Context: an optimization exercise on an open-source flow, tuned for small area, a short achievable clock period and few clock cycles. The choices shown serve that exercise and are no tape-out recipe.
Where RTL was checked, it was by simulation tests only, not by an equivalence proof against the original.
The series may have gaps, and a smaller design here may also do less where the tests do not look.
The RTL of run 5 was laid out without a check of its function.

File: design/flow/config.mk
export PLATFORM = sky130hd
export DESIGN_NAME = fsm
export DESIGN_NICKNAME = fsm
export VERILOG_FILES = /design/flow/design.v
export SDC_FILE = /design/flow/constraint.sdc
export NUM_CORES = 4
export LEC_CHECK = 0
export CAP_MARGIN = 20
export CORE_MARGIN = 2
export CORE_UTILIZATION = 40
export SLEW_MARGIN = 20
File: design/flow/constraint.sdc
create_clock -name core_clock -period 10.0 [get_ports {clk}]
set_input_delay 2.0000 -clock core_clock [delete_from_list [all_inputs] [get_ports {clk}]]
set_output_delay 2.0000 -clock core_clock [all_outputs]
set_load 0.01 [all_outputs]
File: design/flow/design.v
`timescale 1ns / 1ps
module checkfr_fsm(
    input [31:0] num_in,
    input clk, rst, r_i,
    output res,
    output reg r_o
    );
    reg [4:0] lst;
    reg [4:0] iter;
    reg res_rg;
    reg [1:0] state;
    reg [31:0] num;
    always@(posedge clk)
    begin
        if(rst)
            state <= 2'b00;
        else
        case(state)
        2'b00: if(r_i)
            begin
                lst <= 5'b11111;
                iter <= 0;
                res_rg <= 0;
                num <= num_in;
                state <= 2'b01;
            end
        2'b01:
            begin
                for(iter = 0; iter <= 22; iter = iter + 1)
                begin
                    if (lst == 5'b11111 && num[iter])
                        lst = iter;
                    else
                        lst = lst;
                end
                state <= 2'b10;
            end
        2'b10:
            begin
                if (num[30:23] > 7'b1111111)
                begin
                   res_rg = num[31] || ((22-(num[30:23]-7'b1111111)) >= lst) && (lst!=5'b11111);
                end
                else
                begin
                    res_rg = 1;
                end
                state <= 2'b00;
            end
        default:
            state <= 2'b00;
        endcase
    end
    always@(posedge clk)
    begin
        if(rst)
            r_o <= 0;
        else if(state == 2'b10)
            r_o <= 1;
        else
            r_o <= 0;
    end
    assign res = res_rg;
endmodule
`timescale 1ns / 1ps
module sum_fsm(
    input clk, rst, r_i,
    input [31:0] a, b,
    output [31:0] res,
    output reg r_o
    );
    reg [3:0] state;
    reg [31:0] mx;
    reg [31:0] mn;
    reg [24:0] mant;
    reg [22:0] mant_res;
    reg [8:0] exp;
    reg [4:0] carry;
    reg [4:0] iter;
    reg [31:0] res_reg;
    always@(posedge clk)
    begin
        if(rst)
            state <= 3'b000;
        else
        case(state)
            3'b000:
            begin
                state <= 3'b001;
                mx <= 0;
                mn <= 0;
                mant_res <= 0;
                mant <= 0;
                exp <= 0;
                carry <= 0;
                iter <= 0;
                res_reg <= 0;
            end
            3'b001: if(r_i)
            begin
                mx = (a[30:23] > b[30:23]) ? a : (((a[30:23] == b[30:23])) ? (a[22:0] > b[22:0] ? a : b) : b );
                mn = (a == mx) ? b : a;
                state <= 3'b010;
            end
            3'b010:
            begin
                mant <= (mx[31]^mn[31]) ? {1'b1, mx[22:0]} - ({1'b1, mn[22:0]} >> (mx[30:23]-mn[30:23])): {1'b1, mx[22:0]}+({1'b1, mn[22:0]} >> (mx[30:23]-mn[30:23]));
                state <= 3'b011;
            end
            3'b011:
            begin
                for(iter = 0; iter <= 24; iter = iter + 1)
                begin
                    if(mant[iter])
                        carry = iter;
                    else
                        carry = carry;
                end
                state <= 3'b100;
            end
            3'b100:
            begin
                mant_res <= mant[24] ? (mant >> 1) : (mant << (23-carry)); 
                state <= 3'b101;
            end
            3'b101:
            begin
                exp <= mx[30:23]+carry-5'b10111;
                state <= 3'b110;
            end
            3'b110:
            begin
                res_reg <= mx[31] ? {1'b1, exp[7:0], mant_res} : {1'b0, exp[7:0], mant_res};
                state <= 3'b111;
            end
            3'b111:
                state <= 3'b000;
            default:
                state <= 3'b000;
        endcase
    end
    always@(posedge clk)
    begin
        if(rst)
            r_o <= 0;
        else
        case(state)
            3'b000: r_o <= 0;
            3'b111: r_o <= 1;
        endcase
    end
    assign res = res_reg;
endmodule
`timescale 1ns / 1ps
module del_fsm(
    input [31:0] n, x,
    input clk, rst, r_i,
    output [31:0] res,
    output reg r_o
    );
    reg [24:0] divisible;
    reg [24:0] divider;
    reg [7:0] divs_exp;
    reg [7:0] divd_exp;
    reg divd_fb;
    reg divs_fb;
    reg [4:0] state;
    reg [4:0] iter;
    reg [23:0] mant_res;
    reg [24:0] reminder;
    reg [4:0] carry;
    reg [4:0] carry_sh;
    reg [8:0] exp;
    reg [31:0] res_reg;
    always@(posedge clk)
    begin
        if(rst)
            state <= 5'b00000;
        else
        case(state)
            5'b00000:
            begin
                divisible <= 0;
                divider <= 0;
                divs_exp <= 0;
                divd_exp <= 0;
                divd_fb <= 0;
                divs_fb <= 0;
                iter <= 0;
                mant_res <= 0;
                reminder <= 0;
                carry <= 0;
                res_reg <= 0;
                state <= 5'b00001;
            end
            5'b00001: if(r_i)
            begin
                divisible <= {1'b1, n[22:0]};
                divider <= {1'b1, x[22:0]};
                divs_exp <= n[30:23];
                divd_exp <= x[30:23];
                divd_fb <= n[31];
                divs_fb <= x[31];
                state <= 5'b00010;
            end
            5'b00010:
            begin
                if(divisible >= divider)
                begin
                    divisible <= divisible-divider;
                    mant_res <= mant_res +1'b1;
                    state <= 5'b00010;
                end
                else
                begin
                    reminder <= divisible;
                    state <= 5'b00011;
                end
            end
            5'b00011:
            begin
                reminder <= reminder << 1;
                state <= 5'b00100;
            end
            5'b00100:
            begin
                if(!mant_res[23])
                    state <= 5'b00101;
                else
                    state <= 5'b01010;  
            end
            5'b00101:
            begin
                if(reminder < divider)
                begin
                    mant_res <= mant_res << 1;
                    reminder <= reminder << 1;
                    state <= 5'b01001;
                end
                else
                    state <= 5'b00110;
            end
            5'b00110:
            begin
                mant_res <= (mant_res << 1) + 1'b1;
                state <= 5'b00111;
            end
            5'b00111:
            begin
                reminder <= reminder - divider;
                state <= 5'b01000;
            end
            5'b01000:
            begin
                reminder <= reminder << 1;
                state <= 5'b01001;
            end
            5'b01001:
            begin
                if(iter < 22)
                begin
                    iter <= iter + 1;
                    state <= 5'b00100;
                end
                else
                begin
                    state <= 5'b01010;
                    iter <= 0;
                end
            end
            5'b01010:  
            begin
                if(iter <= 23)
                    state <= 5'b01011;
                else
                    state <= 5'b01100;
            end
            5'b01011:
            begin
                if(mant_res[iter])
                begin
                    carry <= iter;
                    state <= 5'b01101;
                end
                else
                    state <= 5'b01101;
            end
            5'b01101:
            begin
                iter <= iter + 1;
                state <= 5'b01010;
            end
            5'b01100:
            begin
                carry_sh <= 23 - carry;
                state <= 5'b01110;
            end
            5'b01110:
            begin
                mant_res <= mant_res << carry_sh;
                state <= 5'b01111;
            end
            5'b01111:
            begin
                exp <= {1'b0,divs_exp}+7'b1111111-{1'b0,divd_exp};
                state <= 5'b10000;
            end
            5'b10000:
            begin
                res_reg <= {divs_fb^divd_fb, exp[7:0]-5'b10111+carry, mant_res[22:0]};
                state <= 5'b10001;
            end
            5'b10001:
            begin
                state <= 5'b00000;
            end
            default:
                state <= 5'b00000;
        endcase
    end
    always@(posedge clk)
    begin
        if(rst)
            r_o <= 0;
        else if(state == 5'b10001)
            r_o <= 1;
        else
            r_o <= 0;
    end    
    assign res = res_reg;
endmodule
`timescale 1ns / 1ps
module pow2_fsm(
    input [31:0] x,  
    input clk,
    input rst,
    input r_i,
    output [31:0] res,
    output err,
    output reg r_o
    );
    reg [8:0] exp_in;
    reg [22:0] mant_in;
    reg fb;
    reg [8:0] exp;
    reg [47:0] mant;
    reg [22:0] mant_res;
    reg [2:0] state;
    reg [31:0] res_reg;
    reg over;
    always@(posedge clk)
    begin
        if(rst)
            state <= 3'b000;
        else
        case(state)
        3'b000: if(r_i)
        begin
            exp_in <= x[30:23];
            mant_in <= x[22:0];
            fb <= x[31];
            exp <= 0;
            mant <= 0;
            mant_res <= 0;
            over <= 0;
            res_reg <= 0;
            state <= 3'b001;
        end
        3'b001:
        begin
            mant <= {1'b1,mant_in}*{1'b1,mant_in};
            state <= 3'b010;
        end
        3'b010:
        begin
            mant_res <= mant[47] ? mant[46:24] : mant[45:23];  
            state <= 3'b011;
        end
        3'b011:
        begin
            exp <= {1'b0,exp_in}+{1'b0,exp_in}-9'b001111111+mant[47];
            state <= 3'b100;
        end
        3'b100:
        begin
            res_reg = {1'b0, exp[7:0], mant_res};
            over = exp_in[7] ? {exp_in, mant_in} > res_reg[30:0] : {exp_in, mant_in} < res_reg[30:0];
            state <= 3'b101;
        end
        3'b101:
        begin
            state <= 3'b000;
        end
        default:
            state <= 3'b000;
        endcase
    end
    always@(posedge clk)
    begin
        if(rst)
            r_o <= 0;
        else if(state == 3'b101)
            r_o <= 1;
        else
            r_o <= 0;
    end
    assign res = res_reg;
    assign err = over;
endmodule
`timescale 1ns / 1ps
module fsm(
    input [15:0] dataIn,
    input R_I,
    input reset,
    input clk,
    output reg r_o,
    output reg [1:0] err,
    output [31:0] dataOut,
    output ready
    );
    reg [3:0] state;
    reg [31:0] reg_x;
    reg [31:0] reg_n;
    reg [31:0] counter;
    reg [31:0] step1;
    reg [31:0] step2;
    reg fr_i;
    reg fr_flag;
    wire fr_o;
    wire fr_res;
    reg incr_i;
    reg incr_flag;
    wire incr_o;
    wire [31:0] inc_res;
    reg sm_ri;
    reg sm_flag;
    wire sm_ro;
    wire [31:0] sm_res;
    reg dl_ri;
    reg dl_flag;
    wire dl_ro;
    wire [31:0] dl_res;
    reg pw_ri;
    reg pw_flag;
    wire pw_ro;
    wire pw_err;
    wire [31:0] pw_res;
    always@(posedge clk)
    begin
        if(reset)
        begin
            state <= 0;
            fr_i <= 0;
            incr_i <= 0;
            sm_ri <= 0;
            dl_ri <= 0;
            pw_ri <= 0;
        end
        else
        begin
            case(state)
                4'b0000:
                begin
                    reg_x <= 0;
                    reg_n <= 0;
                    counter <= 0;
                    err <= 0;
                    state <= 4'b0001;
                    fr_i <= 0;
                    fr_flag <= 1;
                    incr_i <= 0;
                    incr_flag <= 1;
                    sm_ri <= 0;
                    sm_flag <= 1;
                    dl_ri <= 0;
                    dl_flag <= 1;
                    pw_ri <= 0;
                    pw_flag <= 1;
                end
                4'b0001: if(R_I)
                begin
                    reg_x[31:16] <= dataIn;
                    state <= 4'b0010;
                end
                4'b0010: if(R_I)
                begin
                    reg_x[15:0] <= dataIn;
                    if ({reg_x[31:16], dataIn} == 0)
                    begin 
                        err <= 2'b11;
                        state <= 4'b1110;
                    end
                    else
                        state <= 4'b0011;    
                end
                4'b0011: if(R_I)
                begin
                    reg_n[31:16] <= dataIn;
                    state <= 4'b0100;
                end
                4'b0100: if(R_I)
                begin
                    reg_n[15:0] <= dataIn;
                    state <= 4'b1100;
                end
                4'b1100:  
                begin
                    if(fr_o)
                    begin
                        if(fr_res)
                        begin
                            err <= 2'b10;
                            reg_x <= 0;
                            fr_flag <= 1;
                            state <= 4'b1110;
                        end
                        else
                        begin
                            fr_flag <= 1;
                            state <= 4'b1101;
                        end
                    end
                    else
                    begin
                        if(fr_flag)
                        begin
                            fr_i <= 1;
                            fr_flag <= 0;
                        end
                        else
                            fr_i <= 0;
                   end
                end
                4'b1101:
                begin
                    state <= 4'b0101;
                end
                4'b0101:  
                begin
                    if(incr_o)
                    begin
                        counter <= inc_res;
                        if (inc_res[30:23]>reg_n[30:23] ? 1 : (inc_res[30:23]==reg_n[30:23] ? inc_res[22:0]>=reg_n[22:0] : 0))
                        begin
                            state <= 4'b0000;
                            incr_flag <= 1;
                        end
                        else
                        begin
                            incr_flag <= 1;
                            state <= 4'b0110;
                        end
                    end
                    else
                    begin
                        if(incr_flag)
                        begin
                            incr_i <= 1;
                            incr_flag <= 0;
                        end
                        else
                            incr_i <= 0;
                    end    
                end
                4'b0110:  
                begin
                    if(pw_ro)
                    begin
                        if (pw_err)
                        begin
                            err <= 2'b01;
                            reg_x <= 0;
                            state <= 4'b1110;
                            pw_flag <= 1;
                        end
                        else
                        begin
                            pw_flag <= 1;
                            step1 <= pw_res;
                            state <= 4'b0111;
                        end
                    end
                    else
                    begin
                        if(pw_flag)
                        begin
                            pw_ri <= 1;
                            pw_flag <= 0;
                        end
                        else
                            pw_ri <= 0;
                    end
                end
                4'b0111:  
                begin
                    if(dl_ro)
                    begin
                        dl_flag <= 1;
                        step2 <= dl_res;
                        state <= 4'b1000;
                    end
                    else
                    begin
                        if(dl_flag)
                        begin
                            dl_ri <= 1;
                            dl_flag <= 0;
                        end
                        else
                            dl_ri <= 0;
                   end
                end
                4'b1000:  
                begin
                    if(sm_ro)
                    begin
                        sm_flag <= 1;
                        reg_x <= sm_res;
                        state <= 4'b1110;
                    end
                    else
                    begin
                        if(sm_flag)
                        begin
                            sm_ri <= 1;
                            sm_flag <= 0;
                        end
                        else
                            sm_ri <= 0;
                    end
                end
                4'b1110:  
                begin
                    if(err==0)
                        state <= 4'b0101;
                    else
                        state <= 4'b0000;
                end
            endcase 
        end
    end
    always@(posedge clk)
    begin
        if(reset)
            r_o <= 0;
        else
        case(state)
            4'b0000: r_o <= 0;
            4'b0101: r_o <= 0;
            4'b1110: r_o <= 1;
            4'b1101: r_o <= 1;
        endcase
    end
    assign dataOut = reg_x;
    assign ready = (state == 4'b0001) || (state == 4'b0010) ||
                   (state == 4'b0011) || (state == 4'b0100);
    checkfr_fsm FR(
        .clk(clk),
        .rst(reset),
        .r_i(fr_i),
        .num_in(reg_n),
        .res(fr_res),
        .r_o(fr_o)
    );
    sum_fsm INCR(
        .clk(clk),
        .rst(reset),
        .r_i(incr_i),
        .r_o(incr_o),
        .a(counter),
        .b(32'b00111111100000000000000000000000),
        .res(inc_res)
    );
    sum_fsm SM(
        .clk(clk),
        .rst(reset),
        .r_i(sm_ri),
        .r_o(sm_ro),
        .a(step1),
        .b(step2),
        .res(sm_res)
    );
    pow2_fsm PW(
        .clk(clk),
        .rst(reset),
        .r_i(pw_ri),
        .r_o(pw_ro),
        .x(reg_x),
        .err(pw_err),
        .res(pw_res)
    );
    del_fsm DL(
        .clk(clk),
        .rst(reset),
        .r_i(dl_ri),
        .r_o(dl_ro),
        .n(reg_n),
        .x(reg_x),
        .res(dl_res)
    );
endmodule
File: design/flow/run.sh
#!/bin/bash
# synth_recipe.tcl (not shown) runs the flow's synth.tcl, then flattens the netlist and writes it again
# the make line also repeats each setting of config.mk as NAME=value (left out here)
make -C /OpenROAD-flow-scripts/flow DESIGN_CONFIG=/design/flow/config.mk WORK_HOME=/design/flow/orfs CLKGATE_MAP_FILE= SYNTH_SCRIPT=/design/flow/synth_recipe.tcl finish
==> impl_results.md, run 1 <==
* Synth Area in Adders at 21.8%
* TritonCTS clock tree: done
* Multiplexer share of the synthesized area at under 10%
* TNS Setup at 0 ns
* Remaining number of nets flagged by the antenna check after routing at 0
* Worst-case clock buffer depth at 3
* Global-route track usage on met1 at 29.3%
* Combined flip-flop and latch cell area at 24900 µm²
* Instance count after placement with tap cells included at 8469
* Met3 routed wirelength at 13.5 mm
* Final instance count without filler cells at 8662
* Highest fanout seen on the critical path at 17
* Most frequent standard cell in the layout excluding fill and tap cells: sky130_fd_sc_hd__edfxtp_1
* Met2 wire len at about 85 mm
* Capture point of the worst reg-to-reg path: PW.mant[37]
* Unrepaired setup endpoints after global routing: false
* TritonCTS buffer count at 97
* Status: complete, no violations
* Final Hold Vio Count at 0
* Fin crit share at 93.2%
* Commonest register cell after synthesis: sky130_fd_sc_hd__edfxtp_1
* I/O pin count at 55
* Global Route Usage Sum at around 22%
* Vias in the first global route at 47752
* Share of flip-flops with an asynchronous set or reset at 0%
* Per-cell routed wire length at 21.0 µm
* Worst r2r path cells at 25
* Count of warnings emitted by yosys at 5
* Proportion of synthesized chip area in sequential cells at 37.7%
* Die extent in x at 410 µm
* Std-Cell Rows at 149
Testbench counts for the RTL of run 1, summed over its fixed seeds: cycles 273,764.
[run 1: synth_stat cells (10+ instances only)]
library cell and instances:
sky130_fd_sc_hd__o221ai_1 10, sky130_fd_sc_hd__nor3b_1 10, sky130_fd_sc_hd__fa_1 433, sky130_fd_sc_hd__or2_2 28, sky130_fd_sc_hd__a22oi_1 60, sky130_fd_sc_hd__xnor2_1 151, sky130_fd_sc_hd__buf_1 23, sky130_fd_sc_hd__and2_1 186
sky130_fd_sc_hd__o31ai_1 24, sky130_fd_sc_hd__o21ai_0 255, sky130_fd_sc_hd__clkbuf_1 252, sky130_fd_sc_hd__nor4_1 42, sky130_fd_sc_hd__nor3_1 122, sky130_fd_sc_hd__xor2_1 89, sky130_fd_sc_hd__a21oi_1 269, sky130_fd_sc_hd__o211ai_1 20
sky130_fd_sc_hd__a2111oi_0 11, sky130_fd_sc_hd__mux2i_1 156, sky130_fd_sc_hd__a221oi_1 11, sky130_fd_sc_hd__mux2_2 24, sky130_fd_sc_hd__nand2b_1 68, sky130_fd_sc_hd__buf_2 11, sky130_fd_sc_hd__a22o_1 40, sky130_fd_sc_hd__a211o_1 15
sky130_fd_sc_hd__a211oi_1 63, sky130_fd_sc_hd__inv_1 793, sky130_fd_sc_hd__ha_1 457, sky130_fd_sc_hd__o21bai_1 31, sky130_fd_sc_hd__a21o_1 66, sky130_fd_sc_hd__a222oi_1 13, sky130_fd_sc_hd__nor2b_1 60, sky130_fd_sc_hd__a31oi_1 31
sky130_fd_sc_hd__dfxtp_1 31, sky130_fd_sc_hd__mux4_2 53, sky130_fd_sc_hd__o2111ai_1 11, sky130_fd_sc_hd__and3_1 220, sky130_fd_sc_hd__nand2_1 462, sky130_fd_sc_hd__nand4_1 52, sky130_fd_sc_hd__nand3_1 129, sky130_fd_sc_hd__o21a_1 50
sky130_fd_sc_hd__edfxtp_1 808, sky130_fd_sc_hd__o22ai_1 33, sky130_fd_sc_hd__or3_1 28, sky130_fd_sc_hd__nor2_1 534
[run 1: final cells by class]
| class | count | area share, % |
|---|---|---|
| clock inverters | 60 | 1.11 |
| flip-flops and latches | 839 | 34.4 |
| diodes | 6 | 0.0207 |
| repair buffers | 156 | 1.82 |
| well taps | 2189 | 3.78 |
| inverters | 805 | 4.17 |
| multi-input cells | 4483 | 51.1 |
| clock buffers | 124 | 3.60 |
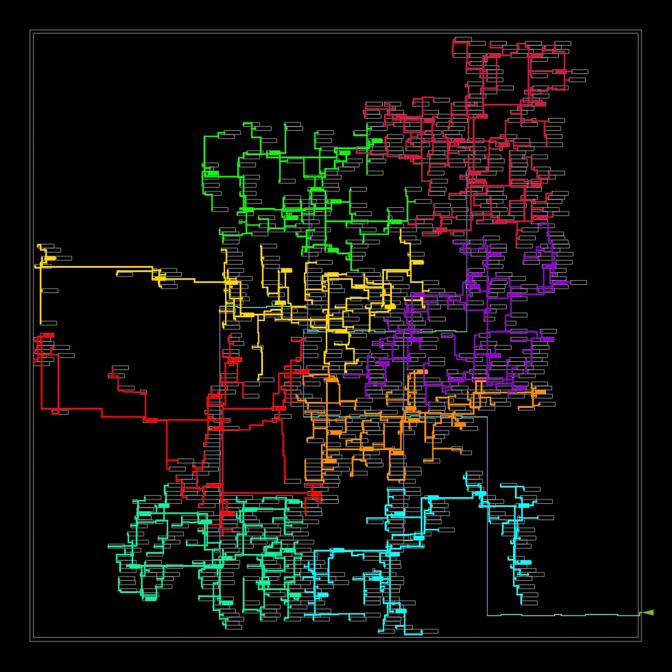
run_1/cts_layout.png
root buffer selected by CTS: sky130_fd_sc_hd__clkbuf_16
number of levels the H-tree was split into: 3

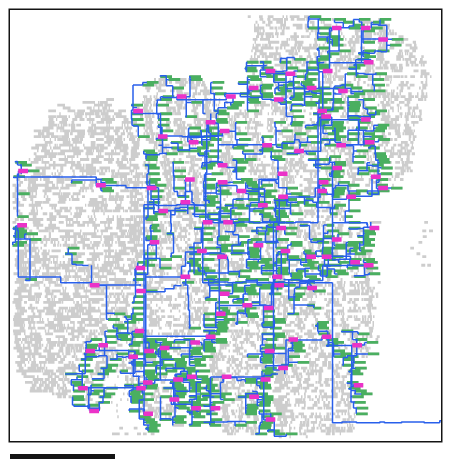
run_1/clock_map.png
Scale bar: 100 µm.
[cells driving clock nets] magenta | count: 97
[clock wires] blue | length: 11800 µm
[flip-flops] green | count: 839
routed clock nets	98
clock latency on the worst-skew pair: 0.73 ns
worst clock skew: 0.0389 ns

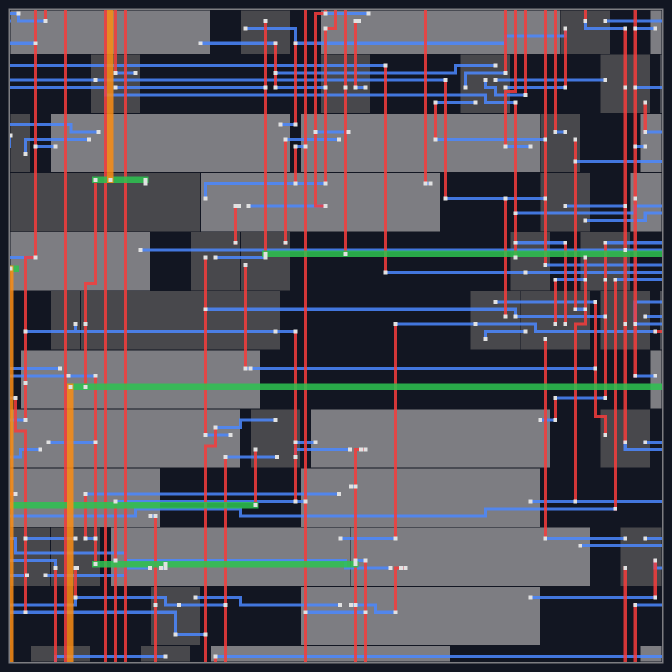
run_1/zoom.png
Window x 293 to 323, y 293 to 323 µm. Cells in gray, sequential cells in the stronger gray; small squares are vias.
layer	color
met4	orange
met3	green
met2	red
met1	blue
most frequent	edfxtp_1 (14), and2_1 (10)
netlist names of flops here include	counter (10), INCR.mx (3)
sequential cells in the window	14
cells with their middle in the window	38

## Run 2: files that changed since run 1, shown whole
==> design/flow/design.v <==
`timescale 1ns / 1ps
module checkfr_fsm(
    input  [31:0] num_in,
    output        res,
    output        inf,
    output [24:0] inc
    );
    wire [7:0]  e = num_in[30:23];
    wire [22:0] m = num_in[22:0];
    wire        in_rng = (e[7:5] == 3'b100) && (e[4:0] <= 5'd23);    
    wire [4:0]  t = 5'd23 - e[4:0];                                    
    genvar i;
    generate
        for (i = 0; i < 25; i = i + 1) begin : g_inc
            assign inc[i] = (t == i);
        end
    endgenerate
    wire [22:0] fmask;
    generate
        for (i = 0; i < 23; i = i + 1) begin : g_mask
            assign fmask[i] = (e >= 8'd150) || ({1'b0, e} + i <= 9'd149);
        end
    endgenerate
    assign res = num_in[31] || (e <= 8'd127) || ((m & fmask) != 23'd0);
    assign inf = !in_rng;
endmodule
`timescale 1ns / 1ps
module sum_align(
    input  [31:0] a, b,
    output        mx_s,
    output [7:0]  mx_e,
    output [22:0] mx_m,
    output        sub,
    output [23:0] sh
    );
    wire       a_gt = a[30:0] > b[30:0];
    wire [31:0] mx = a_gt ? a : b;
    wire [31:0] mn = a_gt ? b : a;
    wire [7:0]  d  = mx[30:23] - mn[30:23];
    assign sh   = (d >= 8'd24) ? 24'd0 : ({1'b1, mn[22:0]} >> d[4:0]);
    assign mx_s = mx[31];
    assign mx_e = mx[30:23];
    assign mx_m = mx[22:0];
    assign sub  = a[31] ^ b[31];
endmodule
module sum_add(
    input  [22:0] mx_m,
    input  [23:0] sh,
    input         sub,
    output [24:0] mant
    );
    assign mant = sub ? ({1'b0, 1'b1, mx_m} - {1'b0, sh}) : ({1'b0, 1'b1, mx_m} + {1'b0, sh});
endmodule
module sum_norm(
    input  [24:0] mant,
    input  [7:0]  mx_e,
    output [30:0] res
    );
    reg [4:0] carry;
    integer i;
    always @(*) begin
        carry = 5'd0;
        for (i = 0; i <= 24; i = i + 1)
            if (mant[i]) carry = i;
    end
    wire [24:0] shl = mant << (5'd23 - carry);
    wire [22:0] m_res = mant[24] ? mant[23:1] : shl[22:0];
    wire [7:0]  e_res = mx_e + {3'b000, carry} - 8'd23;
    assign res = {e_res, m_res};
endmodule
`timescale 1ns / 1ps
module del_fsm(
    input  [24:0] r,
    input  [23:0] d,
    output [24:0] r_nx,
    output [1:0]  q
    );
    wire [25:0] t1 = {1'b0, r} - {2'b00, d};
    wire        b1 = !t1[25];
    wire [24:0] r1 = {(b1 ? t1[23:0] : r[23:0]), 1'b0};
    wire [25:0] t2 = {1'b0, r1} - {2'b00, d};
    wire        b2 = !t2[25];
    assign r_nx = {(b2 ? t2[23:0] : r1[23:0]), 1'b0};
    assign q = {b1, b2};
endmodule
`timescale 1ns / 1ps
module pow2_fsm(
    input  [23:0] m,
    input  [24:0] acc,
    input  [1:0]  pair,
    input         last,
    output [24:0] acc_nx
    );
    wire [25:0] s = {1'b0, acc} + (pair[0] ? {2'b00, m} : 26'd0)
                                + (pair[1] ? {1'b0, m, 1'b0} : 26'd0);
    assign acc_nx = last ? s[25:1] : {1'b0, s[25:2]};
endmodule
`timescale 1ns / 1ps
module fsm(
    input [15:0] dataIn,
    input R_I,
    input reset,
    input clk,
    output reg r_o,
    output reg [1:0] err,
    output [31:0] dataOut,
    output ready
    );
    localparam [3:0] W1 = 4'd0, W2 = 4'd1, W3 = 4'd2, W4 = 4'd3,
                     CHK = 4'd4, MD = 4'd5, S1 = 4'd6, S2 = 4'd7, S3 = 4'd8;
    reg [3:0]  state;
    reg        rdy;
    reg [31:0] reg_x;
    reg [31:0] reg_n;
    reg [24:0] cnt;         
    reg        last;        
    reg [3:0]  it;
    reg [24:0] acc;         
    reg [24:0] rem;         
    reg [23:0] quo;
    reg [7:0]  mx_e;
    reg        mx_s;
    reg        sub;
    wire take = rdy & R_I;
    wire        fr_err, fr_inf;
    wire [24:0] fr_inc;
    checkfr_fsm FR(.num_in(reg_n), .res(fr_err), .inf(fr_inf), .inc(fr_inc));
    wire [24:0] tgt = {1'b1, reg_n[22:0], 1'b0};
    wire [23:0] xm = {1'b1, reg_x[22:0]};
    wire [1:0]  pair = xm[{it[3:0], 1'b0} +: 2];
    wire [24:0] acc_nx;
    pow2_fsm PW(.m(xm), .acc(acc), .pair(pair), .last(it == 4'd11), .acc_nx(acc_nx));
    wire [24:0] rem_nx;
    wire [1:0]  qb;
    del_fsm DL(.r(rem), .d(xm), .r_nx(rem_nx), .q(qb));
    wire [7:0]  xe   = reg_x[30:23];
    wire [7:0]  sq_e = {xe[6:0], 1'b0} + 8'd129 + {7'd0, acc[24]};
    wire [22:0] sq_m = acc[24] ? acc[23:1] : acc[22:0];
    wire [30:0] sq   = {sq_e, sq_m};
    wire        over = xe[7] ? (reg_x[30:0] > sq) : (reg_x[30:0] < sq);
    wire [7:0]  qt_e = reg_n[30:23] - xe + 8'd127 - {7'd0, !quo[23]};
    wire [22:0] qt_m = quo[23] ? quo[22:0] : {quo[21:0], 1'b0};
    wire [31:0] qt   = {reg_n[31] ^ reg_x[31], qt_e, qt_m};
    wire        al_s, al_sub;
    wire [7:0]  al_e;
    wire [22:0] al_m;
    wire [23:0] al_sh;
    sum_align SA(.a({1'b0, sq}), .b(qt), .mx_s(al_s), .mx_e(al_e), .mx_m(al_m),
                 .sub(al_sub), .sh(al_sh));
    wire [24:0] mant;
    sum_add SD(.mx_m(acc[22:0]), .sh(rem[23:0]), .sub(sub), .mant(mant));
    wire [30:0] nres;
    sum_norm SN(.mant(rem), .mx_e(mx_e), .res(nres));
    always @(posedge clk) begin
        if (reset) begin
            state <= W1;
            rdy <= 1'b1;
            r_o <= 1'b0;
        end else begin
            r_o <= 1'b0;
            case (state)
                W1: if (take) begin
                    reg_x[31:16] <= dataIn;
                    state <= W2;
                end
                W2: if (take) begin
                    reg_x[15:0] <= dataIn;
                    if ({reg_x[31:16], dataIn} == 32'd0) begin
                        err <= 2'b11;
                        r_o <= 1'b1;
                        state <= W1;
                    end else
                        state <= W3;
                end
                W3: if (take) begin
                    reg_n[31:16] <= dataIn;
                    state <= W4;
                end
                W4: if (take) begin
                    reg_n[15:0] <= dataIn;
                    rdy <= 1'b0;
                    state <= CHK;
                end
                CHK: begin
                    r_o <= 1'b1;
                    if (fr_err) begin
                        err <= 2'b10;
                        reg_x <= 32'd0;
                        rdy <= 1'b1;
                        state <= W1;
                    end else begin
                        err <= 2'b00;
                        cnt <= fr_inc;
                        acc <= 25'd0;
                        rem <= {1'b0, 1'b1, reg_n[22:0]};
                        it <= 4'd0;
                        state <= MD;
                    end
                end
                MD: begin
                    acc <= acc_nx;
                    rem <= rem_nx;
                    quo <= {quo[21:0], qb};
                    it <= it + 4'd1;
                    if (it == 4'd0) cnt <= cnt + fr_inc;
                    if (it == 4'd1) last <= !fr_inf && (cnt == tgt);
                    if (it == 4'd11) state <= S1;
                end
                S1: begin
                    if (over) begin
                        err <= 2'b01;
                        reg_x <= 32'd0;
                        r_o <= 1'b1;
                        rdy <= 1'b1;
                        state <= W1;
                    end else begin
                        acc[22:0] <= al_m;
                        rem[23:0] <= al_sh;
                        mx_e <= al_e;
                        mx_s <= al_s;
                        sub <= al_sub;
                        state <= S2;
                    end
                end
                S2: begin
                    rem <= mant;
                    state <= S3;
                end
                S3: begin
                    reg_x <= {mx_s, nres};
                    r_o <= 1'b1;
                    acc <= 25'd0;
                    rem <= {1'b0, 1'b1, reg_n[22:0]};
                    it <= 4'd0;
                    if (last) begin
                        rdy <= 1'b1;
                        state <= W1;
                    end else
                        state <= MD;
                end
                default: begin
                    state <= W1;
                    rdy <= 1'b1;
                end
            endcase
        end
    end
    assign dataOut = reg_x;
    assign ready = rdy;
endmodule
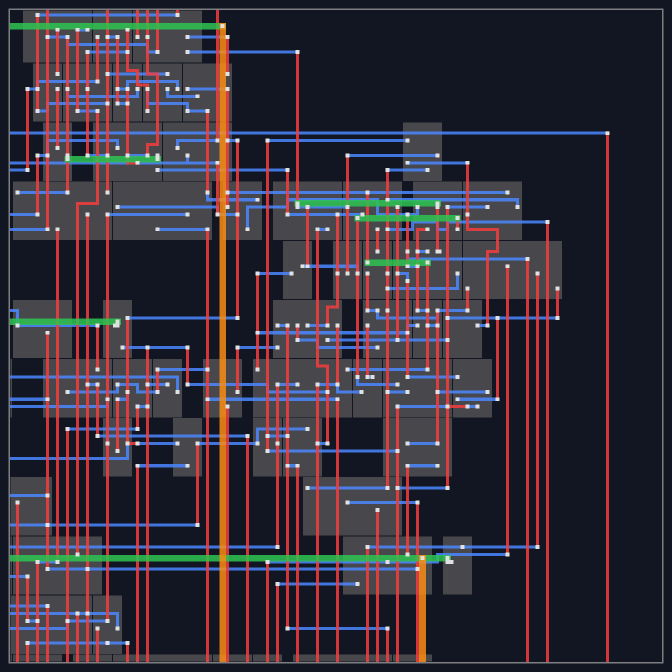
run_2/zoom.png
Window x 171 to 201, y 171 to 201 µm. Cells in gray, sequential cells in the stronger gray; small squares are vias.
layer	color
met1	blue
met4	orange
met2	red
met3	green
sequential cells in the window	0
cells with their middle in the window	50
most frequent	nand2_1 (7), a21oi_1 (6), ha_1 (6)

==> run 2 against run 1 <==
Critical path type unchanged. Critical path depth decreased by 1. Flip-flop and latch count decreased by 653. Utilization decreased by 0.054 points. Synthesized area decreased by 64%. Cell count decreased by 58%. Via count decreased by 51%. Non-clock buffer count decreased by 53. Worst setup slack improved by 0.14 ns. Die area decreased by 63%.
==> impl_results.md, run 2 <==
* Status: complete, no violations (unchanged)
* Die extent in x at 249 µm (was 410 µm)
* Worst-case clock buffer depth at 2 (was 3)
* Root buffer selected by CTS: sky130_fd_sc_hd__clkbuf_16 (unchanged)
* Most frequent standard cell in the layout excluding fill and tap cells: sky130_fd_sc_hd__nand2_1 (was sky130_fd_sc_hd__edfxtp_1)
* Share of flip-flops with an asynchronous set or reset at 0% (unchanged)
* Worst hold start: quo[14] (was DL.res_reg[2])
* TritonCTS clock tree: done (unchanged)
* Final instance count without filler cells at 3678 (was 8662)
* Synthesized flop and latch total at 186 (was 839)
* TritonCTS buffer count at 17 (was 97)
* Remaining number of nets flagged by the antenna check after routing at 0 (unchanged)
* Rel. slew slack at 27.6% (was 29.6%)
* Capture point of the worst reg-to-reg path: rem[7] (was PW.mant[37])
* Most common cell in the netlist: sky130_fd_sc_hd__nand2_1 (was sky130_fd_sc_hd__edfxtp_1)
* Initial antenna violation count at 2 (was 20)
* Instance area at placement at 25300 µm² (was 68900 µm²)
* Setup slack on the worst flop-to-flop path at 0.82 ns (was 0.68 ns)
* Commonest register cell after synthesis: sky130_fd_sc_hd__edfxtp_1 (unchanged)
* Proportion of synthesized chip area in sequential cells at 23.1% (was 37.7%)
* Highest fanout seen on the critical path at 30 (was 17)
* Global Route Usage Sum at 30.2% (was 21.6%)
* Number of levels the H-tree was split into at 4 (was 3)
* Highest-count cells in the layout ignoring fill and taps: sky130_fd_sc_hd__nand2_1, sky130_fd_sc_hd__a21oi_1, sky130_fd_sc_hd__nor2_1 (was sky130_fd_sc_hd__edfxtp_1, sky130_fd_sc_hd__inv_1, sky130_fd_sc_hd__nor2_1)
* Number of buffers inserted by hold repair at cts at 0 (unchanged)
* Vias in the first global route at 22605 (was 47752)
* Crit path max-delay cell type: sky130_fd_sc_hd__edfxtp_1 (unchanged)
* Global-route track usage on met1 at 38.4% (was 29.3%)
* Unrepaired setup endpoints after global routing: false (unchanged)
* Synth cell types at 97 (was 101)
* Per-cell routed wire length at 26.1 µm (was 21.0 µm)
* Count of warnings emitted by yosys at 2 (was 5)
* Post-Syn Area at 23900 µm² (was 66000 µm²)
* Instance count after placement with tap cells included at 3646 (was 8469)
* I/O pin count at 55 (unchanged)
* Syn Nets at 3199 (was 7333)
* Sort of element at the end of the critical path: register (unchanged)
* Top post-synthesis cells by count: sky130_fd_sc_hd__nand2_1, sky130_fd_sc_hd__nor2_1, sky130_fd_sc_hd__a21oi_1 (was sky130_fd_sc_hd__edfxtp_1, sky130_fd_sc_hd__inv_1, sky130_fd_sc_hd__nor2_1)
* Vias at 23345 (was 47934)
* Worst path depth at 24 (was 25)
* Antenna diodes at 0 (was 6)
* Fin crit share at 91.8% (was 93.2%)
* Worst r2r path cells at 24 (was 25)
* Proportion of layout cells with a drive suffix above 1 at 6.78% (was 6.70%)
* Std-Cell Rows at 89 (was 149)
* Die Height at 249 µm (was 410 µm)
* TNS Setup at 0 ns (unchanged)
* Final Hold Vio Count at 0 (unchanged)
Testbench counts for the RTL of run 2, summed over its fixed seeds: cycles 23,218.
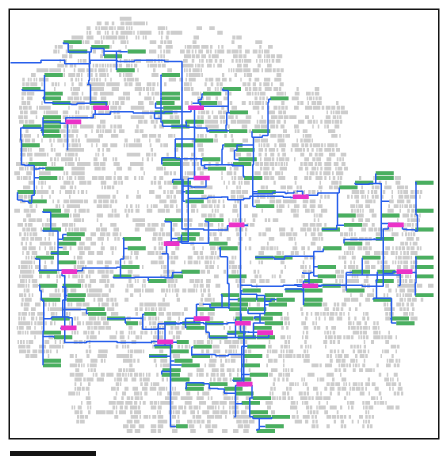
run_2/clock_map.png
Scale bar: 50 µm.
[flip-flops] green | count: 186
[clock wires] blue | length: 3150 µm
[cells driving clock nets] magenta | count: 17
routed clock nets	18
worst clock skew: 0.0149 ns
clock latency on the worst-skew pair: 0.50 ns

run 2: cell types whose count changed after synthesis, sizes merged, moves of 162 or more:
| cell | before | now |
|---|---|---|
| and2 | 187 | 16 |
| and3 | 220 | 18 |
| edfxtp | 808 | 180 |
| fa | 433 | 30 |
| ha | 457 | 231 |
| inv | 797 | 234 |
| nand2 | 462 | 300 |
| nor2 | 534 | 238 |
run 2: cell type report:
cell class,count,area [µm²],share of cell area [%]
Multi-Input combinational cell,2345,17000,65.4
Clock inverter,13,240,0.925
Sequential cell,186,5530,21.3
Inverter,239,897,3.45
Clock buffer,19,433,1.67
Timing Repair Buffer,103,923,3.56
Tap cell,773,967,3.72
run 2: cell families (layout without fill, tap and decap cells):
group / count (synthesis) / in the layout / share of synthesized area, %
compound gates: 852 / 852 / 22.9
simple gates: 843 / 843 / 16.2
buf+inv: 388 / 374 / 6.20
fa+ha+maj: 266 / 266 / 14.8
xor+xnor: 200 / 200 / 7.51
flops: 186 / 186 / 23.1
mux: 184 / 184 / 9.27
run 2: layer usage:
layer | vias to the layer above | wire length, µm
li1 | 10587 | -
met1 | 11327 | 38800
met2 | 1188 | 44100
met3 | 241 | 8530
met4 | 2 | 4660
met5 | - | 13
run 2: worst max path at each step:
stage / startpoint / end / slack, ns
after global routing: reg_n[26] / rem[9] / 0.33
after global placement: reg_n[26] / rem[7] / 0.91
after CTS: reg_n[26] / rem[7] / 0.91
final: reg_n[26] / rem[7] / 0.82
after detailed placement: reg_n[26] / rem[7] / 0.93
after floorplan: reg_n[27] / cnt[0] / 2.32
run 2: stage by stage:
stage	hold WS [ns]	utilization, %
6_report	0.488	44.0
3_5_place_dp	0.466	42.8
2_1_floorplan	0.443	-
5_1_grt	0.496	44.0
3_3_place_gp	0.464	42.8
4_1_cts	0.480	44.0
==> run 2 -> run 3 <==
--- a/design/flow/design.v
+++ b/design/flow/design.v
@@ -9,18 +9,20 @@
     wire [22:0] m = num_in[22:0];
-    wire        in_rng = (e[7:5] == 3'b100) && (e[4:0] <= 5'd23);    
-    wire [4:0]  t = 5'd23 - e[4:0];                                    
+    wire [4:0]  u = e[4:0];
+    wire        ge150 = e[7] & ((e[6:5] != 2'b00) | (u >= 5'd22));
+    wire [22:0] fmask;
     genvar i;
     generate
+        for (i = 0; i < 23; i = i + 1) begin : g_mask
+            if (i <= 21) begin : g_lo
+                assign fmask[i] = ge150 | (u <= 5'd21 - i);
+            end else begin : g_hi
+                assign fmask[i] = ge150;
+            end
+        end
         for (i = 0; i < 25; i = i + 1) begin : g_inc
-            assign inc[i] = (t == i);
+            assign inc[i] = (u == 5'd23 - i);
         end
     endgenerate
-    wire [22:0] fmask;
-    generate
-        for (i = 0; i < 23; i = i + 1) begin : g_mask
-            assign fmask[i] = (e >= 8'd150) || ({1'b0, e} + i <= 9'd149);
-        end
-    endgenerate
-    assign res = num_in[31] || (e <= 8'd127) || ((m & fmask) != 23'd0);
-    assign inf = !in_rng;
+    assign res = num_in[31] | !e[7] | ((m & fmask) != 23'd0);
+    assign inf = !(e[7:5] == 3'b100 && u <= 5'd23);
 endmodule
@@ -28,18 +30,15 @@
 module sum_align(
-    input  [31:0] a, b,
-    output        mx_s,
-    output [7:0]  mx_e,
+    input  [22:0] am, bm,
+    input         e_gt, e_eq,
+    input  [7:0]  ad,
+    output        a_gt,
     output [22:0] mx_m,
-    output        sub,
     output [23:0] sh
     );
-    wire       a_gt = a[30:0] > b[30:0];
-    wire [31:0] mx = a_gt ? a : b;
-    wire [31:0] mn = a_gt ? b : a;
-    wire [7:0]  d  = mx[30:23] - mn[30:23];
-    assign sh   = (d >= 8'd24) ? 24'd0 : ({1'b1, mn[22:0]} >> d[4:0]);
-    assign mx_s = mx[31];
-    assign mx_e = mx[30:23];
-    assign mx_m = mx[22:0];
-    assign sub  = a[31] ^ b[31];
+    wire        m_gt = am > bm;
+    assign a_gt = e_gt | (e_eq & m_gt);
+    wire [22:0] mn_e = e_gt ? bm : am;       
+    wire [23:0] shd  = (ad >= 8'd24) ? 24'd0 : ({1'b1, mn_e} >> ad[4:0]);
+    assign sh   = e_eq ? {1'b1, (m_gt ? bm : am)} : shd;
+    assign mx_m = a_gt ? am : bm;
 endmodule
@@ -120,3 +119,6 @@
     reg [23:0] quo;
-    reg [7:0]  mx_e;
+    reg [7:0]  mx_e;        
+    reg [7:0]  sqe;         
+    reg [7:0]  ad;          
+    reg        e_gt, e_eq;  
     reg        mx_s;
@@ -136,15 +138,17 @@
     wire [7:0]  xe   = reg_x[30:23];
-    wire [7:0]  sq_e = {xe[6:0], 1'b0} + 8'd129 + {7'd0, acc[24]};
+    wire        f24  = xm >= 24'hB504F4;           
+    wire [7:0]  sq_e = {xe[6:0], 1'b0} + 8'd129 + {7'd0, f24};
+    wire [7:0]  qt_e = reg_n[30:23] - xe + 8'd127 - {7'd0, !quo[1]};
+    wire [8:0]  dsq  = {1'b0, sq_e} - {1'b0, qt_e};
+    wire [8:0]  dqt  = {1'b0, qt_e} - {1'b0, sq_e};
+    wire        qs   = reg_n[31] ^ reg_x[31];
     wire [22:0] sq_m = acc[24] ? acc[23:1] : acc[22:0];
-    wire [30:0] sq   = {sq_e, sq_m};
+    wire [30:0] sq   = {sqe, sq_m};
     wire        over = xe[7] ? (reg_x[30:0] > sq) : (reg_x[30:0] < sq);
-    wire [7:0]  qt_e = reg_n[30:23] - xe + 8'd127 - {7'd0, !quo[23]};
     wire [22:0] qt_m = quo[23] ? quo[22:0] : {quo[21:0], 1'b0};
-    wire [31:0] qt   = {reg_n[31] ^ reg_x[31], qt_e, qt_m};
-    wire        al_s, al_sub;
-    wire [7:0]  al_e;
+    wire        al_agt;
     wire [22:0] al_m;
     wire [23:0] al_sh;
-    sum_align SA(.a({1'b0, sq}), .b(qt), .mx_s(al_s), .mx_e(al_e), .mx_m(al_m),
-                 .sub(al_sub), .sh(al_sh));
+    sum_align SA(.am(sq_m), .bm(qt_m), .e_gt(e_gt), .e_eq(e_eq), .ad(ad),
+                 .a_gt(al_agt), .mx_m(al_m), .sh(al_sh));
     wire [24:0] mant;
@@ -205,3 +209,11 @@
                     if (it == 4'd0) cnt <= cnt + fr_inc;
-                    if (it == 4'd1) last <= !fr_inf && (cnt == tgt);
+                    if (it == 4'd1) begin
+                        last <= !fr_inf && (cnt == tgt);
+                        sqe  <= sq_e;
+                        e_gt <= dqt[8];
+                        e_eq <= (dsq == 9'd0);
+                        ad   <= dsq[8] ? dqt[7:0] : dsq[7:0];
+                        mx_e <= dsq[8] ? qt_e : sq_e;
+                        sub  <= qs;
+                    end
                     if (it == 4'd11) state <= S1;
@@ -218,5 +230,3 @@
                         rem[23:0] <= al_sh;
-                        mx_e <= al_e;
-                        mx_s <= al_s;
-                        sub <= al_sub;
+                        mx_s <= al_agt ? 1'b0 : sub;
                         state <= S2;
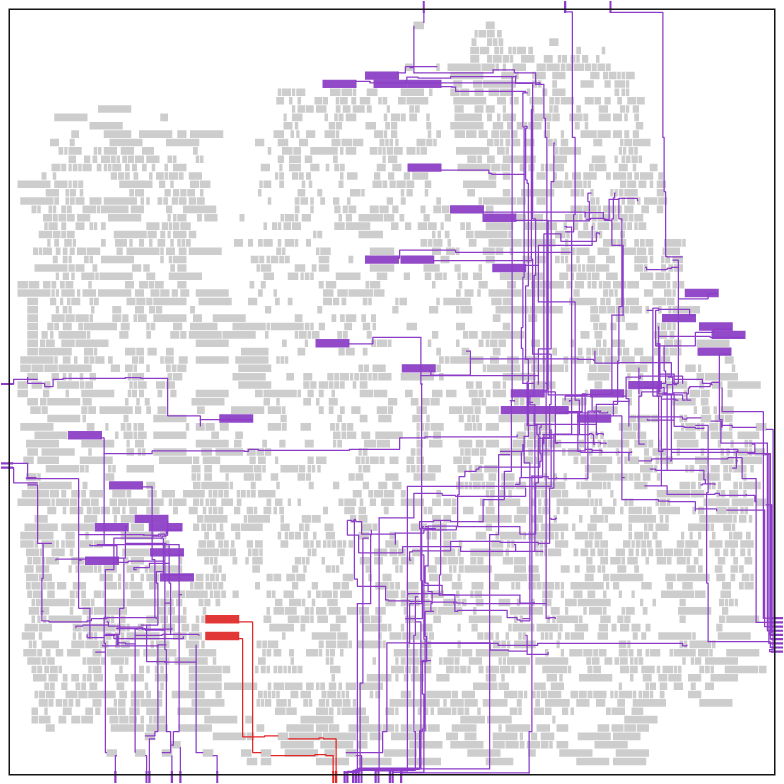
run_3/port_nets.png
port	color	bits	direction	end cells	buffers	wire
dataOut	purple	32	output	32	33	7490 µm
err	red	2	output	2	2	149 µm
I/O pin count: 55
count of input and output buffers: 54

==> run 3 against run 2 <==
Still clean on timing, DRC and antenna. Utilization about the same. Hold slack worse by 0.017 ns. Routed wire length up 2.5%. Cell count down 3.6%. Sequential share of layout area rose by 2.1 points. First-iteration DRC count grew 1.2%. Critical path depth is 2 lower. Worst setup slack better by 2.0 ns. Synthesized cell count decreased by 4.6%. Clock skew grew 0.0094 ns. Critical endpoint is now rem[6].
==> impl_results.md, run 3 <==
* Per-cell routed wire length at 27.7 µm (was 26.1 µm)
* Synth cell types at 92 (was 97)
* Number of instances resized during post-cts repair at 0 (unchanged)
* Top post-synthesis cells by count: sky130_fd_sc_hd__inv_1, sky130_fd_sc_hd__nand2_1, sky130_fd_sc_hd__ha_1, sky130_fd_sc_hd__nor2_1, sky130_fd_sc_hd__a21oi_1 (was sky130_fd_sc_hd__nand2_1, sky130_fd_sc_hd__nor2_1, sky130_fd_sc_hd__a21oi_1)
* Combinational family with the most area after synthesis: compound AO/OA/AOI/OAI gates (unchanged)
* Antenna diodes at 0 (unchanged)
* Combined flip-flop and latch cell area at 6070 µm² (was 5530 µm²)
* Remaining number of nets flagged by the antenna check after routing at 0 (unchanged)
* Tightest hold margin at 0.471 ns (was 0.488 ns)
* TNS Setup at 0 ns (unchanged)
* Most common cell in the netlist: sky130_fd_sc_hd__inv_1 (was sky130_fd_sc_hd__nand2_1)
* Highest-count cells in the layout ignoring fill and taps: sky130_fd_sc_hd__inv_1, sky130_fd_sc_hd__nand2_1, sky130_fd_sc_hd__ha_1 (was sky130_fd_sc_hd__nand2_1, sky130_fd_sc_hd__a21oi_1, sky130_fd_sc_hd__nor2_1)
* Crit path max-delay cell type: sky130_fd_sc_hd__edfxtp_1 (unchanged)
* Final instance count without filler cells at 3547 (was 3678)
* Post-Syn Area at 23900 µm² (about the same)
* Final Hold Vio Count at 0 (unchanged)
* Clock latency on the worst-skew pair at 0.59 ns (was 0.50 ns)
* Status: complete, no violations (unchanged)
* Multiplexer share of the synthesized area at 10.5% (was 9.27%)
* Die extent in x at 248 µm (was 249 µm)
* Instance count after placement with tap cells included at 3500 (was 3646)
* Rel. slew slack at 22.0% (was 27.6%)
* Share of the synthesized netlist area taken by xor and xnor gates at 6.19% (was 7.51%)
* Sort of element at the end of the critical path: register (unchanged)
* Unrepaired setup endpoints after global routing: false (unchanged)
* Highest fanout seen on the critical path at 24 (was 30)
* Count of warnings emitted by yosys at 2 (unchanged)
* Met3 routed wirelength at 8.64 mm (was 8.53 mm)
* Synthesized flop and latch total at 204 (was 186)
* Vias at 22780 (was 23345)
* Commonest register cell after synthesis: sky130_fd_sc_hd__edfxtp_1 (unchanged)
* Highest metal used: met5 (unchanged)
* Syn Nets at 3058 (was 3199)
* Proportion of synthesized chip area in sequential cells at 25.4% (was 23.1%)
* Growth of design area from synthesis to finish at 8.74% (was 8.59%)
* Global Route Usage Sum at 30.8% (was 30.2%)
* Worst clock skew at 0.0243 ns (was 0.0149 ns)
* Die Height at 248 µm (was 249 µm)
* Multi-input gate area at 16400 µm² (was 17000 µm²)
* Met2 wire len at 43.5 mm (was 44.1 mm)
* Post-synthesis compound-gate area fraction at 22.1% (was 22.9%)
* Fin crit share at 72.0% (was 91.8%)
* Worst-case clock buffer depth at 3 (was 2)
* TritonCTS buffer count at 27 (was 17)
* Root buffer selected by CTS: sky130_fd_sc_hd__clkbuf_16 (unchanged)
* Number of levels the H-tree was split into at 1 (was 4)
* Setup slack on the worst flop-to-flop path at 2.80 ns (was 0.82 ns)
* Most frequent standard cell in the layout excluding fill and tap cells: sky130_fd_sc_hd__inv_1 (was sky130_fd_sc_hd__nand2_1)
Testbench counts for the RTL of run 3, summed over its fixed seeds: cycles 23,218.
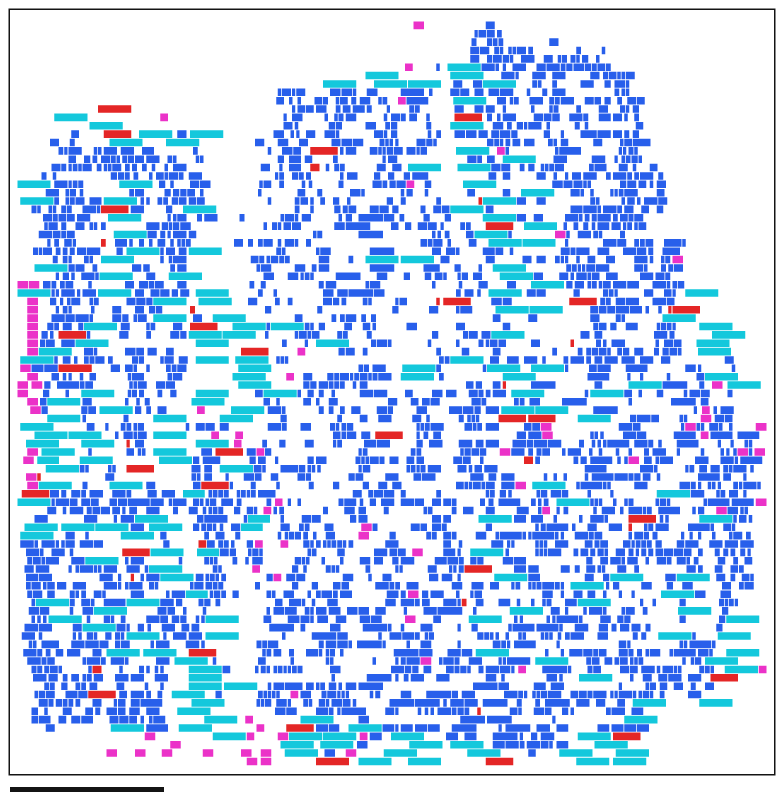
run_3/cell_classes.png
Scale bar: 50 µm.
class	color	cells	share of their area
other buffers and delay cells	magenta	82	3.0%
clock drivers and dummy loads	red	47	3.4%
flops	cyan	204	24%
all other logic	blue	2441	69%
core area: 59000 µm²
utilization of the core after routing: 44.0%
final design instance area without fill: 26000 µm²
Std-Cell Rows: 89
sequential cell area share: 23.3%

==> run 3: kinds of logic after synthesis <==
kind of cell	after synthesis
XOR/XNOR	169
adder cells (fa/ha/maj)	255
AO/OA/AOI/OAI	808
AND/OR/NAND/NOR	753
buffers and inverters	394
multiplexers	201
flip-flops	204
==> run 3: per-layer routing <==
layer  vias up  GRT usage, %
met2      1249          48.1
met5         -             0
met3       217          5.41
met1     11130          42.2
met4         6          11.9
li1      10178             -
==> run 3: path summary, 6_finish.rpt <==
check | from | endpoint | depth (start not counted)
worst min-delay path | quo[3] | quo[5] | 0
worst max-delay path | reg_x[17] | rem[6] | 22
worst min register to register | quo[3] | quo[5] | 0
worst max register to register | reg_x[17] | rem[6] | 22
==> run 3: final cells by class <==
| type | instances | share of cell area [%] |
|---|---|---|
| inverters | 255 | 3.68 |
| multi-input cells | 2186 | 63.1 |
| flip-flops and latches | 204 | 23.3 |
| clock inverters | 13 | 0.578 |
| clock buffers | 34 | 2.70 |
| repair buffers | 82 | 2.89 |
| well taps | 773 | 3.72 |
==> run 3: worst reg2reg max path: cells and delay by family, from the launching register on <==
family | cells | cell delay [ns]
AND/OR/NAND/NOR | 7 | 1.83
buffers and inverters | 3 | 0.77
flip-flops | 1 | 0.75
AO/OA/AOI/OAI | 10 | 2.84
adder cells (fa/ha/maj) | 2 | 0.76
==> run 3: stage by stage <==
step | instance area [µm²]
4_1_cts | 26000
3_5_place_dp | 25100
6_report | 26000
2_1_floorplan | 23900
3_3_place_gp | 25100
5_1_grt | 26000
==> run 3 -> run 4 <==
--- a/design/flow/config.mk
+++ b/design/flow/config.mk
@@ -10,2 +10,3 @@
 export CORE_UTILIZATION = 40
+export SETUP_SLACK_MARGIN = 5
 export SLEW_MARGIN = 20
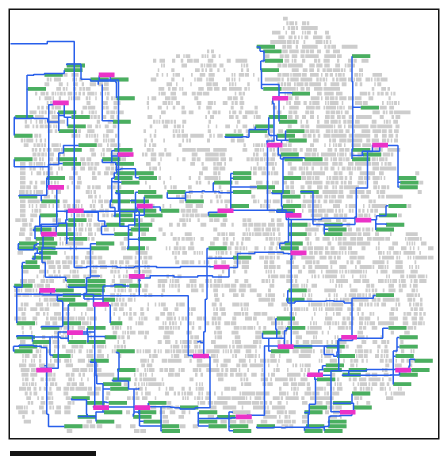
run_4/clock_map.png
Scale bar: 50 µm.
[flip-flops] green | count: 204
[cells driving clock nets] magenta | count: 29
[clock wires] blue | length: 3950 µm
flops lie	widely spread
routed clock nets	30
clock latency on the worst-skew pair: 0.61 ns
worst clock skew: 0.0298 ns

==> run 4 against run 3 <==
Critical path depth rose by 3. Still clean. Cell count increased by 3.6%.
==> impl_results.md, run 4 <==
* Start of the worst register-to-register path: reg_x[18] (was reg_x[17])
* TNS Setup at 0 ns (unchanged)
* Status: complete, no violations (unchanged)
* Most frequent standard cell in the layout excluding fill and tap cells: sky130_fd_sc_hd__inv_1 (unchanged)
* Die Height at 248 µm (unchanged)
* Commonest register cell after synthesis: sky130_fd_sc_hd__edfxtp_1 (unchanged)
* Sort of element at the end of the critical path: register (unchanged)
* Most common cell in the netlist: sky130_fd_sc_hd__inv_1 (unchanged)
* Post-Syn Area at 23900 µm² (unchanged)
* Root buffer selected by CTS: sky130_fd_sc_hd__clkbuf_16 (unchanged)
* Synthesized flop and latch total at 204 (unchanged)
* Core area at 59000 µm² (unchanged)
* Initial antenna violation count at 4 (was 6)
* Highest-count cells in the layout ignoring fill and taps: sky130_fd_sc_hd__inv_1, sky130_fd_sc_hd__nand2_1, sky130_fd_sc_hd__nor2_1 (was sky130_fd_sc_hd__inv_1, sky130_fd_sc_hd__nand2_1, sky130_fd_sc_hd__ha_1)
* Worst r2r path cells at 25 (was 22)
* Top post-synthesis cells by count: sky130_fd_sc_hd__inv_1, sky130_fd_sc_hd__nand2_1, sky130_fd_sc_hd__ha_1, sky130_fd_sc_hd__nor2_1, sky130_fd_sc_hd__a21oi_1 (unchanged)
* Highest fanout seen on the critical path at 11 (was 24)
* Final Hold Vio Count at 0 (unchanged)
* Worst-case clock buffer depth at 3 (unchanged)
* Worst hold start: quo[19] (was quo[3])
* Tightest hold margin at 0.472 ns (was 0.471 ns)
* Share of flip-flops with an asynchronous set or reset at 0% (unchanged)
* Count of warnings emitted by yosys at 2 (unchanged)
* Std-Cell Rows at 89 (unchanged)
* Terminating pin of the worst hold path: quo[21] (was quo[5])
* Per-cell routed wire length at 28.3 µm (was 27.7 µm)
* Syn Nets at 3058 (unchanged)
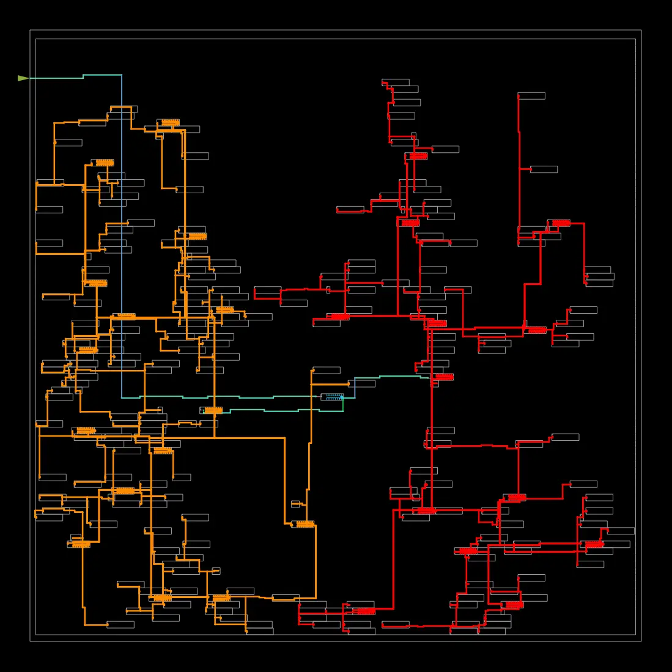
run_4/cts_layout.png
TritonCTS buffer count: 29
number of flip-flops and latches: 204
number of levels the H-tree was split into: 1
clock sink total: 204

run 4: cell counts after synthesis:
Identical to the previous run, type by type.
run 4: routing by layer:
metal | vias up | wire length [µm] | track usage, %
li1 | 10430 | - | -
met1 | 11445 | 42300 | 42.9
met2 | 1420 | 45400 | 49.2
met3 | 297 | 10300 | 6.26
met4 | 2 | 5950 | 15.8
met5 | - | 14 | 0
run 4: layout make-up:
class	count	area (µm²)	area share, %
Tap cell	773	967	3.46
Clock inverter	22	313	1.12
Multi-Input combinational cell	2188	17100	61.2
Timing Repair Buffer	196	1750	6.27
Inverter	255	976	3.49
Antenna cell	2	5.00	0.0179
Timing Repair inverter	2	17.5	0.0627
Clock buffer	32	737	2.64
Sequential cell	204	6070	21.7
run 4: timing repair:
action | CTS | global route
setup buffers | 88 | 22
setup endpoints to repair | 65 | 79
gates resized for setup | 80 | 65
gates cloned | 5 | 2
hold buffers | 0 | 0
endpoints found under the hold margin | 0 | 0
pin swaps | 50 | 34
run 4: worst max path at each step:
stage               to  cells past startpoint  startpoint
2_1_floorplan   rem[6]                     26    reg_x[1]
3_3_place_gp   rem[16]                     21   reg_x[17]
3_5_place_dp   rem[16]                     21   reg_x[17]
4_1_cts        rem[21]                     21      rem[1]
5_1_grt        rem[21]                     25   reg_x[18]
6_report       rem[21]                     25   reg_x[18]
run 4: logic make-up after synthesis:
group           share of synthesized area (%)
simple gates                             14.9
xor+xnor                                 6.19
compound gates                           22.1
fa+ha+maj                                14.4
mux                                      10.5
buf+inv                                  6.56
flops                                    25.4
run 4: stage by stage:
step	std cells	setup WS [ns]	utilization, %	cell area [µm²]
after floorplan	2784	4.73	-	24000
after global placement	3501	3.74	42.7	25200
after detailed placement	3501	3.51	42.7	25200
after CTS	3648	4.33	46.5	27400
after global routing	3672	4.33	47.3	27900
final	3674	4.42	47.3	27900
run 4: critical path: cells and delay by family (launching register included):
family,cells,cell delay [ns]
flops,1,0.47
compound gates,11,2.50
buf+inv,6,0.78
fa+ha+maj,2,0.71
simple gates,6,0.84
==> run 4 -> run 5 <==
--- a/design/flow/design.v
+++ b/design/flow/design.v
@@ -44,9 +44,9 @@
 endmodule
-module sum_add(
-    input  [22:0] mx_m,
-    input  [23:0] sh,
+module sum_fsm(
+    input  [24:0] a,
+    input  [23:0] b,
     input         sub,
-    output [24:0] mant
-    );
-    assign mant = sub ? ({1'b0, 1'b1, mx_m} - {1'b0, sh}) : ({1'b0, 1'b1, mx_m} + {1'b0, sh});
+    output [25:0] s
+    );
+    assign s = {1'b0, a} + ({2'b00, b} ^ {26{sub}}) + {25'd0, sub};
 endmodule
@@ -73,2 +73,3 @@
     input  [23:0] d,
+    input  [25:0] t2,         
     output [24:0] r_nx,
@@ -76,9 +77,11 @@
     );
-    wire [25:0] t1 = {1'b0, r} - {2'b00, d};
-    wire        b1 = !t1[25];
-    wire [24:0] r1 = {(b1 ? t1[23:0] : r[23:0]), 1'b0};
-    wire [25:0] t2 = {1'b0, r1} - {2'b00, d};
-    wire        b2 = !t2[25];
-    assign r_nx = {(b2 ? t2[23:0] : r1[23:0]), 1'b0};
-    assign q = {b1, b2};
+    wire [26:0] r2 = {1'b0, r, 1'b0};
+    wire [26:0] t1 = r2 - {3'b000, d};
+    wire [26:0] t3 = r2 - {3'b000, d} - {2'b00, d, 1'b0};
+    wire        n1 = t1[26];
+    wire        n2 = t2[25];
+    wire        n3 = t3[26];
+    assign q = !n3 ? 2'd3 : !n2 ? 2'd2 : !n1 ? 2'd1 : 2'd0;
+    wire [23:0] sel = !n3 ? t3[23:0] : !n2 ? {t2[22:0], 1'b0} : !n1 ? t1[23:0] : r2[23:0];
+    assign r_nx = {sel, 1'b0};
 endmodule
@@ -126,2 +129,3 @@
     wire take = rdy & R_I;
+    wire md = (state == MD);
     wire        fr_err, fr_inf;
@@ -134,5 +138,7 @@
     pow2_fsm PW(.m(xm), .acc(acc), .pair(pair), .last(it == 4'd11), .acc_nx(acc_nx));
+    wire [25:0] as_s;
+    sum_fsm SD(.a(rem), .b(md ? xm : acc[23:0]), .sub(md | sub), .s(as_s));
     wire [24:0] rem_nx;
     wire [1:0]  qb;
-    del_fsm DL(.r(rem), .d(xm), .r_nx(rem_nx), .q(qb));
+    del_fsm DL(.r(rem), .d(xm), .t2(as_s), .r_nx(rem_nx), .q(qb));
     wire [7:0]  xe   = reg_x[30:23];
@@ -140,6 +146,4 @@
     wire [7:0]  sq_e = {xe[6:0], 1'b0} + 8'd129 + {7'd0, f24};
-    wire [7:0]  qt_e = reg_n[30:23] - xe + 8'd127 - {7'd0, !quo[1]};
-    wire [8:0]  dsq  = {1'b0, sq_e} - {1'b0, qt_e};
-    wire [8:0]  dqt  = {1'b0, qt_e} - {1'b0, sq_e};
-    wire        qs   = reg_n[31] ^ reg_x[31];
+    wire [8:0]  dsq  = {1'b0, sqe} - {1'b0, mx_e};
+    wire [8:0]  dqt  = {1'b0, mx_e} - {1'b0, sqe};
     wire [22:0] sq_m = acc[24] ? acc[23:1] : acc[22:0];
@@ -153,4 +157,2 @@
                  .a_gt(al_agt), .mx_m(al_m), .sh(al_sh));
-    wire [24:0] mant;
-    sum_add SD(.mx_m(acc[22:0]), .sh(rem[23:0]), .sub(sub), .mant(mant));
     wire [30:0] nres;
@@ -208,13 +210,22 @@
                     it <= it + 4'd1;
-                    if (it == 4'd0) cnt <= cnt + fr_inc;
-                    if (it == 4'd1) begin
-                        last <= !fr_inf && (cnt == tgt);
-                        sqe  <= sq_e;
-                        e_gt <= dqt[8];
-                        e_eq <= (dsq == 9'd0);
-                        ad   <= dsq[8] ? dqt[7:0] : dsq[7:0];
-                        mx_e <= dsq[8] ? qt_e : sq_e;
-                        sub  <= qs;
-                    end
-                    if (it == 4'd11) state <= S1;
+                    case (it)
+                        4'd0: begin
+                            cnt  <= cnt + fr_inc;
+                            sqe  <= sq_e;
+                            mx_e <= reg_n[30:23] - xe + 8'd126;
+                            sub  <= reg_n[31] ^ reg_x[31];
+                        end
+                        4'd1: begin
+                            last <= !fr_inf && (cnt == tgt);
+                            mx_e <= mx_e + {7'd0, quo[1]};
+                        end
+                        4'd2: begin
+                            e_gt <= dqt[8];
+                            e_eq <= (dsq == 9'd0);
+                            ad   <= dsq[8] ? dqt[7:0] : dsq[7:0];
+                            mx_e <= dsq[8] ? mx_e : sqe;
+                        end
+                        4'd11: state <= S1;
+                        default: ;
+                    endcase
                 end
@@ -228,4 +239,4 @@
                     end else begin
-                        acc[22:0] <= al_m;
-                        rem[23:0] <= al_sh;
+                        rem <= {2'b01, al_m};
+                        acc[23:0] <= al_sh;
                         mx_s <= al_agt ? 1'b0 : sub;
@@ -235,3 +246,3 @@
                 S2: begin
-                    rem <= mant;
+                    rem <= as_s[24:0];
                     state <= S3;
==> design/flow/flow/run.sh (new file) <==
#!/bin/bash
# Standard ORFS layout, with timing repair aimed below the design's period.
set -euo pipefail
MARGIN=$(cat flow/margin.txt)
sed "s/^make -C/make SETUP_SLACK_MARGIN=$MARGIN -C/" standard.sh > standard_margin.sh
bash standard_margin.sh > make.log 2>&1
==> design/flow/flow/margin.txt (new file) <==
6.5
==> design/flow/standard.sh (new file) <==
#!/bin/bash
# synth_recipe.tcl (not shown) runs the flow's synth.tcl, then flattens the netlist and writes it again
# the make line also repeats each setting of config.mk as NAME=value (left out here)
make -C /OpenROAD-flow-scripts/flow DESIGN_CONFIG=/design/flow/config.mk WORK_HOME=/design/flow/orfs CLKGATE_MAP_FILE= SYNTH_SCRIPT=/design/flow/synth_recipe.tcl "${@:-finish}"
--- a/design/flow/config.mk
+++ b/design/flow/config.mk
@@ -10,3 +10,2 @@
 export CORE_UTILIZATION = 40
-export SETUP_SLACK_MARGIN = 5
 export SLEW_MARGIN = 20
removed: design/flow/run.sh
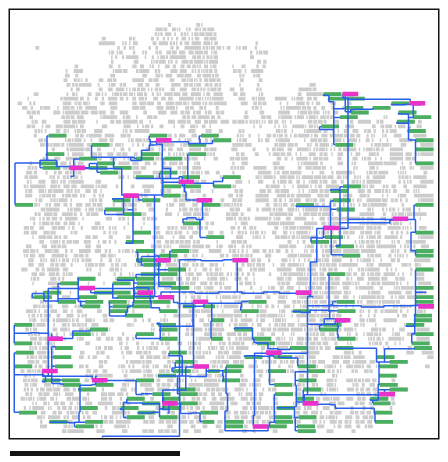
run_5/clock_map.png
Scale bar: 100 µm.
[clock wires] blue | length: 3580 µm
[cells driving clock nets] magenta | count: 27
[flip-flops] green | count: 204
flops lie	widely spread
worst clock skew: 0.0130 ns

==> run 5 against run 4 <==
Synthesized cell count grew 6.0%. Flip-flop and latch count is the same. Synthesized area grew 3.1%. Sequential share of layout area shrank 2.5 points. Fmax grew 9.2%. Worst setup slack gained 0.47 ns. Largest cell class unchanged. Highest routed layer is now met4. Via count grew 10%. Die area grew 3.0%.
==> impl_results.md, run 5 <==
* Status: complete, no violations (unchanged)
* Global Route Usage Sum at 34.1% (was 32.0%)
* Crit-path leading delay family: compound AO/OA/AOI/OAI gates (unchanged)
* Most common cell in the netlist: sky130_fd_sc_hd__nand2_1 (was sky130_fd_sc_hd__inv_1)
* Worst hold start: quo[17] (was quo[19])
* Synthesized flop and latch total at 204 (unchanged)
* Sort of element at the end of the critical path: register (unchanged)
* Crit path max-delay cell type: sky130_fd_sc_hd__edfxtp_1 (unchanged)
* Final Hold Vio Count at 0 (unchanged)
* Count of warnings emitted by yosys at 2 (unchanged)
* Unrepaired setup endpoints after global routing: true (unchanged)
* Vias in the first global route at 24698 (was 22296)
* Clock sink total at 204 (unchanged)
* Instance count after placement with tap cells included at 3687 (was 3501)
* Synth cell types at 107 (was 92)
* Number of buffers inserted by hold repair at cts at 0 (unchanged)
* Top post-synthesis cells by count: sky130_fd_sc_hd__nand2_1, sky130_fd_sc_hd__o21ai_0, sky130_fd_sc_hd__nor2_1 (was sky130_fd_sc_hd__inv_1, sky130_fd_sc_hd__nand2_1, sky130_fd_sc_hd__ha_1, sky130_fd_sc_hd__nor2_1, sky130_fd_sc_hd__a21oi_1)
* Die Height at 252 µm (was 248 µm)
* Post-Syn Area at 24600 µm² (was 23900 µm²)
* TritonCTS clock tree: done (unchanged)
* Count of input and output buffers at 54 (unchanged)
* Per-cell routed wire length at 28.3 µm (about the same)
* Rel. slew slack at 24.5% (was 15.8%)
* Highest fanout seen on the critical path at 8 (was 11)
* Vias at 25988 (was 23594)
* Proportion of layout cells with a drive suffix above 1 at 24.5% (was 15.0%)
* Fin crit share at 51.1% (was 55.8%)
* Post-route setup slack at 4.89 ns (was 4.42 ns)
* Growth of design area from synthesis to finish at 28.6% (was 16.9%)
* Final instance count without filler cells at 3998 (was 3674)
* Setup WS pre-CTS at 3.88 ns (was 3.51 ns)
* Number of levels the H-tree was split into at 1 (unchanged)
* Clock latency on the worst-skew pair at 0.59 ns (was 0.61 ns)
* Highest-count cells in the layout ignoring fill and taps: sky130_fd_sc_hd__nand2_1, sky130_fd_sc_hd__o21ai_0, sky130_fd_sc_hd__nor2_1 (was sky130_fd_sc_hd__inv_1, sky130_fd_sc_hd__nand2_1, sky130_fd_sc_hd__nor2_1)
* Start of the worst register-to-register path: reg_x[1] (was reg_x[18])
* Syn Nets at 3223 (was 3058)
* Initial antenna violation count at 4 (unchanged)
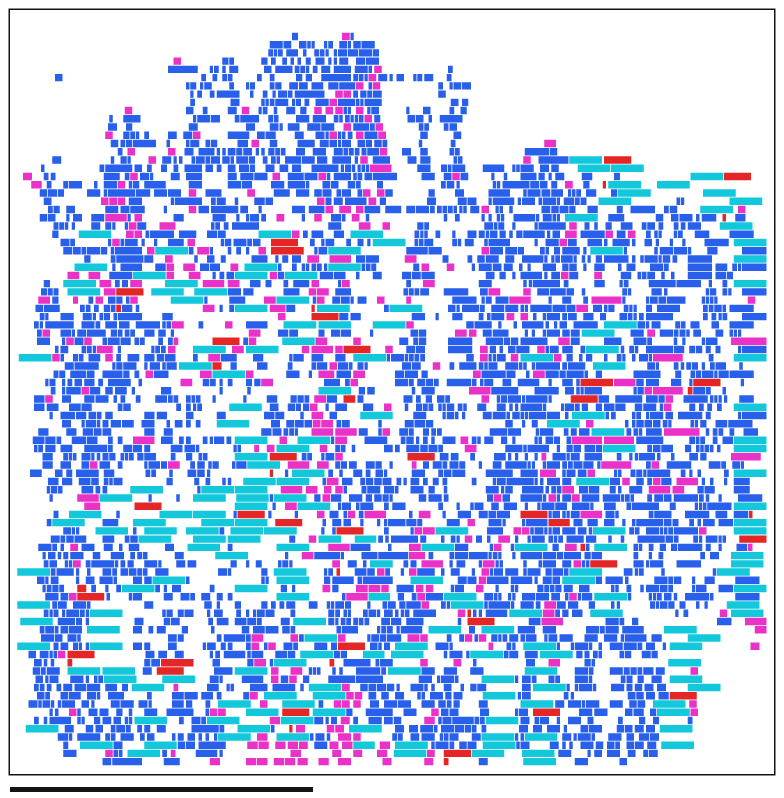
run_5/cell_classes.png
Scale bar: 100 µm.
class	color	cells	share of their area
other buffers and delay cells	magenta	347	11%
clock drivers and dummy loads	red	48	2.9%
flops	cyan	204	20%
all other logic	blue	2615	66%
sequential cell area share: 19.2%
utilization of the core after routing: 52.3%
core area: 60600 µm²
final design instance area without fill: 31700 µm²

-- run 5: path summary, 6_finish.rpt --
check | end | slack, ns | depth (start not counted)
min reg2reg | quo[19] | 0.52 | 0
min | quo[19] | 0.52 | 0
max | rem[21] | 4.89 | 20
max reg2reg | rem[21] | 4.89 | 20
-- run 5: what timing repair did --
item	4_1_cts	5_1_grt
pin swaps	75	86
cloned	17	0
endpoints found under the setup margin	282	214
resized for setup	407	224
setup buffers	186	58
-- run 5: logic make-up (layout without fill, tap and decap cells) --
group | count (synthesis) | count (layout) | share of synthesized area [%]
buffers and inverters | 357 | 612 | 5.95
xor gates and xnor gates | 184 | 184 | 6.54
adders and majority gates | 252 | 252 | 13.8
and+or+nand+nor | 862 | 862 | 15.9
DFF | 204 | 204 | 24.6
other | 0 | 2 | 0
muxes | 183 | 185 | 8.94
AOI/OAI and AO/OA | 910 | 915 | 24.2
-- run 5: final cells by class --
class                      count  area (µm²)  area share, %
antenna                        2        5.00         0.0158
clock buffer                  32         694           2.19
clock inverter                16         180          0.569
inverter                     216         852           2.69
multi-input combinational   2398       19500           61.5
sequential                   204        6070           19.2
tap                          782         978           3.09
timing repair buffer         347        3420           10.8
timing repair inverter         1        3.75         0.0119
-- run 5: worst register-to-register path, delay by kind of cell, from the launching register on --
kind,cells,cell delay (ns)
AO/OA/AOI/OAI,8,1.42
AND/OR/NAND/NOR,5,1.13
adder cells (fa/ha/maj),2,0.60
flip-flops,1,0.50
buffers and inverters,3,0.43
multiplexers,1,0.39
XOR/XNOR,1,0.28
-- run 5: routing by layer --
metal,GRT usage (%),up-vias,wire length [µm],part of all wire [%]
met2,54.4,1524,49600,44
met4,17.3,0,7560,6.7
met5,0,-,0,0
met3,7.16,384,12000,11
li1,-,11419,-,-
met1,43.6,12661,44000,39
==> run 6: a larger rewrite; changed files in full <==
removed: design/flow/flow/run.sh
removed: design/flow/flow/margin.txt
removed: design/flow/standard.sh
==> design/flow/design.v <==
`timescale 1ns / 1ps
module checkfr_fsm(
    input  [31:0] num_in,
    output        res,
    output        inf,
    output [24:0] inc
    );
    wire [7:0]  e = num_in[30:23];
    wire [22:0] m = num_in[22:0];
    wire [4:0]  u = e[4:0];
    wire        ge150 = e[7] & ((e[6:5] != 2'b00) | (u >= 5'd22));
    wire [22:0] fmask;
    genvar i;
    generate
        for (i = 0; i < 23; i = i + 1) begin : g_mask
            if (i <= 21) begin : g_lo
                assign fmask[i] = ge150 | (u <= 5'd21 - i);
            end else begin : g_hi
                assign fmask[i] = ge150;
            end
        end
        for (i = 0; i < 25; i = i + 1) begin : g_inc
            assign inc[i] = (u == 5'd23 - i);
        end
    endgenerate
    assign res = num_in[31] | !e[7] | ((m & fmask) != 23'd0);
    assign inf = !(e[7:5] == 3'b100 && u <= 5'd23);
endmodule
`timescale 1ns / 1ps
module sum_align(
    input  [22:0] am, bm,
    input         e_gt, e_eq,
    input  [7:0]  ad,
    output        a_gt,
    output [22:0] mx_m,
    output [23:0] sh
    );
    wire        m_gt = am > bm;
    assign a_gt = e_gt | (e_eq & m_gt);
    wire [22:0] mn_e = e_gt ? bm : am;       
    wire [23:0] shd  = (ad >= 8'd24) ? 24'd0 : ({1'b1, mn_e} >> ad[4:0]);
    assign sh   = e_eq ? {1'b1, (m_gt ? bm : am)} : shd;
    assign mx_m = a_gt ? am : bm;
endmodule
module sum_fsm(
    input  [24:0] a,
    input  [23:0] b,
    input         sub,
    output [25:0] s
    );
    assign s = {1'b0, a} + ({2'b00, b} ^ {26{sub}}) + {25'd0, sub};
endmodule
`timescale 1ns / 1ps
module del_fsm(
    input  [24:0] r,
    input  [23:0] d,
    input  [25:0] t2,         
    output [24:0] r_nx,
    output [1:0]  q
    );
    wire [26:0] r2 = {1'b0, r, 1'b0};
    wire [26:0] t1 = r2 - {3'b000, d};
    wire [26:0] a  = {3'b000, d};
    wire [26:0] b  = {2'b00, d, 1'b0};
    wire [26:0] c  = ~r2;
    wire [26:0] cs = a ^ b ^ c;
    wire [26:0] cc = {((a & b) | (a & c) | (b & c)), 1'b0};
    wire [26:0] t3 = ~(cs + cc);
    wire        n1 = t1[26];
    wire        n2 = t2[25];
    wire        n3 = t3[26];
    assign q = !n3 ? 2'd3 : !n2 ? 2'd2 : !n1 ? 2'd1 : 2'd0;
    wire [23:0] sel = !n3 ? t3[23:0] : !n2 ? {t2[22:0], 1'b0} : !n1 ? t1[23:0] : r2[23:0];
    assign r_nx = {sel, 1'b0};
endmodule
`timescale 1ns / 1ps
module pow2_fsm(
    input  [23:0] m,
    input  [24:0] acc,
    input  [2:0]  tri_b,
    input         last,
    output [24:0] acc_nx
    );
    wire [26:0] a  = {2'b00, acc};
    wire [26:0] p0 = tri_b[0] ? {3'b000, m} : 27'd0;
    wire [26:0] p1 = tri_b[1] ? {2'b00, m, 1'b0} : 27'd0;
    wire [26:0] p2 = tri_b[2] ? {1'b0, m, 2'b00} : 27'd0;
    wire [26:0] s1 = a ^ p0 ^ p1;
    wire [26:0] c1 = {((a & p0) | (a & p1) | (p0 & p1)), 1'b0};
    wire [26:0] s2 = s1 ^ c1 ^ p2;
    wire [26:0] c2 = {((s1 & c1) | (s1 & p2) | (c1 & p2)), 1'b0};
    wire [26:0] s  = s2 + c2;
    assign acc_nx = last ? s[26:2] : {1'b0, s[26:3]};
endmodule
`timescale 1ns / 1ps
module fsm(
    input [15:0] dataIn,
    input R_I,
    input reset,
    input clk,
    output reg r_o,
    output reg [1:0] err,
    output [31:0] dataOut,
    output ready
    );
    localparam [2:0] W1 = 3'd0, W2 = 3'd1, W3 = 3'd2, W4 = 3'd3,
                     MD = 3'd4, S1 = 3'd5, S2 = 3'd6, NORM = 3'd7;
    reg [2:0]  state;
    reg        rdy;
    reg [31:0] reg_x;
    reg [31:0] reg_n;
    reg [24:0] cnt;         
    reg        last;        
    reg [4:0]  it;
    reg [24:0] acc;         
    reg [24:0] rem;         
    reg [23:0] quo;
    reg [7:0]  mx_e;        
    reg [7:0]  sqe;         
    reg [7:0]  ad;          
    reg        e_gt, e_eq;  
    reg        mx_s;
    reg        sub;
    wire take = rdy & R_I;
    wire md = (state == MD);
    wire        fr_err, fr_inf;
    wire [24:0] fr_inc;
    checkfr_fsm FR(.num_in({reg_n[31:16], dataIn}), .res(fr_err), .inf(), .inc());
    checkfr_fsm FC(.num_in(reg_n), .res(), .inf(fr_inf), .inc(fr_inc));
    wire [24:0] tgt = {1'b1, reg_n[22:0], 1'b0};
    wire [23:0] xm = {1'b1, reg_x[22:0]};
    wire [2:0]  tri_b = (it[2:0] == 3'd7) ? xm[23:21] : xm[{2'b00, it[2:0]} * 5'd3 +: 3];
    wire [24:0] acc_nx;
    pow2_fsm PW(.m(xm), .acc(acc), .tri_b(tri_b), .last(it[2:0] == 3'd7), .acc_nx(acc_nx));
    wire [25:0] as_s;
    sum_fsm SD(.a(rem), .b(md ? xm : acc[23:0]), .sub(md | sub), .s(as_s));
    wire [24:0] rem_nx;
    wire [1:0]  qb;
    del_fsm DL(.r(rem), .d(xm), .t2(as_s), .r_nx(rem_nx), .q(qb));
    wire [7:0]  xe   = reg_x[30:23];
    wire        f24  = xm >= 24'hB504F4;           
    wire [7:0]  sq_e = {xe[6:0], 1'b0} + 8'd129 + {7'd0, f24};
    wire [8:0]  dsq  = {1'b0, sqe} - {1'b0, mx_e};
    wire [8:0]  dqt  = {1'b0, mx_e} - {1'b0, sqe};
    wire [22:0] sq_m = acc[24] ? acc[23:1] : acc[22:0];
    wire [30:0] sq   = {sqe, sq_m};
    wire        over = xe[7] ? (reg_x[30:0] > sq) : (reg_x[30:0] < sq);
    wire        sqdom = e_gt & (ad >= 8'd24);
    wire [22:0] qt_m = quo[23] ? quo[22:0] : {quo[21:0], 1'b0};
    wire        al_agt;
    wire [22:0] al_m;
    wire [23:0] al_sh;
    sum_align SA(.am(sq_m), .bm(qt_m), .e_gt(e_gt), .e_eq(e_eq), .ad(ad),
                 .a_gt(al_agt), .mx_m(al_m), .sh(al_sh));
    wire [24:0] mant = as_s[24:0];
    wire [7:0]  e_up = mx_e + 8'd1;
    task automatic finish_elem;
        begin
            r_o <= 1'b1;
            acc <= 25'd0;
            rem <= {1'b0, 1'b1, reg_n[22:0]};
            it <= 5'd0;
            if (last) begin
                rdy <= 1'b1;
                state <= W1;
            end else
                state <= MD;
        end
    endtask
    always @(posedge clk) begin
        if (reset) begin
            state <= W1;
            rdy <= 1'b1;
            r_o <= 1'b0;
        end else begin
            r_o <= 1'b0;
            case (state)
                W1: if (take) begin
                    reg_x[31:16] <= dataIn;
                    state <= W2;
                end
                W2: if (take) begin
                    reg_x[15:0] <= dataIn;
                    if ({reg_x[31:16], dataIn} == 32'd0) begin
                        err <= 2'b11;
                        r_o <= 1'b1;
                        state <= W1;
                    end else
                        state <= W3;
                end
                W3: if (take) begin
                    reg_n[31:16] <= dataIn;
                    state <= W4;
                end
                W4: if (take) begin
                    reg_n[15:0] <= dataIn;
                    r_o <= 1'b1;
                    if (fr_err) begin
                        err <= 2'b10;
                        reg_x <= 32'd0;
                        state <= W1;
                    end else begin
                        err <= 2'b00;
                        rdy <= 1'b0;
                        acc <= 25'd0;
                        rem <= {1'b0, 1'b1, reg_n[22:16], dataIn};
                        it <= 5'd0;
                        cnt <= fr_inc;
                        state <= MD;
                    end
                end
                MD: begin
                    if (it[3:0] <= 4'd7) acc <= acc_nx;
                    rem <= rem_nx;
                    quo <= {quo[21:0], qb};
                    it <= it + 5'd1;
                    case (it[3:0])
                        4'd0: begin
                            cnt  <= cnt + fr_inc;
                            sqe  <= sq_e;
                            mx_e <= reg_n[30:23] - xe + 8'd126;
                            sub  <= reg_n[31] ^ reg_x[31];
                        end
                        4'd1: begin
                            mx_e <= mx_e + {7'd0, quo[1]};
                            last <= !fr_inf && (cnt == tgt);
                        end
                        4'd2: begin
                            e_gt <= dqt[8];
                            e_eq <= (dsq == 9'd0);
                            ad   <= dsq[8] ? dqt[7:0] : dsq[7:0];
                            mx_e <= dsq[8] ? mx_e : sqe;
                        end
                        4'd8: begin
                            if (over) begin
                                err <= 2'b01;
                                reg_x <= 32'd0;
                                r_o <= 1'b1;
                                rdy <= 1'b1;
                                state <= W1;
                            end else if (sqdom) begin
                                reg_x <= {1'b0, sq};
                                finish_elem;
                            end
                        end
                        4'd11: state <= S1;
                        default: ;
                    endcase
                end
                S1: begin
                    rem <= {2'b01, al_m};
                    acc[23:0] <= al_sh;
                    mx_s <= al_agt ? 1'b0 : sub;
                    state <= S2;
                end
                S2: begin
                    if (mant[24]) begin
                        reg_x <= {mx_s, e_up, mant[23:1]};
                        finish_elem;
                    end else if (mant[23]) begin
                        reg_x <= {mx_s, mx_e, mant[22:0]};
                        finish_elem;
                    end else begin
                        rem <= mant;
                        it <= 5'd0;
                        state <= NORM;
                    end
                end
                NORM: begin
                    if (rem[23] || it == 5'd23) begin
                        reg_x <= {mx_s, mx_e, rem[22:0]};
                        finish_elem;
                    end else begin
                        rem <= {rem[23:0], 1'b0};
                        mx_e <= mx_e - 8'd1;
                        it <= it + 5'd1;
                    end
                end
                default: begin
                    state <= W1;
                    rdy <= 1'b1;
                end
            endcase
        end
    end
    assign dataOut = reg_x;
    assign ready = rdy;
endmodule
==> design/flow/run.sh <==
#!/bin/bash
# synth_recipe.tcl (not shown) runs the flow's synth.tcl, then flattens the netlist and writes it again
# the make line also repeats each setting of config.mk as NAME=value (left out here)
make -C /OpenROAD-flow-scripts/flow DESIGN_CONFIG=/design/flow/config.mk WORK_HOME=/design/flow/orfs CLKGATE_MAP_FILE= SYNTH_SCRIPT=/design/flow/synth_recipe.tcl finish
==> design/flow/config.mk <==
export PLATFORM = sky130hd
export DESIGN_NAME = fsm
export DESIGN_NICKNAME = fsm
export VERILOG_FILES = /design/flow/design.v
export SDC_FILE = /design/flow/constraint.sdc
export NUM_CORES = 4
export LEC_CHECK = 0
export CAP_MARGIN = 20
export CORE_MARGIN = 2
export CORE_UTILIZATION = 40
export SETUP_SLACK_MARGIN = 5
export SLEW_MARGIN = 20
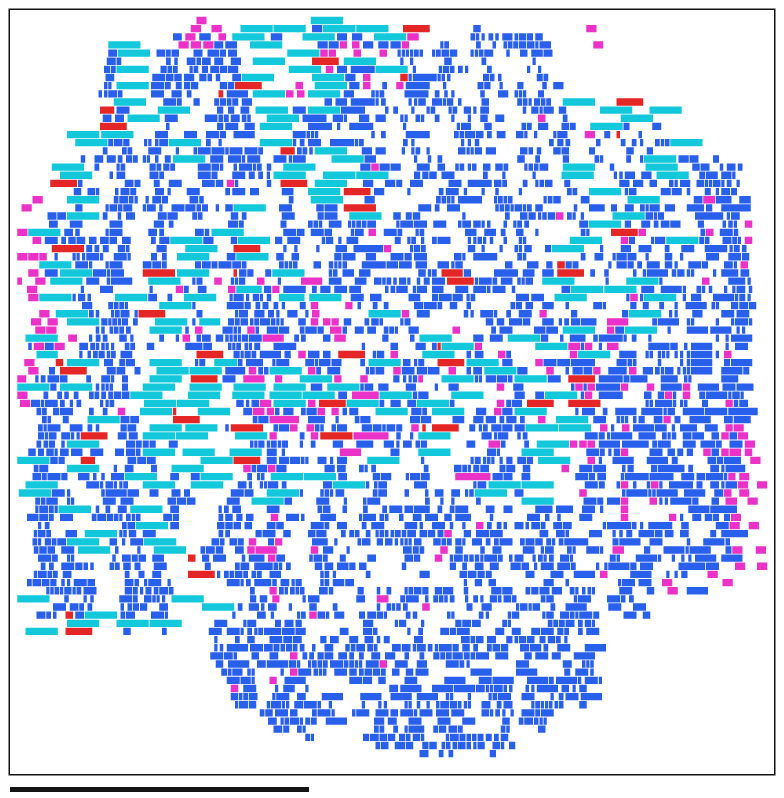
run_6/cell_classes.png
Scale bar: 100 µm.
class	color	cells	share of their area
flops	cyan	204	21%
all other logic	blue	2604	68%
clock drivers and dummy loads	red	48	3.5%
other buffers and delay cells	magenta	213	6.8%
Std-Cell Rows: 92
core area: 62700 µm²
final design instance area without fill: 29400 µm²
utilization of the core after routing: 46.8%

==> run 6 against run 5 <==
Fmax is 9.0% lower. Sequential share of layout area is 1.5 points higher. First-iteration DRC count increased by 2.1%. Worst setup slack got worse by 0.51 ns. Via count decreased by 3.7%. Utilization down 5.4 points. Critical path type unchanged. Critical path depth up 1. Global-route usage shrank 2.1 points. Still clean on timing, DRC and antenna.
==> impl_results.md, run 6 <==
* Initial DRC count at 3260 (was 3192)
* Proportion of layout cells with a drive suffix above 1 at 13.3% (was 24.5%)
* Worst-case clock buffer depth at 3 (unchanged)
* Rel. slew slack at 26.0% (was 24.5%)
* Top post-synthesis cells by count: sky130_fd_sc_hd__nor2_1, sky130_fd_sc_hd__a21oi_1, sky130_fd_sc_hd__ha_1 (was sky130_fd_sc_hd__nand2_1, sky130_fd_sc_hd__o21ai_0, sky130_fd_sc_hd__nor2_1)
* Final Hold Vio Count at 0 (unchanged)
* Combinational family with the most area after synthesis: compound AO/OA/AOI/OAI gates (unchanged)
* Multiplexer share of the synthesized area at 7.00% (was 8.94%)
* Fin crit share at 56.1% (was 51.1%)
* Number of levels the H-tree was split into at 1 (unchanged)
* Status: complete, no violations (unchanged)
* Commonest register cell after synthesis: sky130_fd_sc_hd__edfxtp_1 (unchanged)
* DP Wirelength at 79.2 mm (was 81.1 mm)
* Vias at 25019 (was 25988)
* Tightest hold margin at 0.469 ns (was 0.524 ns)
* Growth of design area from synthesis to finish at 16.5% (was 28.6%)
* Required time of the critical path at 10.33 ns (was 10.27 ns)
* Post-route setup slack at 4.39 ns (was 4.89 ns)
* Vias in the first global route at 23877 (was 24698)
* Global Route Usage Sum at 32.0% (was 34.1%)
* Instance area at placement at 26900 µm² (was 26200 µm²)
* Final instance count without filler cells at 3917 (was 3998)
* Synth cell types at 80 (was 107)
* Setup WS pre-CTS at 3.70 ns (was 3.88 ns)
* Simple-Gate Fraction of Synth Area at 14.6% (was 15.9%)
* Unrepaired setup endpoints after global routing: true (unchanged)
* Synthesized flop and latch total at 204 (unchanged)
* Die extent in x at 255 µm (was 252 µm)
* Crit-path leading delay family: compound AO/OA/AOI/OAI gates (unchanged)
* Clock latency on the worst-skew pair at 0.59 ns (about the same)
* TritonCTS clock tree: done (unchanged)
* Share of the synthesized netlist area taken by xor and xnor gates at 6.63% (was 6.54%)
* Proportion of synthesized chip area in sequential cells at 24.1% (was 24.6%)
* Post-synth EDFFs at 199 (was 198)
* Remaining number of nets flagged by the antenna check after routing at 0 (unchanged)
* Die Height at 255 µm (was 252 µm)
* Clock sink total at 204 (unchanged)
* Worst clock skew at 0.0286 ns (was 0.0130 ns)
* Most frequent standard cell in the layout excluding fill and tap cells: sky130_fd_sc_hd__nor2_1 (was sky130_fd_sc_hd__nand2_1)
* Initial antenna violation count at 3 (was 4)
* Root buffer selected by CTS: sky130_fd_sc_hd__clkbuf_16 (unchanged)
* Highest-count cells in the layout ignoring fill and taps: sky130_fd_sc_hd__nor2_1, sky130_fd_sc_hd__a21oi_1, sky130_fd_sc_hd__ha_1 (was sky130_fd_sc_hd__nand2_1, sky130_fd_sc_hd__o21ai_0, sky130_fd_sc_hd__nor2_1)
* Post-Syn Area at 25200 µm² (was 24600 µm²)
* Sort of element at the end of the critical path: register (unchanged)
* Syn Nets at 3298 (was 3223)
* Most common cell in the netlist: sky130_fd_sc_hd__nor2_1 (was sky130_fd_sc_hd__nand2_1)
* Post-synthesis compound-gate area fraction at 23.9% (was 24.2%)
* I/O pin count at 55 (unchanged)
* Per-cell routed wire length at 27.4 µm (was 28.3 µm)
* Highest fanout seen on the critical path at 5 (was 8)
* Crit path max-delay cell type: sky130_fd_sc_hd__fa_1 (was sky130_fd_sc_hd__edfxtp_1)
* Share of flip-flops with an asynchronous set or reset at 0% (unchanged)
* WP buf/inv at 1 (was 3)
Testbench counts for the RTL of run 6, summed over its fixed seeds: cycles 17,123.
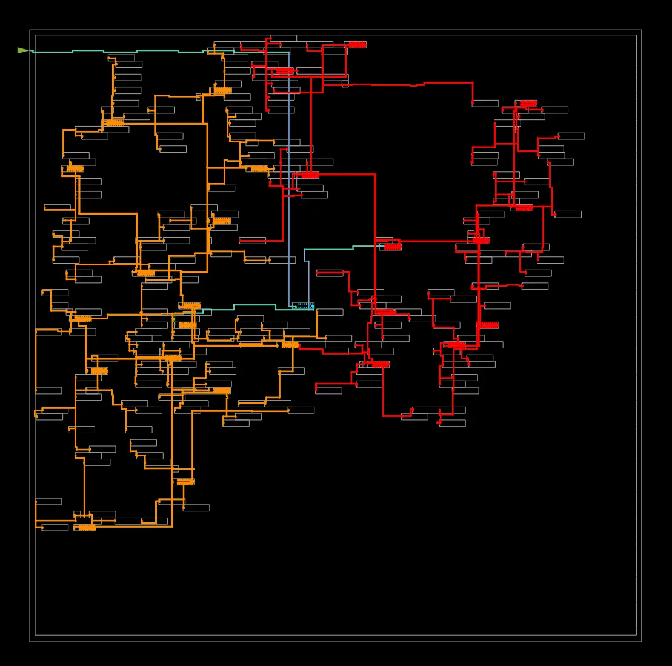
run_6/cts_layout.png
TritonCTS buffer count: 27

[run 6: cell count changes in the layout (fill, tap and decap cells not counted), sizes merged, moves of 14 or more]
cell	before	now
nand2	331	222
a222oi	4	32
and2	13	27
clkdlybuf4s50	19	50
o21ai	275	203
xnor2	106	91
a21oi	198	249
nor2	230	289
ha	220	240
fa	32	76
buf	307	156
mux2i	124	83
xor2	78	100
[run 6: kinds of logic after synthesis]
kind of cell	count (synthesis)
mux	146
buf+inv	376
flops	204
fa+ha+maj	316
xor+xnor	191
compound gates	925
simple gates	805
[run 6: layout make-up]
| type | instances | area [µm²] | area share, % |
|---|---|---|---|
| clock inverter | 15 | 250 | 0.852 |
| inverter | 218 | 830 | 2.82 |
| multi-input combinational | 2386 | 18500 | 62.9 |
| clock buffer | 33 | 728 | 2.48 |
| antenna | 2 | 5.00 | 0.0170 |
| tap | 846 | 1060 | 3.60 |
| sequential | 204 | 6080 | 20.7 |
| timing repair buffer | 213 | 1930 | 6.58 |
[run 6: per-layer routing]
layer  global-route usage (%)  part of all wire (%)  routed length, µm  vias to the layer above
met1                     40.8                    39              42200                    12079
li1                         -                     -                  -                    11104
met3                     8.05                    11              11400                      352
met5                     1.65                  0.13                137                        -
met2                     50.9                    44              47300                     1482
met4                     14.7                   5.7               6080                        2
[run 6: path summary, 6_finish.rpt]
| kind | startpoint | endpoint | slack, ns | cells past startpoint |
|---|---|---|---|---|
| max | reg_x[21] | acc[22] | 4.39 | 21 |
| min | quo[19] | quo[21] | 0.47 | 0 |
| max reg2reg | reg_x[21] | acc[22] | 4.39 | 21 |
| min reg2reg | quo[19] | quo[21] | 0.47 | 0 |
[run 6: timing repair]
action                                  in CTS  in global routing
setup buffers                               51                 48
hold buffers                                 0                  0
pin swaps                                   32                 56
hold endpoints to repair                     0                  0
cloned                                       5                  3
endpoints found under the setup margin     196                105
resized for setup                           74                 75
==> run 6 -> run 7 <==
--- a/design/flow/config.mk
+++ b/design/flow/config.mk
@@ -7,2 +7,3 @@
 export LEC_CHECK = 0
+export ABC_AREA = 1
 export CAP_MARGIN = 20
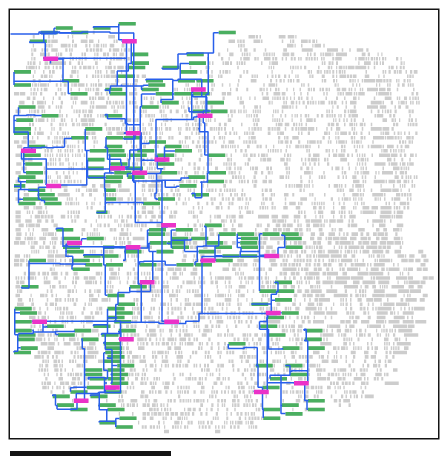
run_7/clock_map.png
Scale bar: 100 µm.
worst clock skew: 0.0275 ns
clock latency on the worst-skew pair: 0.57 ns

==> run 7 against run 6 <==
Worst setup slack better by 0.69 ns. Cell count is 30% higher. Routed wire length is 10% higher. Still clean. Critical path depth is 1 higher. Clock skew is 0.0011 ns lower. Synthesized area is 8.5% higher. Highest routed layer is now met4. Die area is 8.3% higher. Synthesized cell count is 40% higher. Final area is 3.8% higher.
==> impl_results.md, run 7 <==
* Syn Nets at 4486 (was 3298)
* WP buf/inv at 5 (was 1)
* Global Route Usage Sum at 32.5% (was 32.0%)
* Final instance count without filler cells at 5077 (was 3917)
* DP Wirelength at 92.7 mm (was 79.2 mm)
* Vias at 29787 (was 25019)
* Required time of the critical path at 10.31 ns (was 10.33 ns)
* Root buffer selected by CTS: sky130_fd_sc_hd__clkbuf_16 (unchanged)
* Commonest register cell after synthesis: sky130_fd_sc_hd__edfxtp_1 (unchanged)
* Tightest hold margin at 0.453 ns (was 0.469 ns)
* Synthesized flop and latch total at 204 (unchanged)
* Remaining number of nets flagged by the antenna check after routing at 0 (unchanged)
* Fin crit share at 49.3% (was 56.1%)
* Unrepaired setup endpoints after global routing: true (unchanged)
* Sort of element at the end of the critical path: register (unchanged)
* Die Height at 266 µm (was 255 µm)
* Min-Delay Path Depth at 0 (unchanged)
* Synth cell types at 56 (was 80)
* Std-Cell Rows at 95 (was 92)
* Proportion of layout cells with a drive suffix above 1 at 6.42% (was 13.3%)
* Share of flip-flops with an asynchronous set or reset at 0% (unchanged)
* Worst path depth at 22 (was 21)
* Post-synth EDFFs at 199 (unchanged)
* Crit path max-delay cell type: sky130_fd_sc_hd__edfxtp_1 (was sky130_fd_sc_hd__fa_1)
* Rel. slew slack at 30.7% (was 26.0%)
* Initial antenna violation count at 2 (was 3)
* Instance count after placement with tap cells included at 4967 (was 3760)
* Status: complete, no violations (unchanged)
* Per-cell routed wire length at 23.3 µm (was 27.4 µm)
* I/O pin count at 55 (unchanged)
* Growth of design area from synthesis to finish at 11.5% (was 16.5%)
* Vias in the first global route at 27166 (was 23877)
* Most common cell in the netlist: sky130_fd_sc_hd__nand2_1 (was sky130_fd_sc_hd__nor2_1)
* Die extent in x at 266 µm (was 255 µm)
* Number of buffers inserted by hold repair at cts at 0 (unchanged)
* Most frequent standard cell in the layout excluding fill and tap cells: sky130_fd_sc_hd__nand2_1 (was sky130_fd_sc_hd__nor2_1)
* Proportion of synthesized chip area in sequential cells at 22.2% (was 24.1%)
* Core area at 67400 µm² (was 62700 µm²)
* Worst-case clock buffer depth at 3 (unchanged)
* Top post-synthesis cells by count: sky130_fd_sc_hd__nand2_1, sky130_fd_sc_hd__inv_1, sky130_fd_sc_hd__nor2_1 (was sky130_fd_sc_hd__nor2_1, sky130_fd_sc_hd__a21oi_1, sky130_fd_sc_hd__ha_1)
* Crit-path leading delay family: adder cells (was compound AO/OA/AOI/OAI gates)
* Highest fanout seen on the critical path at 4 (was 5)
* Clock sink total at 204 (unchanged)
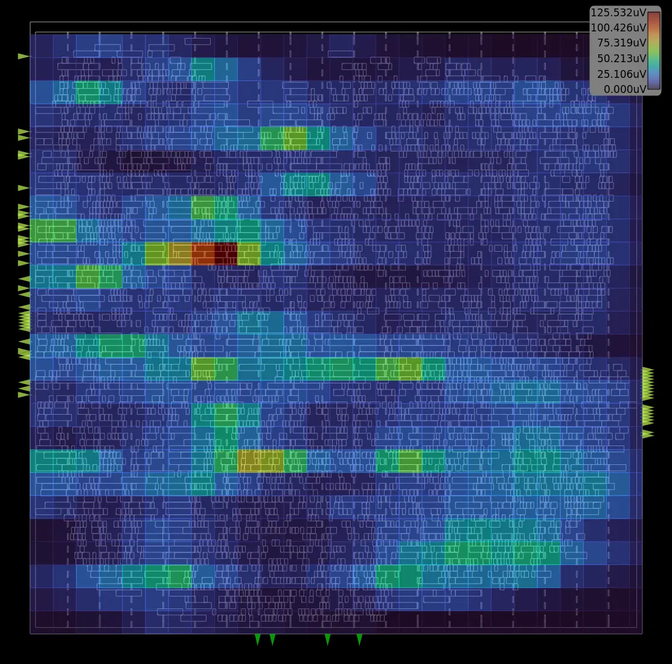
run_7/final_ir_drop.png

[run 7: cell count changes in the layout (fill, tap and decap cells not counted), sizes merged, moves of 38 or more]
cell    delta
nand2    +869
inv      +302
nand3    +257
nor2     +136
o21ai    +111
mux2i     -79
a21o      -66
nand4     +64
buf       -60
mux2      -43
a211oi    -42
xor2      -39
a21oi     +38
[run 7: routing by layer]
metal  GRT usage [%]  vias up  share of wire [%]
met5               0        -                  0
met4            13.9        0                4.9
met3            6.19      239                 11
met2            48.2     1662                 42
met1            45.9    13933                 42
li1                -    13953                  -
[run 7: final cells by class]
class	count	area [µm²]
diodes	1	2.50
clock buffers	30	643
clock inverters	14	168
fillers	7122	36900
inverters	537	2080
multi-input cells	3265	19100
flip-flops and latches	204	6080
well taps	873	1090
repair buffers	150	1340
repair inverters	3	20.0
[run 7: final timing paths]
kind                  start      end  slack [ns]
hold reg to reg     quo[20]  quo[22]        0.45
setup reg to reg  reg_x[16]  acc[14]        5.07
hold / removal      quo[20]  quo[22]        0.45
setup / recovery  reg_x[16]  acc[14]        5.07
[run 7: stage by stage]
stage / worst slack (ns) / util (%) / cell area (µm²)
5_1_grt: 4.90 / 45.3 / 30500
2_1_floorplan: 5.18 / - / 27400
6_report: 5.07 / 45.3 / 30500
3_3_place_gp: 3.79 / 42.6 / 28700
4_1_cts: 5.08 / 44.3 / 29800
3_5_place_dp: 3.69 / 42.6 / 28700
[run 7: what timing repair did]
| action | in CTS | in global routing |
|---|---|---|
| endpoints found under the setup margin | 147 | 114 |
| resized for setup | 33 | 82 |
| cloned | 2 | 1 |
| pin swaps | 1 | 11 |
| buffers inserted | 28 | 34 |
[run 7: logic make-up after synthesis]
group | after synthesis | synth area share (%)
buf+inv | 682 | 9.66
simple gates | 2047 | 31.6
fa+ha+maj | 316 | 16.5
flops | 204 | 22.2
compound gates | 783 | 16.1
mux | 4 | 0.146
xor+xnor | 115 | 3.68
==> run 7 -> run 8 <==
--- a/design/flow/design.v
+++ b/design/flow/design.v
@@ -105,7 +105,7 @@
     );
-    localparam [2:0] W1 = 3'd0, W2 = 3'd1, W3 = 3'd2, W4 = 3'd3,
-                     MD = 3'd4, S1 = 3'd5, S2 = 3'd6, NORM = 3'd7;
-    reg [2:0]  state;
+    localparam [3:0] W1 = 4'd0, W2 = 4'd1, W3 = 4'd2, W4 = 4'd3, MD = 4'd4,
+                     S1 = 4'd5, S2 = 4'd6, NORM = 4'd7, ERRN = 4'd8;
+    reg [3:0]  state;
     reg        rdy;
-    reg [31:0] reg_x;
+    reg [31:0] reg_x;       
     reg [31:0] reg_n;
@@ -114,2 +114,4 @@
     reg [4:0]  it;
+    reg        first;       
+    reg [2:0]  tri_r;       
     reg [24:0] acc;         
@@ -117,2 +119,4 @@
     reg [23:0] quo;
+    reg        asub;        
+    reg        bmd;         
     reg [7:0]  mx_e;        
@@ -121,2 +125,5 @@
     reg        e_gt, e_eq;  
+    reg        ovr;         
+    reg        amb;         
+    reg        ovf;         
     reg        mx_s;
@@ -124,3 +131,2 @@
     wire take = rdy & R_I;
-    wire md = (state == MD);
     wire        fr_err, fr_inf;
@@ -131,3 +137,15 @@
     wire [23:0] xm = {1'b1, reg_x[22:0]};
-    wire [2:0]  tri_b = (it[2:0] == 3'd7) ? xm[23:21] : xm[{2'b00, it[2:0]} * 5'd3 +: 3];
+    wire [2:0]  tri_b = first ? xm[2:0] : tri_r;
+    reg  [2:0]  tri_nx;
+    always @(*) begin
+        case (it[2:0])
+            3'd0: tri_nx = xm[5:3];
+            3'd1: tri_nx = xm[8:6];
+            3'd2: tri_nx = xm[11:9];
+            3'd3: tri_nx = xm[14:12];
+            3'd4: tri_nx = xm[17:15];
+            3'd5: tri_nx = xm[20:18];
+            default: tri_nx = xm[23:21];
+        endcase
+    end
     wire [24:0] acc_nx;
@@ -135,3 +153,3 @@
     wire [25:0] as_s;
-    sum_fsm SD(.a(rem), .b(md ? xm : acc[23:0]), .sub(md | sub), .s(as_s));
+    sum_fsm SD(.a(rem), .b({reg_x[23] | bmd, reg_x[22:0]}), .sub(asub), .s(as_s));
     wire [24:0] rem_nx;
@@ -156,5 +174,4 @@
     wire [7:0]  e_up = mx_e + 8'd1;
-    task automatic finish_elem;
+    task automatic next_elem;
         begin
-            r_o <= 1'b1;
             acc <= 25'd0;
@@ -162,2 +179,10 @@
             it <= 5'd0;
+            first <= 1'b1;
+            asub <= 1'b1;
+            bmd <= 1'b1;
+        end
+    endtask
+    task automatic present;
+        begin
+            r_o <= 1'b1;
             if (last) begin
@@ -196,16 +221,21 @@
                     reg_n[15:0] <= dataIn;
+                    rdy <= 1'b0;
+                    err <= 2'b00;
+                    cnt <= fr_inc;
+                    last <= 1'b0;
+                    acc <= 25'd0;
+                    rem <= {1'b0, 1'b1, reg_n[22:16], dataIn};
+                    it <= 5'd0;
+                    first <= 1'b1;
+                    asub <= 1'b1;
+                    bmd <= 1'b1;
+                    r_o <= !fr_err;
+                    state <= fr_err ? ERRN : MD;
+                end
+                ERRN: begin
+                    err <= 2'b10;
+                    reg_x <= 32'd0;
                     r_o <= 1'b1;
-                    if (fr_err) begin
-                        err <= 2'b10;
-                        reg_x <= 32'd0;
-                        state <= W1;
-                    end else begin
-                        err <= 2'b00;
-                        rdy <= 1'b0;
-                        acc <= 25'd0;
-                        rem <= {1'b0, 1'b1, reg_n[22:16], dataIn};
-                        it <= 5'd0;
-                        cnt <= fr_inc;
-                        state <= MD;
-                    end
+                    rdy <= 1'b1;
+                    state <= W1;
                 end
@@ -215,2 +245,4 @@
                     quo <= {quo[21:0], qb};
+                    tri_r <= tri_nx;
+                    first <= 1'b0;
                     it <= it + 5'd1;
@@ -226,2 +258,4 @@
                             last <= !fr_inf && (cnt == tgt);
+                            amb  <= (xe == sqe);
+                            ovr  <= xe[7] ? (xe > sqe) : (xe < sqe);
                         end
@@ -234,3 +268,4 @@
                         4'd8: begin
-                            if (over) begin
+                            ovf <= over;
+                            if (ovr) begin
                                 err <= 2'b01;
@@ -240,5 +275,6 @@
                                 state <= W1;
-                            end else if (sqdom) begin
+                            end else if (!amb && sqdom) begin
                                 reg_x <= {1'b0, sq};
-                                finish_elem;
+                                next_elem;
+                                present;
                             end
@@ -250,28 +286,35 @@
                 S1: begin
-                    rem <= {2'b01, al_m};
-                    acc[23:0] <= al_sh;
-                    mx_s <= al_agt ? 1'b0 : sub;
-                    state <= S2;
+                    if (amb && ovf) begin
+                        err <= 2'b01;
+                        reg_x <= 32'd0;
+                        r_o <= 1'b1;
+                        rdy <= 1'b1;
+                        state <= W1;
+                    end else if (amb && sqdom) begin
+                        reg_x <= {1'b0, sq};
+                        next_elem;
+                        present;
+                    end else begin
+                        rem <= {2'b01, al_m};
+                        reg_x[23:0] <= al_sh;
+                        mx_s <= al_agt ? 1'b0 : sub;
+                        asub <= sub;
+                        bmd <= 1'b0;
+                        state <= S2;
+                    end
                 end
                 S2: begin
-                    if (mant[24]) begin
-                        reg_x <= {mx_s, e_up, mant[23:1]};
-                        finish_elem;
-                    end else if (mant[23]) begin
-                        reg_x <= {mx_s, mx_e, mant[22:0]};
-                        finish_elem;
-                    end else begin
-                        rem <= mant;
-                        it <= 5'd0;
+                    reg_x <= {mx_s, (mant[24] ? e_up : mx_e), (mant[24] ? mant[23:1] : mant[22:0])};
+                    next_elem;
+                    if (mant[24] || mant[23])
+                        present;
+                    else
                         state <= NORM;
-                    end
                 end
                 NORM: begin
-                    if (rem[23] || it == 5'd23) begin
-                        reg_x <= {mx_s, mx_e, rem[22:0]};
-                        finish_elem;
-                    end else begin
-                        rem <= {rem[23:0], 1'b0};
-                        mx_e <= mx_e - 8'd1;
-                        it <= it + 5'd1;
+                    reg_x[30:0] <= {reg_x[30:23] - 8'd1, reg_x[21:0], 1'b0};
+                    it <= it + 5'd1;
+                    if (reg_x[22] || it == 5'd22) begin
+                        it <= 5'd0;
+                        present;
                     end
--- a/design/flow/config.mk
+++ b/design/flow/config.mk
@@ -7,3 +7,2 @@
 export LEC_CHECK = 0
-export ABC_AREA = 1
 export CAP_MARGIN = 20
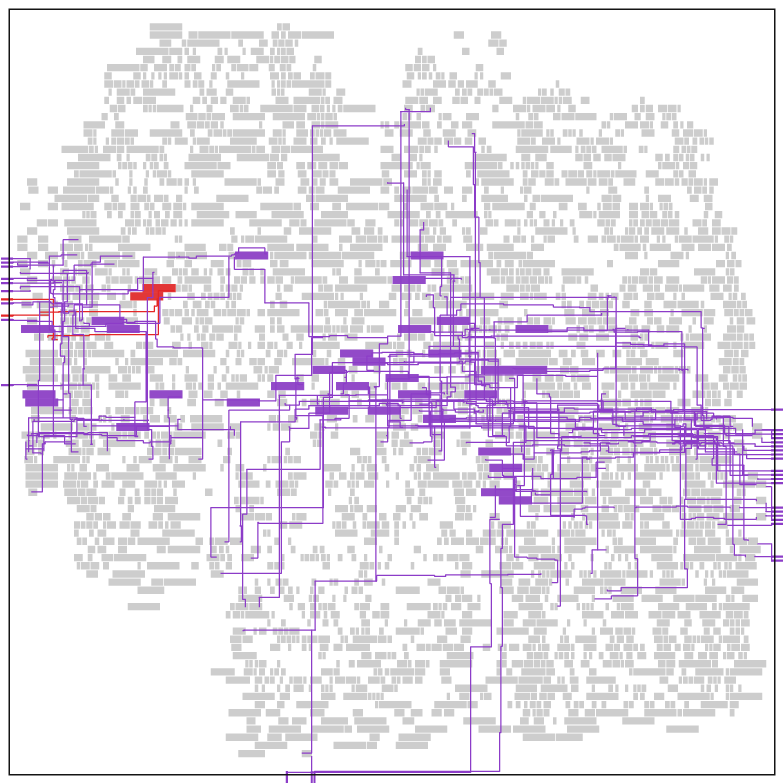
run_8/port_nets.png
port	color	bits	direction	end cells	buffers	wire
dataOut	purple	32	output	32	49	8450 µm
err	red	2	output	2	2	145 µm

==> run 8 against run 7 <==
Still clean. Clock skew is 0.0074 ns lower. Worst setup slack better by 0.056 ns. Highest routed layer unchanged.
==> impl_results.md, run 8 <==
* Final design instance area without fill at 28000 µm² (was 30500 µm²)
* Highest-count cells in the layout ignoring fill and taps: sky130_fd_sc_hd__nor2_1, sky130_fd_sc_hd__ha_1, sky130_fd_sc_hd__a21oi_1 (was sky130_fd_sc_hd__nand2_1, sky130_fd_sc_hd__inv_1, sky130_fd_sc_hd__nor2_1)
* Post-Syn Area at 25100 µm² (was 27400 µm²)
* Count of warnings emitted by yosys at 1 (unchanged)
* Vias at 23985 (was 29787)
* Crit path max-delay cell type: sky130_fd_sc_hd__mux2i_1 (was sky130_fd_sc_hd__edfxtp_1)
* Most frequent standard cell in the layout excluding fill and tap cells: sky130_fd_sc_hd__nor2_1 (was sky130_fd_sc_hd__nand2_1)
* Tightest hold margin at 0.484 ns (was 0.453 ns)
* Rel. slew slack at 25.9% (was 30.7%)
* Syn Nets at 3227 (was 4486)
* Setup WS pre-CTS at 4.18 ns (was 3.69 ns)
* Core area at 61800 µm² (was 67400 µm²)
* Final instance count without filler cells at 3775 (was 5077)
* I/O pin count at 55 (unchanged)
* Top post-synthesis cells by count: sky130_fd_sc_hd__nor2_1, sky130_fd_sc_hd__ha_1, sky130_fd_sc_hd__a21oi_1 (was sky130_fd_sc_hd__nand2_1, sky130_fd_sc_hd__inv_1, sky130_fd_sc_hd__nor2_1)
* Growth of design area from synthesis to finish at 11.4% (was 11.5%)
* Clock sink total at 214 (was 204)
* DP Wirelength at 75.7 mm (was 92.7 mm)
* Most common cell in the netlist: sky130_fd_sc_hd__nor2_1 (was sky130_fd_sc_hd__nand2_1)
* Clock latency on the worst-skew pair at 0.60 ns (was 0.57 ns)
* Std-Cell Rows at 91 (was 95)
* Worst clock skew at 0.0200 ns (was 0.0275 ns)
* Initial DRC count at 3234 (was 3781)
* Cell chain of the critical path: buf_4 -> mux2i_1 -> ha_1 -> nand4_1 -> nor4_4 -> nand4_1 -> o21a_1 -> a31oi_2 -> buf_4 -> o21ba_4 -> mux2i_1 -> a222oi_1 -> nand4_1 (was clkinvlp_4 -> a21oi_1 -> o21ai_0 -> nand3_1 -> nand3_1 -> nand2_4 -> buf_12 -> clkinvlp_4 -> buf_4 -> nor2_1 -> fa_1 -> fa_1 -> ha_1 -> nand2_1 -> inv_1 -> a21oi_1 -> nand2_2 -> a21oi_1 -> xor2_1 -> o211ai_1 -> o211ai_1 -> nand2_1)
* Antenna diodes at 0 (was 1)
* Status: complete, no violations (unchanged)
* Layout filler cell count at 6090 (was 7122)
* Vias in the first global route at 22646 (was 27166)
* Fin crit share at 48.7% (was 49.3%)
* Proportion of synthesized chip area in sequential cells at 25.4% (was 22.2%)
* Number of levels the H-tree was split into at 1 (unchanged)
* Post-synth EDFFs at 208 (was 199)
* Instance area at placement at 26600 µm² (was 28700 µm²)
* Share of flip-flops with an asynchronous set or reset at 0% (unchanged)
* TNS Setup at 0 ns (unchanged)
* Remaining number of nets flagged by the antenna check after routing at 0 (unchanged)
* Die extent in x at 254 µm (was 266 µm)
* Setup slack on the worst flop-to-flop path at 5.13 ns (was 5.07 ns)
* Root buffer selected by CTS: sky130_fd_sc_hd__clkbuf_16 (unchanged)
* Synth cell types at 85 (was 56)
* Number of buffers inserted by hold repair at cts at 0 (unchanged)
* TritonCTS buffer count at 29 (was 24)
* Highest fanout seen on the critical path at 25 (was 4)
* Instance count after placement with tap cells included at 3694 (was 4967)
* Final Hold Vio Count at 0 (unchanged)
* Die Height at 254 µm (was 266 µm)
* Count of input and output buffers at 54 (unchanged)
Testbench counts for the RTL of run 8, summed over its fixed seeds: cycles 17,148.
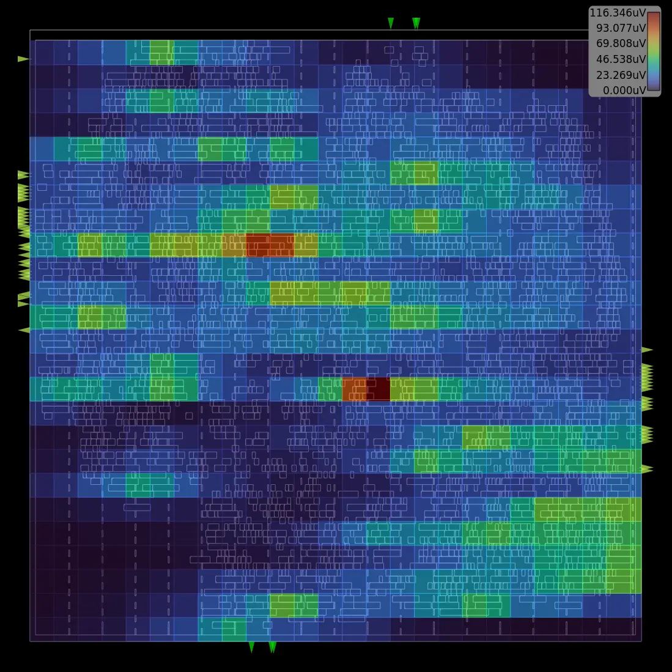
run_8/final_ir_drop.png

run 8: timing repair:
action                     in CTS  in global routing
setup endpoints to repair      38                 33
pin swaps                       4                  9
setup buffers                   8                 18
resized for setup              17                 33
cloned                          1                  2
run 8: area by class of cell:
cell class | count | area, µm² | share of cell area (%)
clock inverters | 17 | 180 | 0.644
multi-input cells | 2328 | 17700 | 63.2
repair buffers | 133 | 1160 | 4.16
clock buffers | 35 | 748 | 2.67
inverters | 211 | 796 | 2.84
flip-flops and latches | 214 | 6370 | 22.8
well taps | 837 | 1050 | 3.74
run 8: cells by family after synthesis:
group	after synthesis	share of synthesized area (%)
compound gates	856	22.3
xor+xnor	189	6.60
fa+ha+maj	320	18.2
buf+inv	347	5.41
flops	214	25.4
mux	168	7.57
simple gates	794	14.5
run 8: critical path: cells and delay by family (launching register included):
| kind | cells | cell delay, ns |
|---|---|---|
| muxes | 2 | 0.93 |
| buffers and inverters | 2 | 0.67 |
| DFF | 1 | 0.32 |
| adders and majority gates | 1 | 0.22 |
| AOI/OAI and AO/OA | 4 | 1.39 |
| and+or+nand+nor | 4 | 1.02 |
run 8: worst paths after layout:
| path | cells past startpoint | from | end |
|---|---|---|---|
| min reg2reg | 0 | quo[19] | quo[21] |
| max | 13 | quo[23] | rem[5] |
| max reg2reg | 13 | quo[23] | rem[5] |
| min | 0 | quo[19] | quo[21] |
run 8: layer usage:
| metal | up-vias | GRT usage [%] | share of wire (%) |
|---|---|---|---|
| met5 | - | 0 | 0 |
| met4 | 0 | 12.6 | 4.9 |
| met3 | 262 | 5.01 | 9.8 |
| met2 | 1368 | 46.2 | 44 |
| met1 | 11677 | 40.8 | 42 |
| li1 | 10678 | - | - |
run 8: through the flow:
stage	utilization, %
CTS	44.7
floorplan	-
global route	45.2
finish	45.2
detailed placement	43.0
global placement	43.0

==> notes/layouts.md <==
Pictures saved along the way, in no particular order.

Cells colored by class.
shot_01.png
Scale bar: 50 µm.
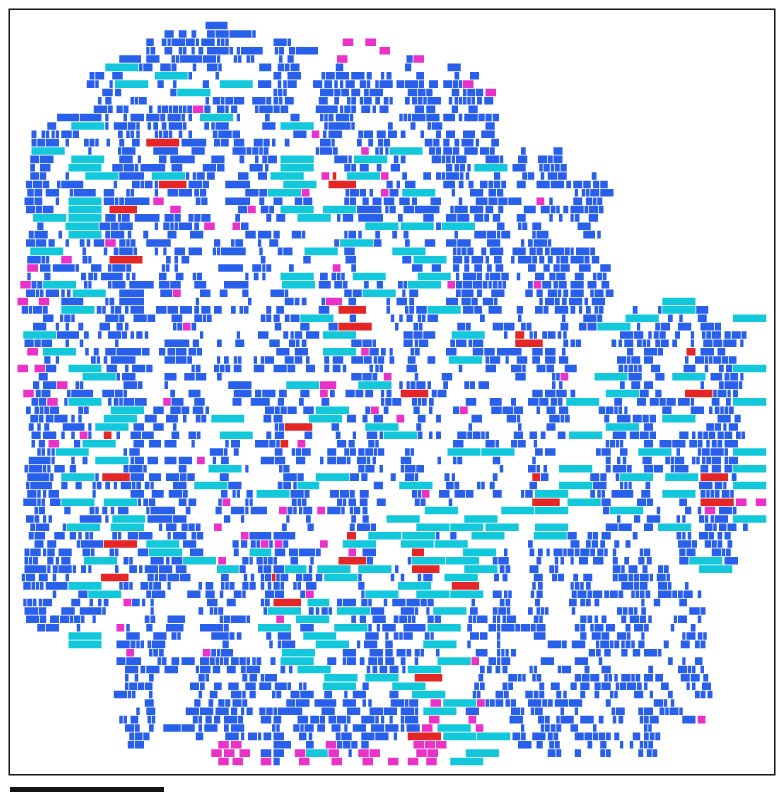
shot_02.png
Scale bar: 50 µm.
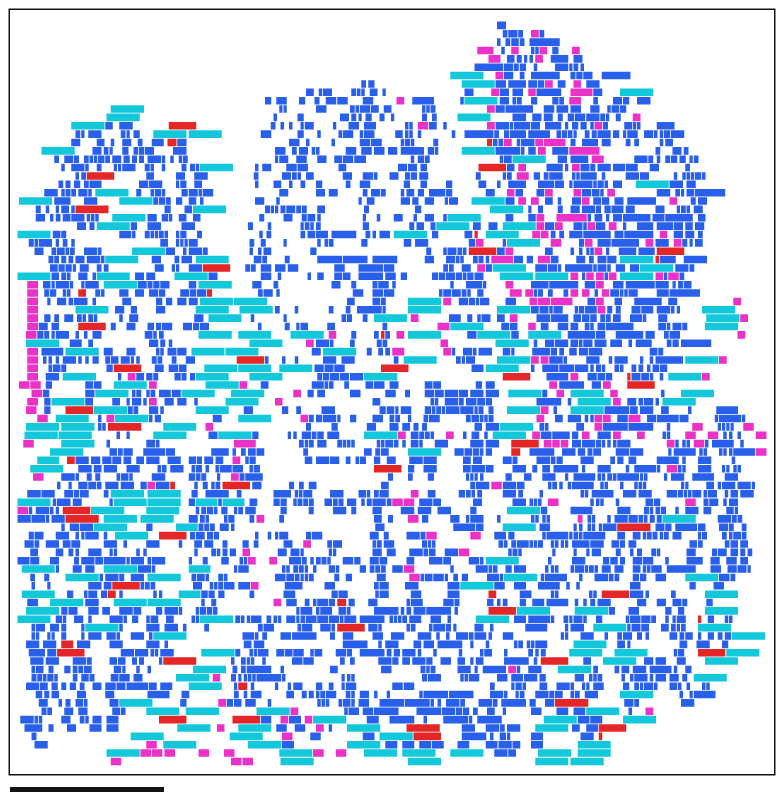
shot_03.png
Scale bar: 100 µm.
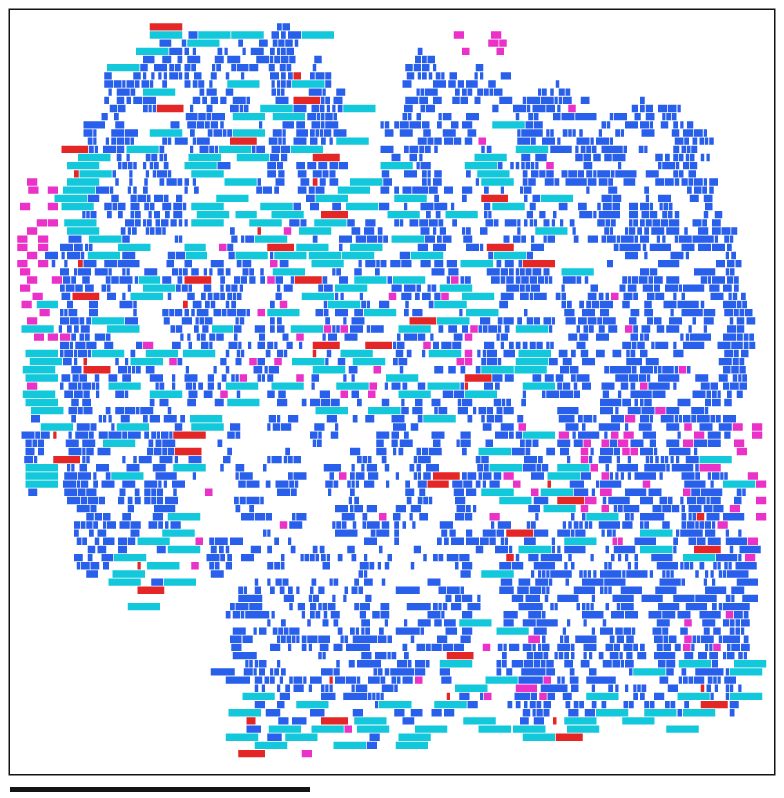
shot_04.png
Scale bar: 100 µm.
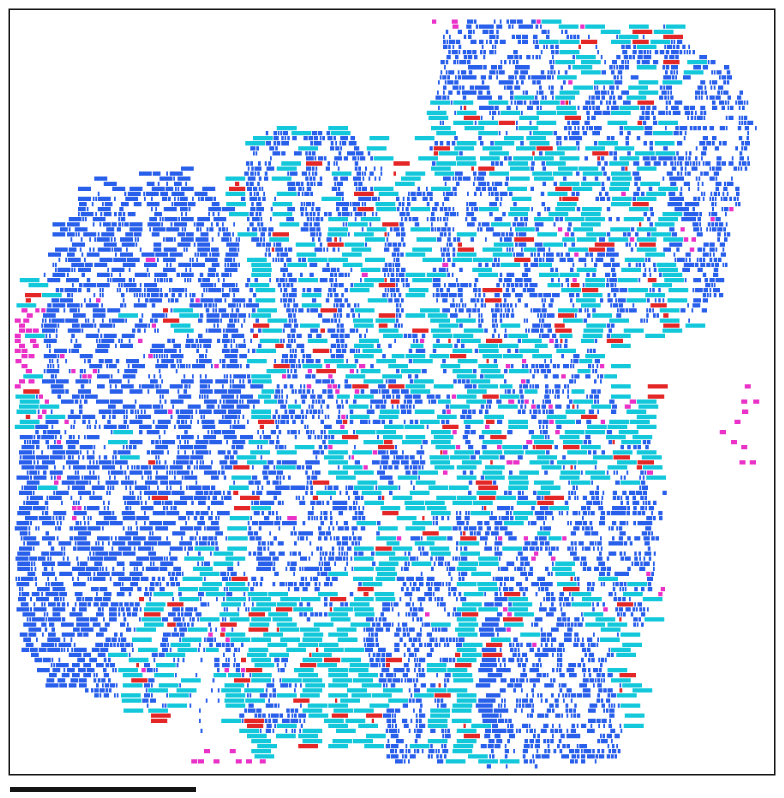
shot_05.png
Scale bar: 100 µm.
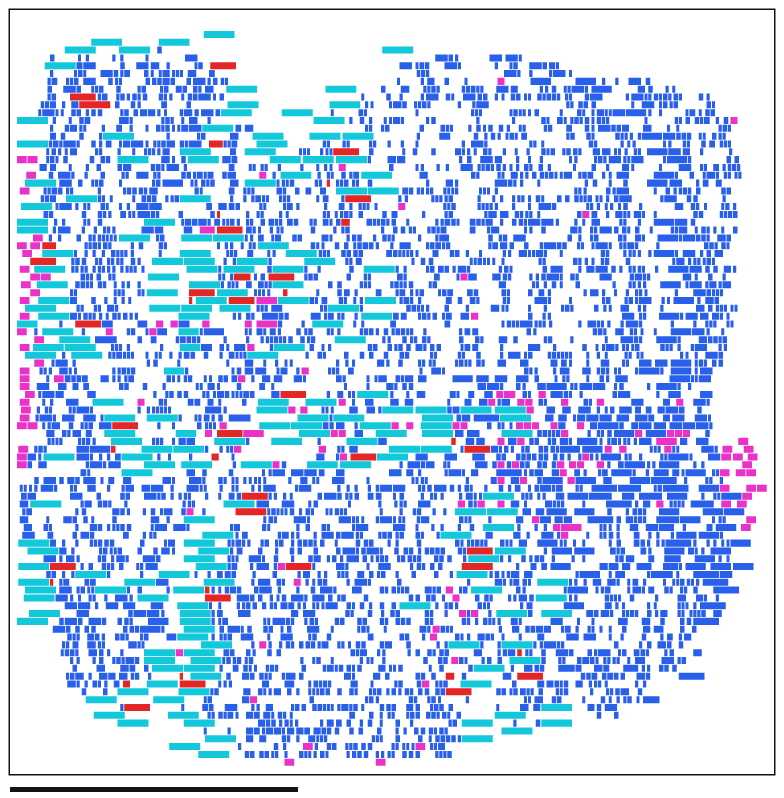
| picture | from |
|---|---|
| shot_04.png | run 1 |
| shot_03.png | run 8 |
| shot_05.png | run 7 |
| shot_01.png | run 2 |
| shot_02.png | run 4 |
The one with the most cells is shot_04.png.
The one with the most sequential cells is shot_04.png.


## Gallery

The clock tree on the layout.
Plate I
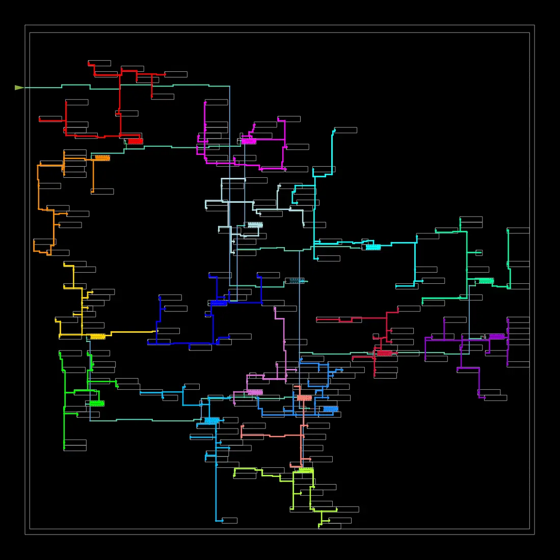
Plate II
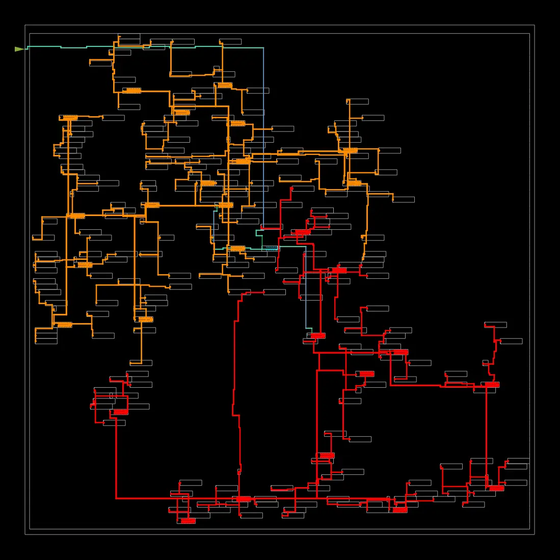
Plate III
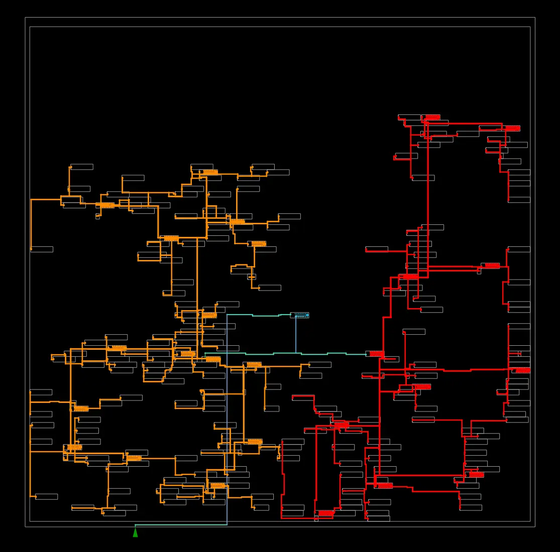
Plate IV
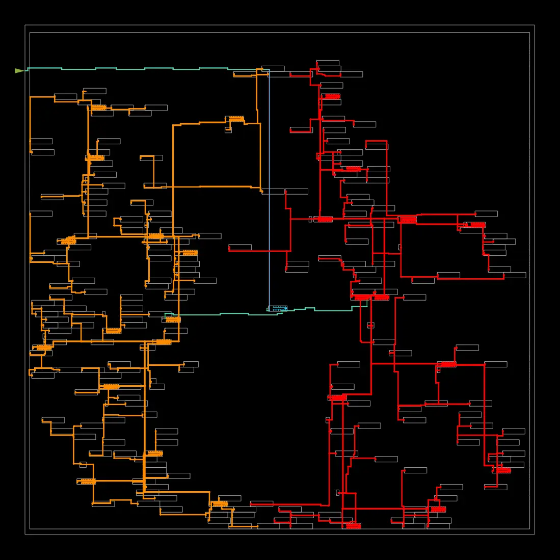
Plate V
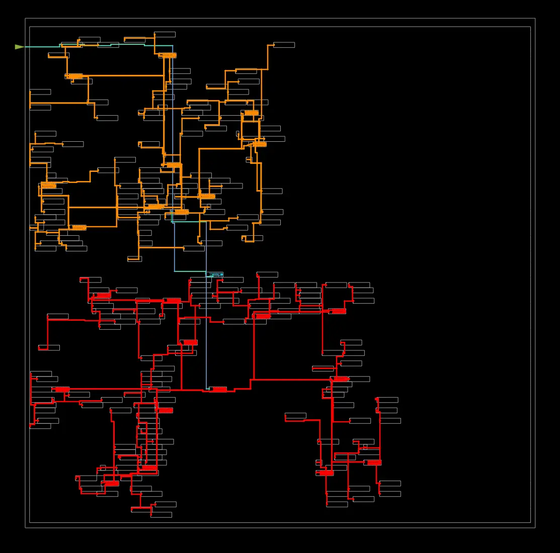
Plate III comes from run 5.
Plate V comes from run 7.
Plate II comes from run 8.
Plate IV comes from run 3.
Plate I comes from run 2.

## static timing again, ports no longer ideal
Ports are ideal in the flow. The routed layouts listed here were re-timed in OpenROAD. Step 1: set_driving_cell puts a clkbuf_16 on clk and a buf_2 on each other input, an assumption about the parent block. Step 2 moves the port delays by t, midway between the first and last clock arrival at a register: inputs arrive t later, outputs are due t later. That takes back most of the time a late clock gives input paths. Three values: ideal ports, drivers, drivers and shift; two values: the first two.
run | t, ns | slack for setup (ns) | worst slew at a driven data input, ns
run 1 | 0.800 | 0.681 / 0.681 / 0.681 | 0.19
run 2 | 0.564 | 0.820 / 0.820 / 0.820 | 0.04
run 3 | 0.639 | 2.796 / 2.796 / 2.796 | 0.04
run 4 | 0.663 | 4.424 / 4.424 / 4.424 | 0.06
run 5 | 0.641 | 4.894 / 4.894 / 4.894 | 0.04
run 6 | 0.637 | 4.386 / 4.386 / 4.386 | 0.03
run 7 | 0.611 | 5.074 / 5.074 / 4.650 | 0.03
run 8 | 0.653 | 5.130 / 5.130 / 5.068 | 0.06
After both steps setup and hold are still met in every run listed. The setup slack of run 7, which loses most, moves by 0.000 ns with the drivers and by -0.424 ns with both steps.
